From an optimization exercise on the open Yosys and OpenROAD flow, aimed at small area; shortcuts taken in it are not production practice.
Only simulation tests tie the RTL to the original design; equivalence was not proved.
The series may have gaps, and a smaller design here may also do less where the tests do not look.

--- design/flow/config.mk ---
export PLATFORM = sky130hd
export DESIGN_NAME = top
export DESIGN_NICKNAME = top
export VERILOG_FILES = /design/flow/design.v
export SDC_FILE = /design/flow/constraint.sdc
export NUM_CORES = 8
export LEC_CHECK = 0
export CAP_MARGIN = 20
export CORE_MARGIN = 2
export CORE_UTILIZATION = 40
export SLEW_MARGIN = 20
--- design/flow/constraint.sdc ---
create_clock -name core_clock -period 20.0 [get_ports {clk}]
set_input_delay 4.0000 -clock core_clock [delete_from_list [all_inputs] [get_ports {clk}]]
set_output_delay 4.0000 -clock core_clock [all_outputs]
set_load 0.01 [all_outputs]
--- design/flow/design.v ---
module top(
	input      clk,
	input      rst,
	input      pio48,
	output     pio47
);
parameter TSLA                              = 0;
parameter AAPL                              = 1;
parameter WMT                               = 2;
parameter JNJ                               = 3;
parameter GOOG                              = 4;
parameter XOM                               = 5; 
parameter MSFT                              = 6; 
parameter GE                                = 7; 
parameter JPM                               = 8; 
parameter IBM                               = 9; 
parameter AMZN                              = 10; 
wire data_received_from_UART_is_valid;
wire [7:0] data_received_from_UART;
wire data_ready_for_mla;
wire [7:0] data_for_mla;
wire data_ready_for_weights;
wire [10:0] stock_selected;
wire [47:0] data_for_stock;
wire data_ready_from_TSLA;
wire [39:0] data_from_TSLA;
wire data_ready_from_AAPL;
wire [39:0] data_from_AAPL;
wire data_ready_from_WMT;
wire [39:0] data_from_WMT;
wire data_ready_from_JNJ;
wire [39:0] data_from_JNJ;
wire data_ready_from_GOOG;
wire [39:0] data_from_GOOG;
wire data_ready_from_XOM;
wire [39:0] data_from_XOM;
wire data_ready_from_MSFT;
wire [39:0] data_from_MSFT;
wire data_ready_from_GE;
wire [39:0] data_from_GE;
wire data_ready_from_JPM;
wire [39:0] data_from_JPM;
wire data_ready_from_IBM;
wire [39:0] data_from_IBM;
wire data_ready_from_AMZN;
wire [39:0] data_from_AMZN;
wire [39:0] output_to_hex_to_ascii;
wire mux_data_ready;
wire [79:0] unserialized_data;
wire unserialized_data_valid;
wire serializer_active;
wire serialized_data_ready;
wire UART_active;
wire [7:0] transmit_byte;
wire transmit_done;
UART_RX rx(clk, rst, pio48, data_received_from_UART_is_valid, data_received_from_UART);
convert_from_ASCII convert_from(clk, rst, data_received_from_UART_is_valid, data_received_from_UART, data_ready_for_mla, data_for_mla);
MLA mla(clk, rst, data_ready_for_mla, data_for_mla, data_ready_for_weights, stock_selected, data_for_stock);
stock_weight TSLA_weight(clk, rst, data_ready_for_weights, stock_selected[TSLA], data_for_stock, data_ready_from_TSLA, data_from_TSLA);  
stock_weight AAPL_weight(clk, rst, data_ready_for_weights, stock_selected[AAPL], data_for_stock, data_ready_from_AAPL, data_from_AAPL);
stock_weight WMT_weight(clk, rst, data_ready_for_weights, stock_selected[WMT], data_for_stock, data_ready_from_WMT, data_from_WMT);
stock_weight JNJ_weight(clk, rst, data_ready_for_weights, stock_selected[JNJ], data_for_stock, data_ready_from_JNJ, data_from_JNJ);
stock_weight GOOG_weight(clk, rst, data_ready_for_weights, stock_selected[GOOG], data_for_stock, data_ready_from_GOOG, data_from_GOOG);
stock_weight XOM_weight(clk, rst, data_ready_for_weights, stock_selected[XOM], data_for_stock, data_ready_from_XOM, data_from_XOM);
stock_weight MSFT_weight(clk, rst, data_ready_for_weights, stock_selected[MSFT], data_for_stock, data_ready_from_MSFT, data_from_MSFT);
stock_weight GE_weight(clk, rst, data_ready_for_weights, stock_selected[GE], data_for_stock, data_ready_from_GE, data_from_GE);
stock_weight JPM_weight(clk, rst, data_ready_for_weights, stock_selected[JPM], data_for_stock, data_ready_from_JPM, data_from_JPM);
stock_weight IBM_weight(clk, rst, data_ready_for_weights, stock_selected[IBM], data_for_stock, data_ready_from_IBM, data_from_IBM);
stock_weight AMZN_weight(clk, rst, data_ready_for_weights, stock_selected[AMZN], data_for_stock, data_ready_from_AMZN, data_from_AMZN);
mux11to1 MUX(clk, rst, data_ready_from_TSLA, data_ready_from_AAPL, data_ready_from_WMT, data_ready_from_JNJ, data_ready_from_GOOG, data_ready_from_XOM, data_ready_from_MSFT, 
        data_ready_from_GE, data_ready_from_JPM, data_ready_from_IBM, data_ready_from_AMZN, data_from_TSLA, data_from_AAPL, data_from_WMT, data_from_JNJ, data_from_GOOG, data_from_XOM,
        data_from_MSFT, data_from_GE, data_from_JPM, data_from_IBM, data_from_AMZN, stock_selected, output_to_hex_to_ascii, mux_data_ready);
convert_to_ASCII convert_to(clk, rst, serializer_active, mux_data_ready, output_to_hex_to_ascii, unserialized_data_valid, unserialized_data);
parallel_to_serial_buffer serializer(clk, rst, UART_active, unserialized_data_valid, transmit_done, unserialized_data, serialized_data_ready, serializer_active, transmit_byte);
UART_TX tx(clk, rst, serialized_data_ready, transmit_byte, UART_active, pio47, transmit_done);
endmodule
module UART_RX 
  (
   input        clk,
   input        rst,
   input        serial,
   output       data_valid,
   output [7:0] received_byte
   );
  parameter CLKS_PER_BIT   = 87;
  parameter s_IDLE         = 3'b000;
  parameter s_RX_START_BIT = 3'b001;
  parameter s_RX_DATA_BITS = 3'b010;
  parameter s_RX_STOP_BIT  = 3'b011;
  parameter s_CLEANUP      = 3'b100;
  reg           r_Rx_Data_R;
  reg           r_Rx_Data;
  reg [7:0]     r_Clock_Count;
  reg [2:0]     r_Bit_Index;  
  reg [7:0]     r_Rx_Byte;
  reg           r_Rx_DV;
  reg [2:0]     r_SM_Main;
  always @(posedge clk)
    begin
      if (rst)
        begin
          r_Rx_Data_R <= 1'b1;
          r_Rx_Data   <= 1'b1;
        end
      else
        begin
          r_Rx_Data_R <= serial;
          r_Rx_Data   <= r_Rx_Data_R;
        end
    end
  always @(posedge clk)
    begin
      if (rst)
        begin
          r_Clock_Count <= 0;
          r_Bit_Index   <= 0;
          r_Rx_Byte     <= 0;
          r_Rx_DV       <= 0;
          r_SM_Main     <= 0;
        end
      else
      case (r_SM_Main)
        s_IDLE :
          begin
            r_Rx_DV       <= 1'b0;
            r_Clock_Count <= 0;
            r_Bit_Index   <= 0;
            if (r_Rx_Data == 1'b0)           
              r_SM_Main <= s_RX_START_BIT;
            else
              r_SM_Main <= s_IDLE;
          end
        s_RX_START_BIT :
          begin
            if (r_Clock_Count == (CLKS_PER_BIT-1)/2)
              begin
                if (r_Rx_Data == 1'b0)
                  begin
                    r_Clock_Count <= 0;   
                    r_SM_Main     <= s_RX_DATA_BITS;
                  end
                else
                  r_SM_Main <= s_IDLE;
              end
            else
              begin
                r_Clock_Count <= r_Clock_Count + 1;
                r_SM_Main     <= s_RX_START_BIT;
              end
          end  
        s_RX_DATA_BITS :
          begin
            if (r_Clock_Count < CLKS_PER_BIT-1)
              begin
                r_Clock_Count <= r_Clock_Count + 1;
                r_SM_Main     <= s_RX_DATA_BITS;
              end
            else
              begin
                r_Clock_Count          <= 0;
                r_Rx_Byte[r_Bit_Index] <= r_Rx_Data;
                if (r_Bit_Index < 7)
                  begin
                    r_Bit_Index <= r_Bit_Index + 1;
                    r_SM_Main   <= s_RX_DATA_BITS;
                  end
                else
                  begin
                    r_Bit_Index <= 0;
                    r_SM_Main   <= s_RX_STOP_BIT;
                  end
              end
          end  
        s_RX_STOP_BIT :
          begin
            if (r_Clock_Count < CLKS_PER_BIT-1)
              begin
                r_Clock_Count <= r_Clock_Count + 1;
                r_SM_Main     <= s_RX_STOP_BIT;
              end
            else
              begin
                r_Rx_DV       <= 1'b1;
                r_Clock_Count <= 0;
                r_SM_Main     <= s_CLEANUP;
              end
          end  
        s_CLEANUP :
          begin
            r_SM_Main <= s_IDLE;
            r_Rx_DV   <= 1'b0;
          end
        default :
          r_SM_Main <= s_IDLE;
      endcase
    end   
  assign data_valid   = r_Rx_DV;
  assign received_byte = r_Rx_Byte;
endmodule  
module convert_from_ASCII(
  input        clk,
  input        rst,
  input        data_valid,
  input  [7:0] transmitted_byte, 
  output       ready,
  output [7:0] out     
);
parameter FIRST                 = 2'b00;
parameter SECOND                = 2'b01;
parameter CALCULATE             = 2'b10; 
reg [1:0] state;
reg [7:0] LSB_hex_value;
reg [7:0] MSB_hex_value;
reg       ready_reg;
reg [7:0] output_reg; 
always @(posedge clk)
  begin
  if (rst)
    begin
    state                       <= 0;
    LSB_hex_value               <= 0;
    MSB_hex_value               <= 0;
    ready_reg                   <= 0;
    output_reg                  <= 0;
    end
  else
  case (state)
    FIRST :
      begin
      ready_reg                 <= 0;
      output_reg                <= output_reg;           
      if (data_valid == 1'b1)
        begin
        case(transmitted_byte)
          "0":
            begin
            MSB_hex_value <= 8'h00;
            end
          "1":
            begin
            MSB_hex_value <= 8'h10;
            end
          "2":
            begin
            MSB_hex_value <= 8'h20;
            end
          "3":
            begin
            MSB_hex_value <= 8'h30;
            end
          "4":
            begin
            MSB_hex_value <= 8'h40;
            end
          "5":
            begin
            MSB_hex_value <= 8'h50;
            end
          "6":
            begin
            MSB_hex_value <= 8'h60;
            end
          "7":
            begin
            MSB_hex_value <= 8'h70;
            end
          "8":
            begin
            MSB_hex_value <= 8'h80;
            end
          "9":
            begin
            MSB_hex_value <= 8'h90;
            end
          "A":
            begin
            MSB_hex_value <= 8'hA0;
            end
          "B":
            begin
            MSB_hex_value <= 8'hB0;
            end
          "C":
            begin
            MSB_hex_value <= 8'hC0;
            end
          "D":
            begin
            MSB_hex_value <= 8'hD0;
            end
          "E":
            begin
            MSB_hex_value <= 8'hE0;
            end
          "F":
            begin
            MSB_hex_value <= 8'hF0;
            end
          "a":
            begin
            MSB_hex_value <= 8'hA0;
            end
          "b":
            begin
            MSB_hex_value <= 8'hB0;
            end
          "c":
            begin
            MSB_hex_value <= 8'hC0;
            end
          "d":
            begin
            MSB_hex_value <= 8'hD0;
            end
          "e":
            begin
            MSB_hex_value <= 8'hE0;
            end
          "f":
            begin
            MSB_hex_value <= 8'hF0;
            end
          default:
            begin
            MSB_hex_value <= 8'h00;
            end
        endcase
        state                  <= SECOND;
        end           
      else
        begin
        state                  <= FIRST;
        end
      end 
    SECOND :
      begin
      output_reg                <= output_reg;  
      ready_reg                 <= 0;           
      if (data_valid == 1'b1)
        begin
        case(transmitted_byte)
          "0":
            begin
            LSB_hex_value <= 8'h00;
            end
          "1":
            begin
            LSB_hex_value <= 8'h01;
            end
          "2":
            begin
            LSB_hex_value <= 8'h02;
            end
          "3":
            begin
            LSB_hex_value <= 8'h03;
            end
          "4":
            begin
            LSB_hex_value <= 8'h04;
            end
          "5":
            begin
            LSB_hex_value <= 8'h05;
            end
          "6":
            begin
            LSB_hex_value <= 8'h06;
            end
          "7":
            begin
            LSB_hex_value <= 8'h07;
            end
          "8":
            begin
            LSB_hex_value <= 8'h08;
            end
          "9":
            begin
            LSB_hex_value <= 8'h09;
            end
          "A":
            begin
            LSB_hex_value <= 8'h0A;
            end
          "B":
            begin
            LSB_hex_value <= 8'h0B;
            end
          "C":
            begin
            LSB_hex_value <= 8'h0C;
            end
          "D":
            begin
            LSB_hex_value <= 8'h0D;
            end
          "E":
            begin
            LSB_hex_value <= 8'h0E;
            end
          "F":
            begin
            LSB_hex_value <= 8'h0F;
            end
          "a":
            begin
            LSB_hex_value <= 8'h0A;
            end
          "b":
            begin
            LSB_hex_value <= 8'h0B;
            end
          "c":
            begin
            LSB_hex_value <= 8'h0C;
            end
          "d":
            begin
            LSB_hex_value <= 8'h0D;
            end
          "e":
            begin
            LSB_hex_value <= 8'h0E;
            end
          "f":
            begin
            LSB_hex_value <= 8'h0F;
            end
          default:
            begin
            LSB_hex_value <= 8'h00;
            end
        endcase
        state                  <= CALCULATE;
        end 
      else
        begin
        state                  <= SECOND;
        end
      end
    CALCULATE :
      begin
      output_reg                <= MSB_hex_value | LSB_hex_value; 
      ready_reg                 <= 1; 
      state                     <= FIRST;
      end
    default :
      state                     <= FIRST;   
    endcase
end
assign ready                    = ready_reg;
assign out                      = output_reg;
endmodule
module MLA(
  input             clk,
  input             rst,
  input             data_valid,
  input  [7:0]      received_byte, 
  output reg        data_ready,
  output reg [10:0]  stock,
  output reg [47:0] out
);
parameter TSLA                              = 4'h1;
parameter AAPL                              = 4'h2;
parameter WMT                               = 4'h3;
parameter JNJ                               = 4'h4;
parameter GOOG                              = 4'h5;
parameter XOM                               = 4'h6; 
parameter MSFT                              = 4'h7; 
parameter GE                                = 4'h8; 
parameter JPM                               = 4'h9; 
parameter IBM                               = 4'hA; 
parameter AMZN                              = 4'hB; 
parameter SET_STOCK_AND_CMD_STATE           = 0;
parameter DATA_ONE_STATE                    = 1;
parameter DATA_TWO_STATE                    = 2;
parameter DATA_THREE_STATE                  = 3;
parameter DATA_FOUR_STATE                   = 4;
parameter DATA_FIVE_STATE                   = 5;
parameter COMPANY_START_LOCATION            =  0;
parameter COMPANY_END_LOCATION              =  7;
parameter FOUR_START_LOCATION               =  8;
parameter FOUR_END_LOCATION                 = 15;
parameter PROFIT_START_LOCATION             = 16;
parameter PROFIT_END_LOCATION               = 23;
parameter TWITTER_START_LOCATION            = 24;
parameter TWITTER_END_LOCATION              = 31;
parameter MOVING_START_LOCATION             = 32;
parameter MOVING_END_LOCATION               = 39;
parameter CMD_START_LOCATION                = 40;
parameter CMD_END_LOCATION                  = 47;
reg [7:0] state; 
always @(posedge clk)
    begin
    if (rst)
        begin
        data_ready                                              <= 0;
        state                                                   <= SET_STOCK_AND_CMD_STATE;
        end
    else if (data_valid == 1)
        begin
        case (state)
            SET_STOCK_AND_CMD_STATE :
                begin           
                out[CMD_END_LOCATION:CMD_START_LOCATION]        <= {1'h0,received_byte[7:4]};
                case(received_byte[3:0])
                     TSLA : stock <= 11'b00000000001;
                     AAPL : stock <= 11'b00000000010;
                     WMT  : stock <= 11'b00000000100;
                     JNJ  : stock <= 11'b00000001000;
                     GOOG : stock <= 11'b00000010000;
                     XOM  : stock <= 11'b00000100000;
                     MSFT : stock <= 11'b00001000000;
                     GE   : stock <= 11'b00010000000;
                     JPM  : stock <= 11'b00100000000;
                     IBM  : stock <= 11'b01000000000;
                     AMZN : stock <= 11'b10000000000;
                     default : stock <= 11'b00000000000;
                endcase
                data_ready                                      <= 0;
                state                                           <= DATA_ONE_STATE;
                end
            DATA_ONE_STATE :
                begin           
                out[COMPANY_END_LOCATION:COMPANY_START_LOCATION]<= received_byte;
                data_ready                                      <= 0;
                state                                           <= DATA_TWO_STATE;
                end
            DATA_TWO_STATE :
                begin           
                out[FOUR_END_LOCATION:FOUR_START_LOCATION]      <= received_byte;
                data_ready                                      <= 0;
                state                                           <= DATA_THREE_STATE;
                end
            DATA_THREE_STATE :
                begin           
                out[PROFIT_END_LOCATION:PROFIT_START_LOCATION]  <= received_byte;
                data_ready                                      <= 0;
                state                                           <= DATA_FOUR_STATE;
                end
            DATA_FOUR_STATE :
                begin           
                out[TWITTER_END_LOCATION:TWITTER_START_LOCATION]<= received_byte;
                data_ready                                      <= 0;
                state                                           <= DATA_FIVE_STATE;
                end
            DATA_FIVE_STATE :
                begin           
                out[MOVING_END_LOCATION:MOVING_START_LOCATION]  <= received_byte;
                data_ready                                      <= 1;
                state                                           <= SET_STOCK_AND_CMD_STATE;
                end
            default:
                begin
                data_ready                                      <= 0;
                out                                             <= 0;
                state                                           <= SET_STOCK_AND_CMD_STATE; 
                end  
        endcase
        end
    else
        begin
        data_ready                                              <= 0;
        end
    end
endmodule
module stock_weight(
      input            clk,
      input            rst,
      input            data_valid,
      input            stock_selected,
      input  [47:0]    data, 
      output reg       data_ready,
      output reg [39:0] out
    );
parameter SET_WEIGHTS_CMD                   = 4'hA;
parameter GET_WEIGHTS_CMD                   = 4'hB;
parameter CALC_BUY_CMD                      = 4'hC;
parameter CALC_WEIGHTS_POS_CMD              = 4'hD;
parameter CALC_WEIGHTS_NEG_CMD              = 4'hE;
parameter COMPANY_START_LOCATION            =  0;
parameter COMPANY_END_LOCATION              =  7;
parameter FOUR_START_LOCATION               =  8;
parameter FOUR_END_LOCATION                 = 15;
parameter PROFIT_START_LOCATION             = 16;
parameter PROFIT_END_LOCATION               = 23;
parameter TWITTER_START_LOCATION            = 24;
parameter TWITTER_END_LOCATION              = 31;
parameter MOVING_START_LOCATION             = 32;
parameter MOVING_END_LOCATION               = 39;
parameter CMD_START_LOCATION                = 40;
parameter CMD_END_LOCATION                  = 47;
parameter EXECUTION_CONFIRMATION            = 40'hCCCCCCCCCC;
parameter EXECUTE_BUY                       = 40'h1111111111;
parameter EXECUTE_SELL                      = 40'h2222222222;
reg [39:0] stock_weight;
always @(posedge clk)
    begin
    if (rst)
        begin
        stock_weight                            <= 0;
        data_ready                              <= 0;
        end
    else if (data_valid == 1 && stock_selected == 1)
        begin
        case (data[CMD_END_LOCATION:CMD_START_LOCATION])
            SET_WEIGHTS_CMD :
                begin         
                stock_weight                    <= data[39:0];
                data_ready                      <= 1;
                out                             <= EXECUTION_CONFIRMATION;                           
                end
            GET_WEIGHTS_CMD :
                begin         
                data_ready                      <= 1;
                out                             <= stock_weight;                           
                end
            CALC_BUY_CMD :
                begin
                if((stock_weight[COMPANY_END_LOCATION:COMPANY_START_LOCATION]*data[COMPANY_END_LOCATION:COMPANY_START_LOCATION]) 
                        + (stock_weight[FOUR_END_LOCATION:FOUR_START_LOCATION]*data[FOUR_END_LOCATION:FOUR_START_LOCATION]) 
                        + (stock_weight[PROFIT_END_LOCATION:PROFIT_START_LOCATION]*data[PROFIT_END_LOCATION:PROFIT_START_LOCATION])
                        + (stock_weight[TWITTER_END_LOCATION:TWITTER_START_LOCATION]*data[TWITTER_END_LOCATION:TWITTER_START_LOCATION])
                        + (stock_weight[MOVING_END_LOCATION:MOVING_START_LOCATION]*data[MOVING_END_LOCATION:MOVING_START_LOCATION]) > 
                        (stock_weight[COMPANY_END_LOCATION:COMPANY_START_LOCATION] + stock_weight[FOUR_END_LOCATION:FOUR_START_LOCATION] 
                        + stock_weight[PROFIT_END_LOCATION:PROFIT_START_LOCATION] + stock_weight[TWITTER_END_LOCATION:TWITTER_START_LOCATION]
                        + stock_weight[MOVING_END_LOCATION:MOVING_START_LOCATION]) / 2)
                    begin
                    out                         <= EXECUTE_BUY;
                    end
                else
                    begin
                    out                         <= EXECUTE_SELL;
                    end            
                data_ready                      <= 1;                           
                end
            CALC_WEIGHTS_POS_CMD :
                begin
                if(stock_weight [COMPANY_END_LOCATION:COMPANY_START_LOCATION] < 255)
                    stock_weight [COMPANY_END_LOCATION:COMPANY_START_LOCATION]          <= stock_weight [COMPANY_END_LOCATION:COMPANY_START_LOCATION]
                        + data[COMPANY_END_LOCATION:COMPANY_START_LOCATION];
                if(stock_weight [FOUR_END_LOCATION:FOUR_START_LOCATION] < 255)
                    stock_weight [FOUR_END_LOCATION:FOUR_START_LOCATION]                <= stock_weight [FOUR_END_LOCATION:FOUR_START_LOCATION]
                        + data[FOUR_END_LOCATION:FOUR_START_LOCATION];
                if(stock_weight [PROFIT_END_LOCATION:PROFIT_START_LOCATION] < 255)
                    stock_weight [PROFIT_END_LOCATION:PROFIT_START_LOCATION]            <= stock_weight [PROFIT_END_LOCATION:PROFIT_START_LOCATION]
                        + data[PROFIT_END_LOCATION:PROFIT_START_LOCATION];
                if(stock_weight [TWITTER_END_LOCATION:TWITTER_START_LOCATION] < 255)
                    stock_weight [TWITTER_END_LOCATION:TWITTER_START_LOCATION]          <= stock_weight [TWITTER_END_LOCATION:TWITTER_START_LOCATION]
                        + data[TWITTER_END_LOCATION:TWITTER_START_LOCATION];
                if(stock_weight [MOVING_END_LOCATION:MOVING_START_LOCATION] < 255)
                    stock_weight [MOVING_END_LOCATION:MOVING_START_LOCATION]            <= stock_weight [MOVING_END_LOCATION:MOVING_START_LOCATION]
                        + data[MOVING_END_LOCATION:MOVING_START_LOCATION];
                data_ready                      <= 1;
                out                             <= EXECUTION_CONFIRMATION;                           
                end 
            CALC_WEIGHTS_NEG_CMD :
                begin
                if(stock_weight [COMPANY_END_LOCATION:COMPANY_START_LOCATION] > 0)
                    stock_weight [COMPANY_END_LOCATION:COMPANY_START_LOCATION]          <= stock_weight [COMPANY_END_LOCATION:COMPANY_START_LOCATION]
                        - data[COMPANY_END_LOCATION:COMPANY_START_LOCATION];
                if(stock_weight [FOUR_END_LOCATION:FOUR_START_LOCATION] > 0)
                    stock_weight [FOUR_END_LOCATION:FOUR_START_LOCATION]                <= stock_weight [FOUR_END_LOCATION:FOUR_START_LOCATION]
                        - data[FOUR_END_LOCATION:FOUR_START_LOCATION];
                if(stock_weight [PROFIT_END_LOCATION:PROFIT_START_LOCATION] > 0)
                    stock_weight [PROFIT_END_LOCATION:PROFIT_START_LOCATION]            <= stock_weight [PROFIT_END_LOCATION:PROFIT_START_LOCATION]
                        - data[PROFIT_END_LOCATION:PROFIT_START_LOCATION];
                if(stock_weight [TWITTER_END_LOCATION:TWITTER_START_LOCATION] > 0)
                    stock_weight [TWITTER_END_LOCATION:TWITTER_START_LOCATION]          <= stock_weight [TWITTER_END_LOCATION:TWITTER_START_LOCATION]
                        - data[TWITTER_END_LOCATION:TWITTER_START_LOCATION];
                if(stock_weight [MOVING_END_LOCATION:MOVING_START_LOCATION] > 0)
                    stock_weight [MOVING_END_LOCATION:MOVING_START_LOCATION]            <= stock_weight [MOVING_END_LOCATION:MOVING_START_LOCATION]
                        - data[MOVING_END_LOCATION:MOVING_START_LOCATION];
                data_ready                      <= 1;
                out                             <= EXECUTION_CONFIRMATION;                           
                end         
            default:
                begin
                data_ready                      <= 0;
                out                             <= 0; 
                end  
        endcase
        end
    else
        begin
        data_ready                              <= 0;
        end
    end
endmodule
module mux11to1 (      input clk,
                       input rst,
                       input data_a_ready,
                       input data_b_ready,
                       input data_c_ready,
                       input data_d_ready,
                       input data_e_ready,
                       input data_f_ready,
                       input data_g_ready,
                       input data_h_ready,
                       input data_i_ready,
                       input data_j_ready,
                       input data_k_ready,
                       input [39:0] a,                 
                       input [39:0] b,                 
                       input [39:0] c,                 
                       input [39:0] d,
                       input [39:0] e,
                       input [39:0] f,
                       input [39:0] g,
                       input [39:0] h,
                       input [39:0] i,
                       input [39:0] j,
                       input [39:0] k,                 
                       input [10:0] sel, 
                       output reg [39:0] out,
                       output reg ready);
always @ (posedge clk) begin
    if (rst) begin
        ready <= 0;
    end
    else
    case (sel)
        11'b00000000001 : 
            begin
            if(data_a_ready == 1)
                begin
                out <= a;
                ready <= 1;
                end
            else
                begin
                out <= a;
                ready <= 0;
                end
            end
        11'b00000000010 : 
            begin
            if(data_b_ready == 1)
                begin
                out <= b;
                ready <= 1;
                end
            else
                begin
                out <= b;
                ready <= 0;
                end
            end
        11'b00000000100 : 
            begin
            if(data_c_ready == 1)
                begin
                out <= c;
                ready <= 1;
                end
            else
                begin
                out <= c;
                ready <= 0;
                end
            end
        11'b00000001000 : 
            begin
            if(data_d_ready == 1)
                begin
                out <= d;
                ready <= 1;
                end
            else
                begin
                out <= d;
                ready <= 0;
                end
            end
        11'b00000010000 : 
            begin
            if(data_e_ready == 1)
                begin
                out <= e;
                ready <= 1;
                end
            else
                begin
                out <= e;
                ready <= 0;
                end
            end
        11'b00000100000 : 
            begin
            if(data_f_ready == 1)
                begin
                out <= f;
                ready <= 1;
                end
            else
                begin
                out <= f;
                ready <= 0;
                end
            end
        11'b00001000000 : 
            begin
            if(data_g_ready == 1)
                begin
                out <= g;
                ready <= 1;
                end
            else
                begin
                out <= g;
                ready <= 0;
                end
            end
        11'b00010000000 : 
            begin
            if(data_h_ready == 1)
                begin
                out <= h;
                ready <= 1;
                end
            else
                begin
                out <= h;
                ready <= 0;
                end
            end
        11'b00100000000 : 
            begin
            if(data_i_ready == 1)
                begin
                out <= i;
                ready <= 1;
                end
            else
                begin
                out <= i;
                ready <= 0;
                end
            end
        11'b01000000000 : 
            begin
            if(data_j_ready == 1)
                begin
                out <= j;
                ready <= 1;
                end
            else
                begin
                out <= j;
                ready <= 0;
                end
            end
        11'b10000000000 : 
            begin
            if(data_k_ready == 1)
                begin
                out <= k;
                ready <= 1;
                end
            else
                begin
                out <= k;
                ready <= 0;
                end
            end
        default : 
            begin
            ready <= 0;
            out <= a;
            end
    endcase
end
endmodule
module convert_to_ASCII(
  input             clk,
  input             rst,
  input             active,
  input             data_valid,
  input  [39:0]     data, 
  output reg        ready,
  output reg [79:0] data_to_send     
);
parameter IDLE                  = 0;  
parameter CONVERT               = 1;
parameter COMPANY_HEX_LOCATION              =  0;
parameter FOUR_HEX_LOCATION                 =  8;
parameter PROFIT_HEX_LOCATION               = 16;
parameter TWITTER_HEX_LOCATION              = 24;
parameter MOVING_HEX_LOCATION               = 32;
parameter COMPANY_BYTE_LOCATION             =  0;
parameter FOUR_BYTE_LOCATION                = 16;
parameter PROFIT_BYTE_LOCATION              = 32;
parameter TWITTER_BYTE_LOCATION             = 48;
parameter MOVING_BYTE_LOCATION              = 64;
reg        state;
    function [7:0] convert_from_hex;
        input [3:0] hex;
        begin
        case (hex)
            4'h0: convert_from_hex = "0"; 
            4'h1: convert_from_hex = "1";
            4'h2: convert_from_hex = "2";
            4'h3: convert_from_hex = "3";
            4'h4: convert_from_hex = "4";
            4'h5: convert_from_hex = "5";
            4'h6: convert_from_hex = "6";
            4'h7: convert_from_hex = "7";
            4'h8: convert_from_hex = "8";
            4'h9: convert_from_hex = "9";
            4'hA: convert_from_hex = "A";
            4'hB: convert_from_hex = "B";
            4'hC: convert_from_hex = "C";
            4'hD: convert_from_hex = "D";
            4'hE: convert_from_hex = "E";
            4'hF: convert_from_hex = "F";
         endcase
         end
      endfunction        
always @(posedge clk)
  begin
  if (rst)
    begin
    state <= IDLE;
    ready <= 0;
    end
  else
  case (state)
    IDLE :
      begin
      if(data_valid == 1)
        begin
        state <= CONVERT;
        ready <= 0;
        end
      else
        begin
        state <= IDLE;
        ready <= 0;
        end
      end
    CONVERT:
      begin
      if(active == 0)
        begin
        data_to_send[COMPANY_BYTE_LOCATION+7:COMPANY_BYTE_LOCATION] <= convert_from_hex(data[COMPANY_HEX_LOCATION+7:COMPANY_HEX_LOCATION+4]);
        data_to_send[COMPANY_BYTE_LOCATION+15:COMPANY_BYTE_LOCATION+8] <= convert_from_hex(data[COMPANY_HEX_LOCATION+3:COMPANY_HEX_LOCATION]);
        data_to_send[FOUR_BYTE_LOCATION+7:FOUR_BYTE_LOCATION] <= convert_from_hex(data[FOUR_HEX_LOCATION+7:FOUR_HEX_LOCATION+4]);
        data_to_send[FOUR_BYTE_LOCATION+15:FOUR_BYTE_LOCATION+8] <= convert_from_hex(data[FOUR_HEX_LOCATION+3:FOUR_HEX_LOCATION]);
        data_to_send[PROFIT_BYTE_LOCATION+7:PROFIT_BYTE_LOCATION] <= convert_from_hex(data[PROFIT_HEX_LOCATION+7:PROFIT_HEX_LOCATION+4]);
        data_to_send[PROFIT_BYTE_LOCATION+15:PROFIT_BYTE_LOCATION+8] <= convert_from_hex(data[PROFIT_HEX_LOCATION+3:PROFIT_HEX_LOCATION]);
        data_to_send[TWITTER_BYTE_LOCATION+7:TWITTER_BYTE_LOCATION] <= convert_from_hex(data[TWITTER_HEX_LOCATION+7:TWITTER_HEX_LOCATION+4]);
        data_to_send[TWITTER_BYTE_LOCATION+15:TWITTER_BYTE_LOCATION+8] <= convert_from_hex(data[TWITTER_HEX_LOCATION+3:TWITTER_HEX_LOCATION]);
        data_to_send[MOVING_BYTE_LOCATION+7:MOVING_BYTE_LOCATION] <= convert_from_hex(data[MOVING_HEX_LOCATION+7:MOVING_HEX_LOCATION+4]);
        data_to_send[MOVING_BYTE_LOCATION+15:MOVING_BYTE_LOCATION+8] <= convert_from_hex(data[MOVING_HEX_LOCATION+3:MOVING_HEX_LOCATION]);
        state <= IDLE;
        ready <= 1;
        end
      else
        begin
        data_to_send <= 0;
        state <= CONVERT;
        ready <= 0;
        end
      end
   endcase
   end
endmodule
module parallel_to_serial_buffer(
  input            clk,
  input            rst,
  input            uart_active,
  input            data_valid,
  input            uart_done,
  input  [79:0]    data, 
  output reg       ready,
  output reg       active,
  output reg [7:0] current_byte_to_send     
);
parameter IDLE                              =  0;  
parameter FIRST_BYTE                        =  1;
parameter SECOND_BYTE                       =  2;
parameter THIRD_BYTE                        =  3;
parameter FOURTH_BYTE                       =  4;
parameter FIFTH_BYTE                        =  5;
parameter SIXTH_BYTE                        =  6;
parameter SEVENTH_BYTE                      =  7;
parameter EIGHTH_BYTE                       =  8;
parameter NINTH_BYTE                        =  9;
parameter TENTH_BYTE                        = 10;
parameter WAIT_FOR_UART                     = 11;
reg [3:0]  state;
reg [79:0] data_to_send;
integer    i;
reg [3:0] next_state;
always @(posedge clk)
  begin
  if (rst)
    begin
    state <= IDLE;
    data_to_send <= 0;
    i <= 0;
    next_state <= IDLE;
    ready <= 0;
    active <= 0;
    end
  else
  case (state)
    IDLE :
      begin
      if(data_valid == 1)
        begin
        data_to_send <= data;
        state <= FIRST_BYTE;
        ready <= 0;
        active <= 1;
        end
      else
        begin
        state <= IDLE;
        ready <= 0;
        active <= 0;
        end
      end
    FIRST_BYTE :
      begin
      if(uart_active == 0)
        begin
        current_byte_to_send <= data_to_send[7:0];
        ready <= 1;
        state <= WAIT_FOR_UART;
        next_state <= SECOND_BYTE;
        active <= 1; 
        end
      else
        begin
        ready <= 0;
        active <= 1;
        state <= FIRST_BYTE;
        end
      end
    SECOND_BYTE :
      begin
      if(uart_active == 0)
        begin
        current_byte_to_send <= data_to_send[15:8];
        ready <= 1;
        state <= WAIT_FOR_UART;
        next_state <= THIRD_BYTE;
        active <= 1; 
        end
      else
        begin
        ready <= 0;
        active <= 1;
        state <= SECOND_BYTE;
        end
      end
    THIRD_BYTE :
      begin
      if(uart_active == 0)
        begin
        current_byte_to_send <= data_to_send[23:16];
        ready <= 1;
        state <= WAIT_FOR_UART;
        next_state <= FOURTH_BYTE;
        active <= 1; 
        end
      else
        begin
        ready <= 0;
        active <= 1;
        state <= THIRD_BYTE;
        end
      end
    FOURTH_BYTE :
      begin
      if(uart_active == 0)
        begin
        current_byte_to_send <= data_to_send[31:24];
        ready <= 1;
        state <= WAIT_FOR_UART;
        next_state <= FIFTH_BYTE;
        active <= 1; 
        end
      else
        begin
        ready <= 0;
        active <= 1;
        state <= FOURTH_BYTE;
        end
      end
    FIFTH_BYTE :
      begin
      if(uart_active == 0)
        begin
        current_byte_to_send <= data_to_send[39:32];
        ready <= 1;
        state <= WAIT_FOR_UART;
        next_state <= SIXTH_BYTE;
        active <= 1; 
        end
      else
        begin
        ready <= 0;
        active <= 1;
        state <= FIFTH_BYTE;
        end
      end
    SIXTH_BYTE :
      begin
      if(uart_active == 0)
        begin
        current_byte_to_send <= data_to_send[47:40];
        ready <= 1;
        state <= WAIT_FOR_UART;
        next_state <= SEVENTH_BYTE;
        active <= 1; 
        end
      else
        begin
        ready <= 0;
        active <= 1;
        state <= SIXTH_BYTE;
        end
      end
    SEVENTH_BYTE :
      begin
      if(uart_active == 0)
        begin
        current_byte_to_send <= data_to_send[55:48];
        ready <= 1;
        state <= WAIT_FOR_UART;
        next_state <= EIGHTH_BYTE;
        active <= 1; 
        end
      else
        begin
        ready <= 0;
        active <= 1;
        state <= SEVENTH_BYTE;
        end
      end
    EIGHTH_BYTE :
      begin
      if(uart_active == 0)
        begin
        current_byte_to_send <= data_to_send[63:56];
        ready <= 1;
        state <= WAIT_FOR_UART;
        next_state <= NINTH_BYTE;
        active <= 1; 
        end
      else
        begin
        ready <= 0;
        active <= 1;
        state <= EIGHTH_BYTE;
        end
      end
    NINTH_BYTE :
      begin
      if(uart_active == 0)
        begin
        current_byte_to_send <= data_to_send[71:64];
        ready <= 1;
        state <= WAIT_FOR_UART;
        next_state <= TENTH_BYTE;
        active <= 1; 
        end
      else
        begin
        ready <= 0;
        active <= 1;
        state <= NINTH_BYTE;
        end
      end
    TENTH_BYTE :
      begin
      if(uart_active == 0)
        begin
        current_byte_to_send <= data_to_send[79:72];
        ready <= 1;
        state <= WAIT_FOR_UART;
        next_state <= IDLE;
        active <= 1; 
        end
      else
        begin
        ready <= 0;
        active <= 1;
        state <= TENTH_BYTE;
        end
      end
    WAIT_FOR_UART :
      begin
      if(i > 10000)
        begin
        i <= 0;
        ready <= 0;
        state <= next_state;
        active <= 1; 
        end
      else
        begin
        i <= i + 1;
        ready <= 0;
        active <= 1;
        state <= WAIT_FOR_UART;
        end
      end
    default:
        begin
        state <= IDLE;
        ready <= 0;
        end
    endcase
  end
endmodule
module UART_TX 
  (
   input       clk,
   input       rst,
   input       data_valid,
   input [7:0] transmit_byte, 
   output      active,
   output reg  serial,
   output      transmit_done
   );
  parameter CLKS_PER_BIT   = 87;
  parameter s_IDLE         = 3'b000;
  parameter s_TX_START_BIT = 3'b001;
  parameter s_TX_DATA_BITS = 3'b010;
  parameter s_TX_STOP_BIT  = 3'b011;
  parameter s_CLEANUP      = 3'b100;
  reg [2:0]    r_SM_Main;
  reg [7:0]    r_Clock_Count;
  reg [2:0]    r_Bit_Index;
  reg [7:0]    r_Tx_Data;
  reg          r_Tx_Done;
  reg          r_Tx_Active;
  always @(posedge clk)
    begin
      if (rst)
        begin
          serial        <= 1'b1;
          r_SM_Main     <= 0;
          r_Clock_Count <= 0;
          r_Bit_Index   <= 0;
          r_Tx_Data     <= 0;
          r_Tx_Done     <= 0;
          r_Tx_Active   <= 0;
        end
      else
      case (r_SM_Main)
        s_IDLE :
          begin
            serial   <= 1'b1;          
            r_Tx_Done     <= 1'b0;
            r_Clock_Count <= 0;
            r_Bit_Index   <= 0;
            if (data_valid == 1'b1)
              begin
                r_Tx_Active <= 1'b1;
                r_Tx_Data   <= transmit_byte;
                r_SM_Main   <= s_TX_START_BIT;
              end
            else
              r_SM_Main <= s_IDLE;
          end  
        s_TX_START_BIT :
          begin
            serial <= 1'b0;
            if (r_Clock_Count < CLKS_PER_BIT-1)
              begin
                r_Clock_Count <= r_Clock_Count + 1;
                r_SM_Main     <= s_TX_START_BIT;
              end
            else
              begin
                r_Clock_Count <= 0;
                r_SM_Main     <= s_TX_DATA_BITS;
              end
          end  
        s_TX_DATA_BITS :
          begin
            serial <= r_Tx_Data[r_Bit_Index];
            if (r_Clock_Count < CLKS_PER_BIT-1)
              begin
                r_Clock_Count <= r_Clock_Count + 1;
                r_SM_Main     <= s_TX_DATA_BITS;
              end
            else
              begin
                r_Clock_Count <= 0;
                if (r_Bit_Index < 7)
                  begin
                    r_Bit_Index <= r_Bit_Index + 1;
                    r_SM_Main   <= s_TX_DATA_BITS;
                  end
                else
                  begin
                    r_Bit_Index <= 0;
                    r_SM_Main   <= s_TX_STOP_BIT;
                  end
              end
          end  
        s_TX_STOP_BIT :
          begin
            serial <= 1'b1;
            if (r_Clock_Count < CLKS_PER_BIT-1)
              begin
                r_Clock_Count <= r_Clock_Count + 1;
                r_SM_Main     <= s_TX_STOP_BIT;
              end
            else
              begin
                r_Tx_Done     <= 1'b1;
                r_Clock_Count <= 0;
                r_SM_Main     <= s_CLEANUP;
                r_Tx_Active   <= 1'b0;
              end
          end  
        s_CLEANUP :
          begin
            r_Tx_Done <= 1'b1;
            r_SM_Main <= s_IDLE;
          end
        default :
          r_SM_Main <= s_IDLE;
      endcase
    end
  assign active = r_Tx_Active;
  assign transmit_done   = r_Tx_Done;
endmodule
--- design/flow/run.sh ---
#!/bin/bash
# synth_recipe.tcl (not shown) runs the flow's synth.tcl, then flattens the netlist and writes it again
# the make line also repeats each setting of config.mk as NAME=value (left out here)
make -C /OpenROAD-flow-scripts/flow DESIGN_CONFIG=/design/flow/config.mk WORK_HOME=/design/flow/orfs CLKGATE_MAP_FILE= SYNTH_SCRIPT=/design/flow/synth_recipe.tcl finish
==> results.ini, run 1 <==
[run_status]
status = complete, no violations

[placement]
post-dp-hpwl_um = 648000
placed_cells = 31700
io_buffer_count = 3

[grt]
grt.overflow.total = 0
use_met1_pct = 40.6
grtUsageMet3_pct = 6.30
grt_pass1_wl_um = 1220000
antenna_found_initial = 95

[synthesis]
seq_area_frac_synth_pct = 14.1
avgSynthCellArea_um2 = 8.58
synth_top_area_share_pct = 25.3
yosysMostFrequentCell = inv_1
async_flop_share_pct = 0
yosys.area_share.simple_pct = 17.8
yosysTopAreaCell = fa_1
ys.flop_type = dfxtp_1

[worst_setup_path]
worstPathRequired_ns = 20.56
timing.critical_path.buf_inv = 8
crit_type = reg2reg
endpoint_kind = flip-flop
startpoint_type = flip-flop

[sta]
hold_viol = 0
final-max-slew-violation-count = 0
slew_headroom_pct = 12.0
holdWs_ns = 0.452
max_freq_ghz = 0.0929
fin_crit_sh_pct = 53.8
finClkSkew_ns = 0.0690

[final_layout]
nets = 30400
syn_to_final_growth_pct = 6.60

[detailed_routing]
dr.pass1.iters = 9
vias = 182000
totalWireLength_um = 842000

[floorplan]
io_pins = 4
fp.dieW_um = 741
dieArea_mm2 = 0.548
num_rows = 270

[clocking]
clockBufferDepth = 4
post_cts_resized = 0
postCtsHoldBufs = 0
clk_latency_ns = 0.89

## run 1: cell type report
class	count	area, µm²	area share, %
timing repair buffer	514	4060	1.76
inverter	4119	15500	6.70
antenna	86	215	0.0930
clock inverter	68	779	0.337
tap	7208	9020	3.90
clock buffer	208	4340	1.88
multi-input combinational	18600	167000	72.1
sequential	1227	30600	13.2
## run 1: how the worst max path moves through the flow
stage          cells after the start   startpoint  slack, ns                  end
2_1_floorplan                     34  mla.out[31]      11.30  MSFT_weight.out[37]
3_3_place_gp                      33  mla.out[35]       9.19  AMZN_weight.out[32]
3_5_place_dp                      32  mla.out[21]       9.54   AAPL_weight.out[4]
4_1_cts                           32  mla.out[21]       9.45   AAPL_weight.out[4]
5_1_grt                           32  mla.out[21]       8.90   AAPL_weight.out[4]
6_report                          32  mla.out[21]       9.24   AAPL_weight.out[4]
## run 1: per-layer routing
metal | share of wire [%] | routed length, µm
met5 | 0.0084 | 71
met4 | 6.5 | 54900
met3 | 10 | 83800
met2 | 42 | 358000
met1 | 41 | 346000
## run 1: stage by stage
step                      area [µm²]  worst slack [ns]
after global placement        226000              9.19
after floorplan               217000             11.30
final                         231000              9.24
after global routing          231000              8.90
after detailed placement      226000              9.54
after CTS                     231000              9.45
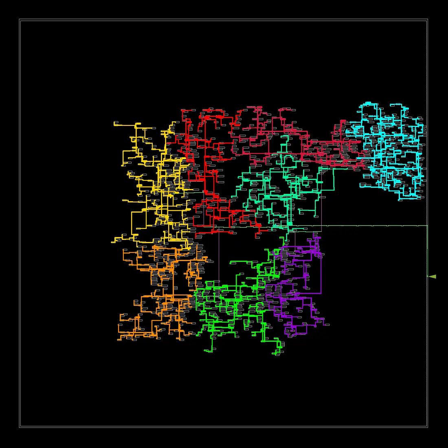
Run 1: clock tree branches
Num CTS Buffers: 155
Root Driver: clkbuf_16
Clock Sinks: 1,227
H-tree Lvls: 4
Seq Cell Count: 1,227

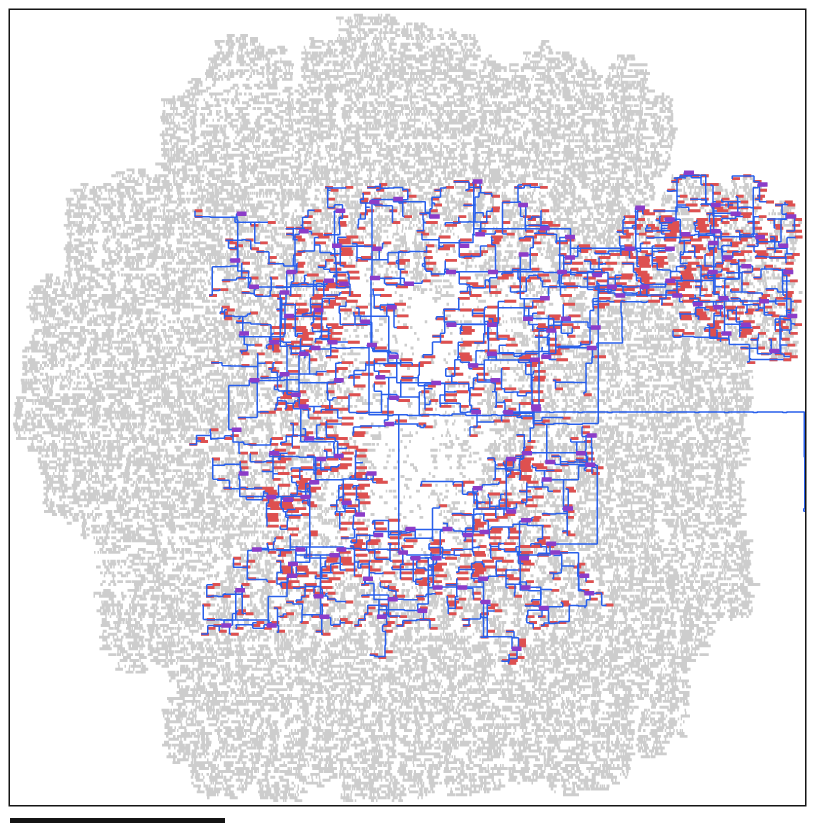
Run 1: routed clock nets over the placement
Bar = 200 µm.
[blue] clock wires | length: 20.3 mm
[purple] cells driving clock nets | count: 155
[red] flip-flops | count: 1,227
routed clock nets: 156

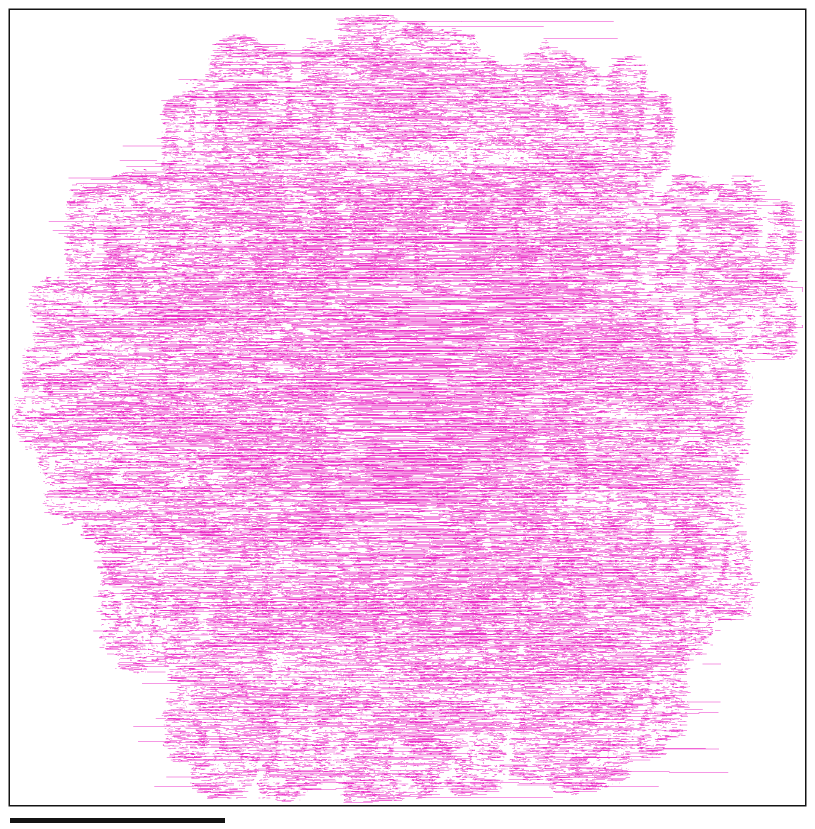
Run 1: M1 wires
Bar = 200 µm.
wire length on this layer: 346 mm
longest straight run: 166 µm
nets with wire on the layer: 28,690
main direction: horizontal
share of all routed wire: 41%

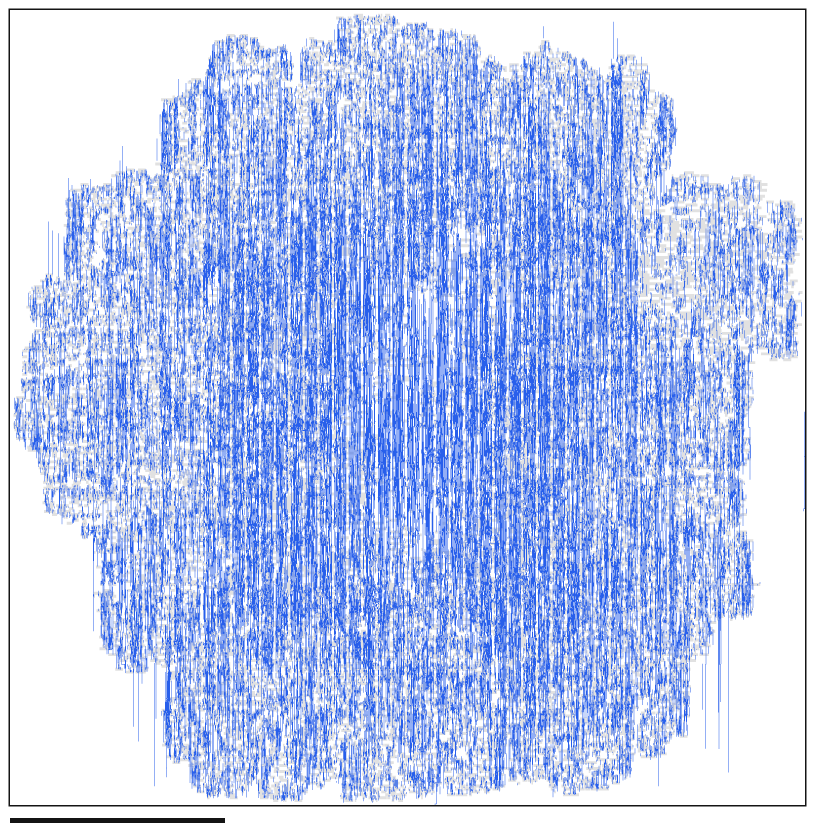
Run 1: met2 routing
Bar = 200 µm.
nets with wire on the layer: 25,042
main direction: vertical
share of all routed wire: 42%
wire length on this layer: 358 mm

## Run 2: files that changed since run 1, shown whole
==> design/flow/design.v <==
module top(
  input  clk,
  input  rst,
  input  pio48,
  output pio47
);
reg  [6:0] bd;
wire       tick = (bd == 7'd86);
always @(posedge clk)
  bd <= (bd >= 7'd86) ? 7'd0 : bd + 7'd1;
reg  [2:0] bc;
reg  [3:0] sc;
always @(posedge clk)
  if (rst) begin
    bc <= 3'd0;
    sc <= 4'd1;
  end else begin
    bc <= bc + 3'd1;
    if (bc == 3'd7) sc <= (sc == 4'd11) ? 4'd1 : sc + 4'd1;
  end
reg        txm;         
reg  [3:0] bitc;        
reg  [3:0] chc;         
reg  [7:0] sr;          
reg  [3:0] hold;        
reg  [2:0] cmd;         
reg  [3:0] S;           
reg        pend;        
reg        go;          
reg  [2:0] pc;          
reg        ph;          
reg        by;          
reg        cy;          
reg        f;           
reg [10:0] acc;
reg  [3:0] sig;         
reg        clr;         
reg        txd;
reg [87:0] ch0, ch1, ch2, ch3, ch4;
wire isA = (cmd == 3'b010);
wire isB = (cmd == 3'b011);
wire isC = (cmd == 3'b100);
wire isD = (cmd == 3'b101);
wire isE = (cmd == 3'b110);
wire isDE = isD | isE;
wire [3:0] lo4 = sr[3:0];
wire [3:0] up4 = sr[7:4];
wire isdig = (up4 == 4'h3) && (lo4 <= 4'd9);
wire islet = ((up4 == 4'h4) || (up4 == 4'h6)) && (lo4 >= 4'd1) && (lo4 <= 4'd6);
wire [3:0] dec = isdig ? lo4 : (islet ? lo4 + 4'd9 : 4'd0);
reg [4:0] sel;
always @(*)
  case (chc)
    4'd3, 4'd4:   sel = 5'b00001;
    4'd5, 4'd6:   sel = 5'b00010;
    4'd7, 4'd8:   sel = 5'b00100;
    4'd9, 4'd10:  sel = 5'b01000;
    4'd11, 4'd12: sel = 5'b10000;
    default:      sel = 5'b00000;
  endcase
wire hi = chc[0];     
wire [4:0] tails = {ch4[87], ch3[87], ch2[87], ch1[87], ch0[87]};
wire t = |(tails & sel);
wire win   = go & (sc == S);
wire step0 = win & (bc == 3'd0);
wire cpass = ~txm & isC;
wire arot  = (win & cpass) | ph;
wire first = cpass & (chc == 4'd3) & (pc == 3'd0);
wire ad = win & cpass & ((~hi & (pc == 3'd0)) ? ~t : (hold[0] & t));
wire cbit = (sig == 4'd2) | (sig == 4'd8) | (sig == 4'd9);
wire x = (first & ~(ph & (bc == 3'd3))) ? cbit : acc[0];
wire cinit = step0 | (win & (bc == 3'd4) & hi & ~cpass);
wire fa_a = cpass ? x : t;
wire fa_b = cpass ? ad : (hold[0] ^ isE);
wire fa_c = cinit ? isE : cy;
wire sum = fa_a ^ fa_b ^ fa_c;
wire co  = (fa_a & fa_b) | (fa_a & fa_c) | (fa_b & fa_c);
wire bycur = step0 ? 1'b0 : by;
wire wrap  = (sig == 4'd10);
wire wr = ~txm & win & ((isA & (bc[2] == hi)) |
                        (isDE & f & (hi ? ((pc == 3'd1) & bc[2]) : 1'b1)));
wire nb = isA ? hold[0] : sum;
wire hsh_w = ~txm & win & ((isA & (bc[2] == hi)) |
                           (isDE & (hi ? ((pc == 3'd1) & bc[2]) : 1'b1)));
wire pass_end = (win & (bc == 3'd7) & ~cpass) | (ph & (bc == 3'd3));
wire last = txm ? 1'b1 :
            isA ? 1'b1 :
            isDE ? (~hi | pc[0]) :
            (hi ? (pc == 3'd5) : (pc == 3'd4));
wire hsh = hsh_w | (cpass & ph & (bc == 3'd3) & ~(~hi & (pc == 3'd0)));
wire [1:0] k2 = bc[1:0];
wire cb = isB ? t : (isC ? (f ? (k2 == 2'd0) : (k2 == 2'd1)) : k2[1]);
wire [3:0] v = sr[7:4];
wire [7:0] hexc = (v < 4'd10) ? {4'h3, v} : {4'h4, v - 4'd9};
wire [2:0] kb = bitc[2:0] - 3'd1;
wire txbit = hexc[kb];
wire procneed = (cmd != 3'b000) & ~isB;
wire [4:0] heads;
genvar gi;
generate
  for (gi = 0; gi < 5; gi = gi + 1) begin : g_head
    assign heads[gi] = clr ? 1'b0 : ((wr & sel[gi]) ? nb : tails[gi]);
  end
endgenerate
always @(posedge clk) begin
  ch0 <= {ch0[86:0], heads[0]};
  ch1 <= {ch1[86:0], heads[1]};
  ch2 <= {ch2[86:0], heads[2]};
  ch3 <= {ch3[86:0], heads[3]};
  ch4 <= {ch4[86:0], heads[4]};
end
always @(posedge clk)
  if (rst) clr <= 1'b1;
  else if ((sc == 4'd11) && (bc == 3'd7)) clr <= 1'b0;
always @(posedge clk) begin
  if (cpass & arot) begin
    if (!bycur) cy <= wrap ? 1'b0 : co;
  end else if (win)
    cy <= co;
  if (arot) begin
    acc <= {(bycur ? x : sum), acc[10:1]};
    sig <= wrap ? 4'd0 : sig + 4'd1;
    by  <= bycur | wrap;
  end
  if (cpass & arot)
    f <= ((first & step0) ? 1'b0 : f) | (bycur ? ad : (wrap & co));
  else if (~txm & isDE & hi & (pc == 3'd0) & win)
    f <= ((bc == 3'd0) ? 1'b0 : f) | (t ^ isD);
  if (~txm & tick & (bitc == 4'd9) & (chc >= 4'd2))
    hold <= dec;
  else if (hsh)
    hold <= {1'b0, hold[3:1]};
  if (~txm & tick & (bitc >= 4'd1) & (bitc <= 4'd8))
    sr <= {pio48, sr[7:1]};
  else if (txm & win & (bc[2] == hi))
    sr <= {cb, sr[7:1]};
  if (~txm & tick & (bitc == 4'd9)) begin
    if (chc == 4'd0) begin
      cmd <= ((dec >= 4'd10) && (dec <= 4'd14)) ? dec[2:0] : 3'b000;
      sig <= 4'd5;
    end
    if (chc == 4'd1) begin
      S <= dec;
      if ((dec == 4'd0) || (dec >= 4'd12)) cmd <= 3'b000;
    end
  end
  if (bc == 3'd7) go <= pend;
  if (cpass & win & (bc == 3'd7)) ph <= 1'b1;
  else if (bc == 3'd3) ph <= 1'b0;
  if (pass_end) begin
    if (last) begin
      pend <= 1'b0;
      if (txm) bitc <= 4'd11;
    end else
      pc <= pc + 3'd1;
  end
  if (~txm & (chc == 4'd12) & ~pend) begin
    if (cmd != 3'b000) begin
      txm  <= 1'b1;
      chc  <= 4'd3;
      pend <= 1'b1;
      pc   <= 3'd0;
    end else
      chc <= 4'd0;
  end
  if (tick) begin
    if (~txm) begin
      if (bitc == 4'd0) begin
        if (~pio48) bitc <= 4'd1;
      end else if (bitc == 4'd9) begin
        bitc <= 4'd0;
        chc  <= chc + 4'd1;
        if (chc >= 4'd2) begin
          pend <= procneed;
          pc   <= 3'd0;
        end
      end else
        bitc <= bitc + 4'd1;
    end else begin
      if (bitc == 4'd11) begin
        bitc <= 4'd1;
        txd  <= 1'b0;
      end else if ((bitc >= 4'd1) && (bitc <= 4'd8)) begin
        bitc <= bitc + 4'd1;
        txd  <= txbit;
      end else if (bitc == 4'd9) begin
        bitc <= 4'd10;
        txd  <= 1'b1;
      end else if (bitc == 4'd10) begin
        bitc <= 4'd0;
        if (chc == 4'd12) begin
          txm <= 1'b0;
          chc <= 4'd0;
        end else begin
          chc  <= chc + 4'd1;
          pend <= 1'b1;
          pc   <= 3'd0;
        end
      end
    end
  end
  if (rst) begin
    txm  <= 1'b0;
    bitc <= 4'd0;
    chc  <= 4'd0;
    pend <= 1'b0;
    go   <= 1'b0;
    ph   <= 1'b0;
    txd  <= 1'b1;
  end
end
assign pio47 = txd;
endmodule
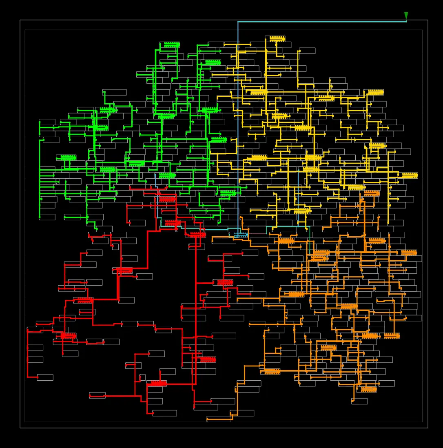
Run 2: clock tree branches
Clock Sinks: 513
H-tree Lvls: 2
Num CTS Buffers: 48
Seq Cell Count: 513

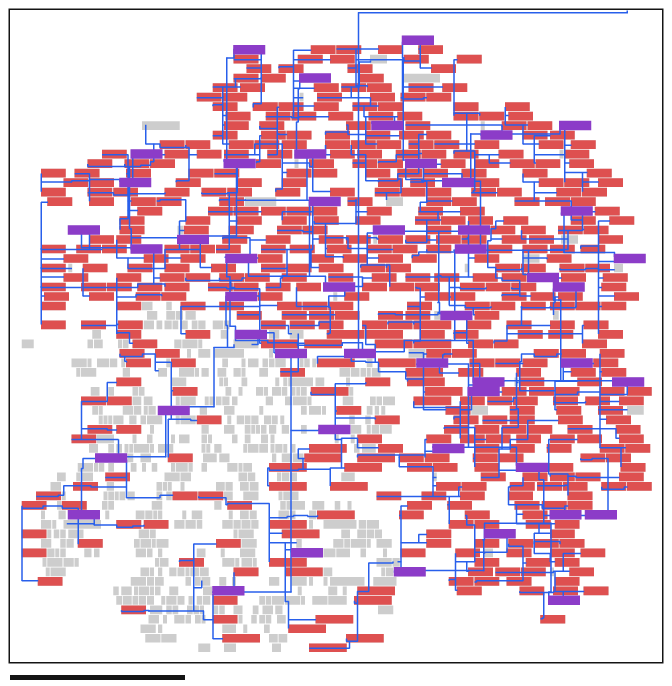
Run 2: routed clock nets over the placement
Bar = 50 µm.
[purple] cells driving clock nets | count: 48
[blue] clock wires | length: 5,090 µm
[red] flip-flops | count: 513
routed clock nets: 49
flops lie: widely spread

==> results.ini, run 2 <==
[run_status]
status = complete, no violations

[synthesis]
ys.flop_type = dfxtp_1
avgSynthCellArea_um2 = 14.2  ; +66%
synth_top_area_share_pct = 71.9  ; +47 points
seq_area_frac_synth_pct = 79.3  ; +65 points
yosysTopAreaCell = dfxtp_1
yosys.area_share.simple_pct = 7.42  ; -10 points
yosysMostFrequentCell = dfxtp_1
synthAdderAreaFrac_pct = 2.86
async_flop_share_pct = 0  ; unchanged

[worst_setup_path]
timing.critical_path.buf_inv = 1  ; -7
endpoint_kind = flip-flop
crit_type = in2reg
worstPathRequired_ns = 20.38  ; -0.18 ns

[floorplan]
coreArea_mm2 = 0.0327
fp.dieW_um = 187  ; -75%
dieArea_mm2 = 0.0349  ; -94%
num_rows = 66  ; -76%
io_pins = 4  ; unchanged

[grt]
grt.overflow.total = 0  ; unchanged
antenna_found_initial = 0  ; -100%
grtUsageMet3_pct = 2.61  ; -3.7 points
grt_pass1_vias = 6261
grt_pass1_wl_um = 31200  ; -97%
use_met1_pct = 15.9  ; -25 points

[sta]
hold_viol = 0  ; unchanged
max_freq_ghz = 0.178  ; +92%
tightest_slew_ns = 0.960
rsz0062_at_grt = no
slew_headroom_pct = 35.8  ; +24 points
fin_crit_sh_pct = 28.0  ; -26 points
finClkSkew_ns = 0.0117  ; -0.0572 ns
final-max-slew-violation-count = 0  ; unchanged
holdWs_ns = 0.316  ; -0.136 ns
fin_setup_tns_ns = 0

[detailed_routing]
highest_layer = met4
dr_wl_met3_um = 933  ; -99%
dr.pass1.iters = 5  ; -4
drt-met1-wl_um = 9540  ; -97%
dr_wl_met2_um = 7140  ; -98%
wire_per_inst_um = 12.5

[clocking]
post_cts_resized = 0  ; unchanged
clockBufferDepth = 3  ; -1
clk_latency_ns = 0.53  ; -0.36 ns

[final_layout]
postLayoutCellArea_mm2 = 0.0154  ; -93%
syn_to_final_growth_pct = 15.6

[placement]
post-dp-hpwl_um = 10500  ; -98%
pre_cts_ws_ns = 13.78  ; +4.24 ns
io_buffer_count = 3  ; unchanged
gp_congestion = 0.844

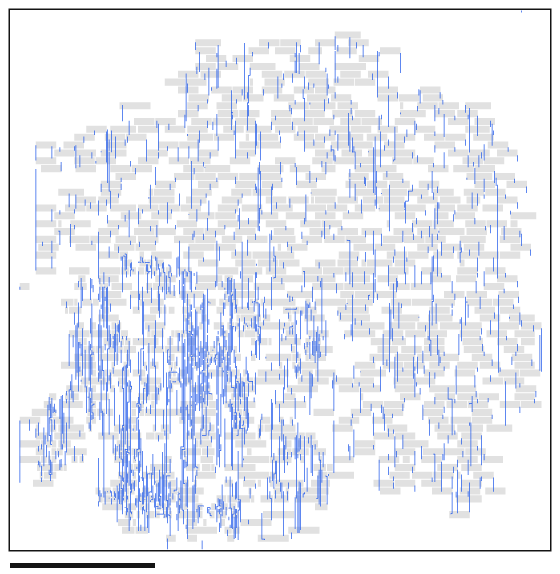
Run 2: met2 routing
Bar = 50 µm.
longest straight run: 39.4 µm
nets with wire on the layer: 847
share of all routed wire: 39%
vias: 6,463
Final Routed Wirelength: 18,100 µm
GRT met2 Usage: 14.8%

-- run 2: layout make-up --
| class | instances | area [µm²] | share of cell area (%) |
|---|---|---|---|
| clock inverter | 14 | 178 | 1.15 |
| sequential | 513 | 10600 | 68.6 |
| timing repair buffer | 4 | 37.5 | 0.243 |
| tap | 442 | 553 | 3.58 |
| inverter | 26 | 97.6 | 0.632 |
| clock buffer | 69 | 1380 | 8.94 |
| multi-input combinational | 384 | 2600 | 16.8 |
-- run 2: worst max-delay path by stage --
stage,from,endpoint,slack [ns],cells past startpoint
after floorplan,rst,sel[4],15.07,6
after global placement,rst,sel[4],13.88,5
after detailed placement,rst,sel[4],13.78,5
after CTS,rst,sel[4],14.36,5
after global routing,rst,sel[4],14.15,5
final,rst,sel[4],14.40,5
-- run 2: logic make-up after synthesis --
family                     after synthesis
and+or+nand+nor                        188
xor gates and xnor gates                16
AOI/OAI and AO/OA                      136
adders and majority gates               30
buffers and inverters                   43
muxes                                   14
DFF                                    513
## Run 3: files that changed since run 2, shown whole
==> design/flow/design.v <==
module top(
  input  clk,
  input  rst,
  input  pio48,
  output pio47
);
reg  [6:0] bd;
wire       tick = (bd == 7'd86);
always @(posedge clk)
  bd <= (bd >= 7'd86) ? 7'd0 : bd + 7'd1;
reg  [2:0] bc;
reg  [3:0] sc;
always @(posedge clk)
  if (rst) begin
    bc <= 3'd0;
    sc <= 4'd1;
  end else begin
    bc <= bc + 3'd1;
    if (bc == 3'd7) sc <= (sc == 4'd11) ? 4'd1 : sc + 4'd1;
  end
reg        txm;         
reg  [3:0] bitc;        
reg  [3:0] chc;         
reg  [7:0] sr;          
reg  [3:0] hold;        
reg  [2:0] cmd;         
reg  [3:0] S;           
reg        pend;        
reg        go;          
reg        p1;          
reg        ph;          
reg        by;          
reg        cy;          
reg        f;           
reg [10:0] acc;
reg  [3:0] sig;         
reg        clr;         
reg        txd;
reg [87:0] ch0, ch1, ch2, ch3, ch4;
wire isA = (cmd == 3'b010);
wire isB = (cmd == 3'b011);
wire isC = (cmd == 3'b100);
wire isD = (cmd == 3'b101);
wire isE = (cmd == 3'b110);
wire isDE = isD | isE;
wire [3:0] lo4 = sr[3:0];
wire [3:0] up4 = sr[7:4];
wire isdig = (up4 == 4'h3) && (lo4 <= 4'd9);
wire islet = ((up4 == 4'h4) || (up4 == 4'h6)) && (lo4 >= 4'd1) && (lo4 <= 4'd6);
wire [3:0] dec = isdig ? lo4 : (islet ? lo4 + 4'd9 : 4'd0);
wire [2:0] fld = chc[3:1];
wire [4:0] sel = {fld == 3'd4, fld == 3'd3, fld == 3'd2, fld == 3'd1, fld == 3'd0};
wire hi = ~chc[0];     
wire [4:0] tails = {ch4[87], ch3[87], ch2[87], ch1[87], ch0[87]};
wire t = |(tails & sel);
wire win   = go & (sc == S);
wire step0 = win & (bc == 3'd0);
wire cpass = ~txm & isC;
wire arot  = (win & cpass) | ph;
wire first = cpass & (chc == 4'd0) & ~p1;
wire last11 = ph & (bc == 3'd3);        
wire nw = ~hi & (sig == {1'b0, bc});
wire ad = win & cpass & (nw ? ~t : (hold[0] & t));
wire cbit = (sig == 4'd2) | (sig == 4'd8) | (sig == 4'd9);
wire x = (first & ~last11) ? cbit : acc[0];
wire cinit = step0 | (win & (bc == 3'd4) & hi & ~cpass);
wire fa_a = cpass ? x : t;
wire fa_b = cpass ? ad : (hold[0] ^ isE);
wire fa_c = cinit ? isE : cy;
wire sum = fa_a ^ fa_b ^ fa_c;
wire co  = (fa_a & fa_b) | (fa_a & fa_c) | (fa_b & fa_c);
wire bycur = step0 ? 1'b0 : by;
wire wrap  = (sig == 4'd10);
wire demod = isDE & (hi ? (p1 & bc[2]) : 1'b1);
wire aw    = isA & (bc[2] == hi);
wire wr  = ~txm & win & (aw | (demod & f));
wire nb  = isA ? hold[0] : sum;
wire pass_end = (win & (bc == 3'd7) & ~cpass) | last11;
wire last = txm | isA | (isDE & (p1 | ~hi)) |
            (isC & (hi ? (sig == 4'd10) : (sig == 4'd4)));
wire hsh = (~txm & win & (aw | demod)) |
           (cpass & last11 & ~(~hi & (sig == 4'd0)));
wire [1:0] k2 = bc[1:0];
wire cb = isB ? t : (isC ? (f ? (k2 == 2'd0) : (k2 == 2'd1)) : k2[1]);
wire [3:0] v = sr[7:4];
wire [7:0] hexc = (v < 4'd10) ? {4'h3, v} : {4'h4, v - 4'd9};
wire txbit = hexc[bitc[2:0]];
wire procneed = (cmd != 3'b000) & ~isB;
wire cdone = tick & (bitc == 4'd0);
wire [4:0] heads;
genvar gi;
generate
  for (gi = 0; gi < 5; gi = gi + 1) begin : g_head
    assign heads[gi] = (wr & sel[gi]) ? nb : (tails[gi] & ~clr);
  end
endgenerate
always @(posedge clk) begin
  ch0 <= {ch0[86:0], heads[0]};
  ch1 <= {ch1[86:0], heads[1]};
  ch2 <= {ch2[86:0], heads[2]};
  ch3 <= {ch3[86:0], heads[3]};
  ch4 <= {ch4[86:0], heads[4]};
end
always @(posedge clk)
  if (rst) clr <= 1'b1;
  else if ((sc == 4'd11) && (bc == 3'd7)) clr <= 1'b0;
always @(posedge clk) begin
  if (cpass & arot) begin
    if (!bycur) cy <= wrap ? 1'b0 : co;
  end else if (win)
    cy <= co;
  if (arot) begin
    acc <= {(bycur ? x : sum), acc[10:1]};
    sig <= wrap ? 4'd0 : sig + 4'd1;
    by  <= bycur | wrap;
  end
  if (cpass & arot)
    f <= ((first & step0) ? 1'b0 : f) | (bycur ? ad : (wrap & co));
  else if (~txm & isDE & hi & ~p1 & win)
    f <= ((bc == 3'd0) ? 1'b0 : f) | (t ^ isD);
  if (~txm & cdone & (chc != 4'd13) & (chc != 4'd14))
    hold <= dec;
  else if (hsh)
    hold <= {1'b0, hold[3:1]};
  if ((~txm & tick & bitc[3]) | (txm & win & (bc[2] == hi)))
    sr <= {(txm ? cb : pio48), sr[7:1]};
  if (~txm & cdone) begin
    if (chc == 4'd13) begin
      cmd <= ((dec >= 4'd10) && (dec <= 4'd14)) ? dec[2:0] : 3'b000;
      sig <= 4'd5;
    end
    if (chc == 4'd14) begin
      S <= dec;
      if ((dec == 4'd0) || (dec >= 4'd12)) cmd <= 3'b000;
    end
  end
  if (bc == 3'd7) go <= pend;
  if (cpass & win & (bc == 3'd7)) ph <= 1'b1;
  else if (bc == 3'd3) ph <= 1'b0;
  if (pass_end) begin
    if (last) pend <= 1'b0;
    else      p1   <= 1'b1;
  end
  if (~txm & (chc == 4'd9) & ~pend) begin
    if (cmd != 3'b000) begin
      txm  <= 1'b1;
      chc  <= 4'd0;
      pend <= 1'b1;
    end else
      chc <= 4'd13;
  end
  if (tick) begin
    if (bitc == 4'd1) begin
      if (txm ? ~pend : ~pio48) begin
        bitc <= 4'd8;
        if (txm) txd <= 1'b0;
      end
    end else begin
      bitc <= bitc + 4'd1;
      if (txm) txd <= bitc[3] ? txbit : 1'b1;
      if (bitc == 4'd0) begin
        if (txm & (chc == 4'd9)) begin
          txm <= 1'b0;
          chc <= 4'd13;
        end else begin
          chc <= chc + 4'd1;
          if (txm | ((chc != 4'd13) & (chc != 4'd14))) begin
            pend <= txm | procneed;
            p1   <= 1'b0;
          end
        end
      end
    end
  end
  if (rst) begin
    txm  <= 1'b0;
    bitc <= 4'd1;
    chc  <= 4'd13;
    pend <= 1'b0;
    go   <= 1'b0;
    ph   <= 1'b0;
    txd  <= 1'b1;
  end
end
assign pio47 = txd;
endmodule
==> design/flow/config.mk <==
export PLATFORM = sky130hd
export DESIGN_NAME = top
export DESIGN_NICKNAME = top
export VERILOG_FILES = /design/flow/design.v
export SDC_FILE = /design/flow/constraint.sdc
export NUM_CORES = 8
export LEC_CHECK = 0
export CAP_MARGIN = 20
export CORE_MARGIN = 2
export CORE_UTILIZATION = 70
export CTS_CLUSTER_DIAMETER = 100
export CTS_CLUSTER_SIZE = 30
export SLEW_MARGIN = 20
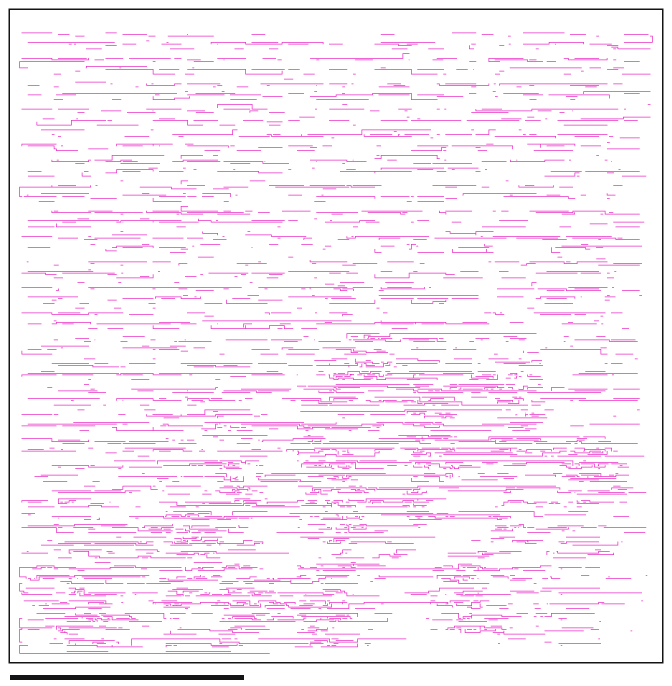
Run 3: M1 wires
Bar = 50 µm.
share of all routed wire: 46%
wire length on this layer: 9,220 µm
longest straight run: 53.4 µm
nets with wire on the layer: 864
main direction: horizontal
met1 Use GR: 30.2%
vias: 6,059
Final Routed Wirelength: 20,200 µm

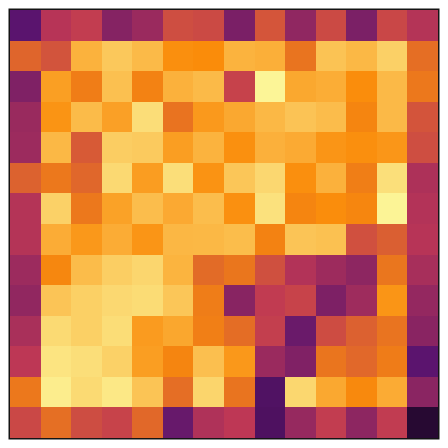
Run 3: cell density map
14 x 14 tiles, from black (low) to pale yellow (high), 0 to 100% covered.
emptiest ninth of the die: lower right
mean over tiles: 69%
tiles over 75% full: 49%
fullest tile: 98%
starting density of the core: 71.4%
Core ar.: 0.0180 mm²
end-of-flow core utilization: 75.7%

==> results.ini, run 3 <==
[sta]
finClkSkew_ns = 0.0239  ; +0.0122 ns
fin_crit_sh_pct = 27.3  ; -0.77 points
holdWs_ns = 0.328  ; +0.0120 ns
max_freq_ghz = 0.183  ; +2.8%
hold_viol = 0  ; unchanged
rsz0062_at_grt = no
final-max-slew-violation-count = 0  ; unchanged
fin_setup_tns_ns = 0  ; unchanged
slew_headroom_pct = 38.2  ; +2.4 points
tightest_slew_ns = 0.912  ; -0.0477 ns

[clocking]
h-tree-depth = 1  ; -1
cts.sinks = 506  ; -1.4%
clockBufferDepth = 3  ; unchanged
clk_latency_ns = 0.54  ; about the same

[detailed_routing]
dr.pass1.iters = 5  ; unchanged
drt-met1-wl_um = 9220  ; -3.4%
highest_layer = met4
dr_wl_met3_um = 821  ; -12%
dr_wl_met2_um = 9710  ; +36%

[synthesis]
seq_area_frac_synth_pct = 81.6  ; +2.2 points
synth_top_area_share_pct = 73.8  ; +1.9 points
ys.flop_type = dfxtp_1
avgSynthCellArea_um2 = 14.6  ; +2.6%
yosysTopAreaCell = dfxtp_1
async_flop_share_pct = 0  ; unchanged
yosys.area_share.simple_pct = 7.02  ; -0.40 points
yosysMostFrequentCell = dfxtp_1

[worst_setup_path]
timing.critical_path.buf_inv = 1  ; unchanged
endpoint_kind = output pin
crit_type = reg2out
cp-startpoint = txd

[placement]
post-dp-hpwl_um = 11600  ; +10%
io_buffer_count = 3  ; unchanged
gp_congestion = 0.825  ; -2.2%

[floorplan]
num_rows = 49  ; -26%
fp.dieW_um = 139  ; -25%
dieArea_mm2 = 0.0194  ; -44%
io_pins = 4  ; unchanged

[grt]
grt_pass1_vias = 5997  ; -4.2%
grt_pass1_wl_um = 32700  ; +4.8%
grtUsageMet3_pct = 2.92  ; +0.31 points
antenna_found_initial = 0  ; unchanged
met2_usage_pct = 35.2  ; +20 points

[final_layout]
postLayoutCellArea_mm2 = 0.0136  ; -12%

[run_status]
status = complete, no violations

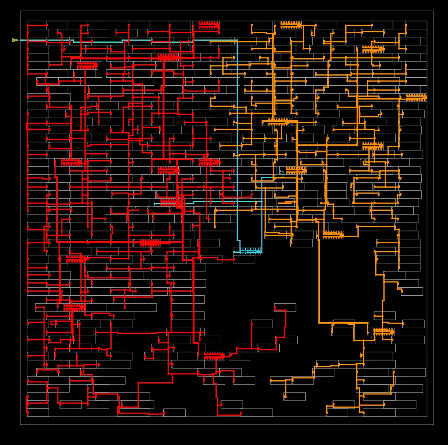
Run 3: clock tree branches
Num CTS Buffers: 20
Seq Cell Count: 506

[run 3: cell types whose count changed after synthesis, sizes merged, moves of 7 or more]
| cell | change |
|---|---|
| xor2 | +8 |
| xnor2 | -7 |
| ha | -10 |
| a21oi | -8 |
| inv | -8 |
| nand2 | -14 |
| dfxtp | -7 |
[run 3: layout make-up]
cell class | count | area, µm² | share of cell area, %
Clock inverter | 1 | 16.3 | 0.120
Tap cell | 229 | 287 | 2.11
Multi-Input combinational cell | 332 | 2200 | 16.1
Timing Repair Buffer | 3 | 30.0 | 0.221
Inverter | 18 | 67.6 | 0.497
Clock buffer | 26 | 544 | 4.00
Sequential cell | 506 | 10500 | 76.9
[run 3: through the flow]
stage          worst slack, ns  util [%]
2_1_floorplan            15.15         -
3_3_place_gp             14.61      72.6
3_5_place_dp             14.58      72.6
4_1_cts                  14.54      75.7
5_1_grt                  14.53      75.7
6_report                 14.55      75.7
[run 3: worst max path at each step]
stage,end,slack [ns],cells after the start
6_report,pio47,14.55,1
5_1_grt,pio47,14.53,1
4_1_cts,pio47,14.54,1
3_5_place_dp,txd,14.58,7
3_3_place_gp,txd,14.61,7
2_1_floorplan,txd,15.15,6

[what the ideal ports hide]
In the flow no input, the clock included, has a driving cell. The finished layouts below were timed again as built, in two steps.
Step 1 assumes that a clkbuf_16 drives the clock port and a buf_2 every other input.
Step 2 adds t to the input delays and takes it off the output delays; t is the mean of the earliest and latest rising clock arrival at the registers after step 1. Input paths then give back, and output paths get back, about the clock's delay inside the block.
a / b / c = ideal ports / drivers / drivers and shift; a / b = the first two.
run	shift t [ns]	slack for setup (ns)	latest minus earliest clock arrival (ns)	slew at the worst register clock pin (ns)
run 1	0.926	9.239 / 9.239 / 9.239	0.082 / 0.082	0.07 / 0.07
run 2	0.577	14.395 / 14.422 / 13.845	0.012 / 0.012	0.06 / 0.06
run 3	0.579	14.549 / 14.501 / 14.553	0.030 / 0.029	0.12 / 0.12
After both steps every run listed still meets setup and hold. The setup slack of run 2, which loses most, moves by +0.027 ns with the drivers and by -0.550 ns with both steps.
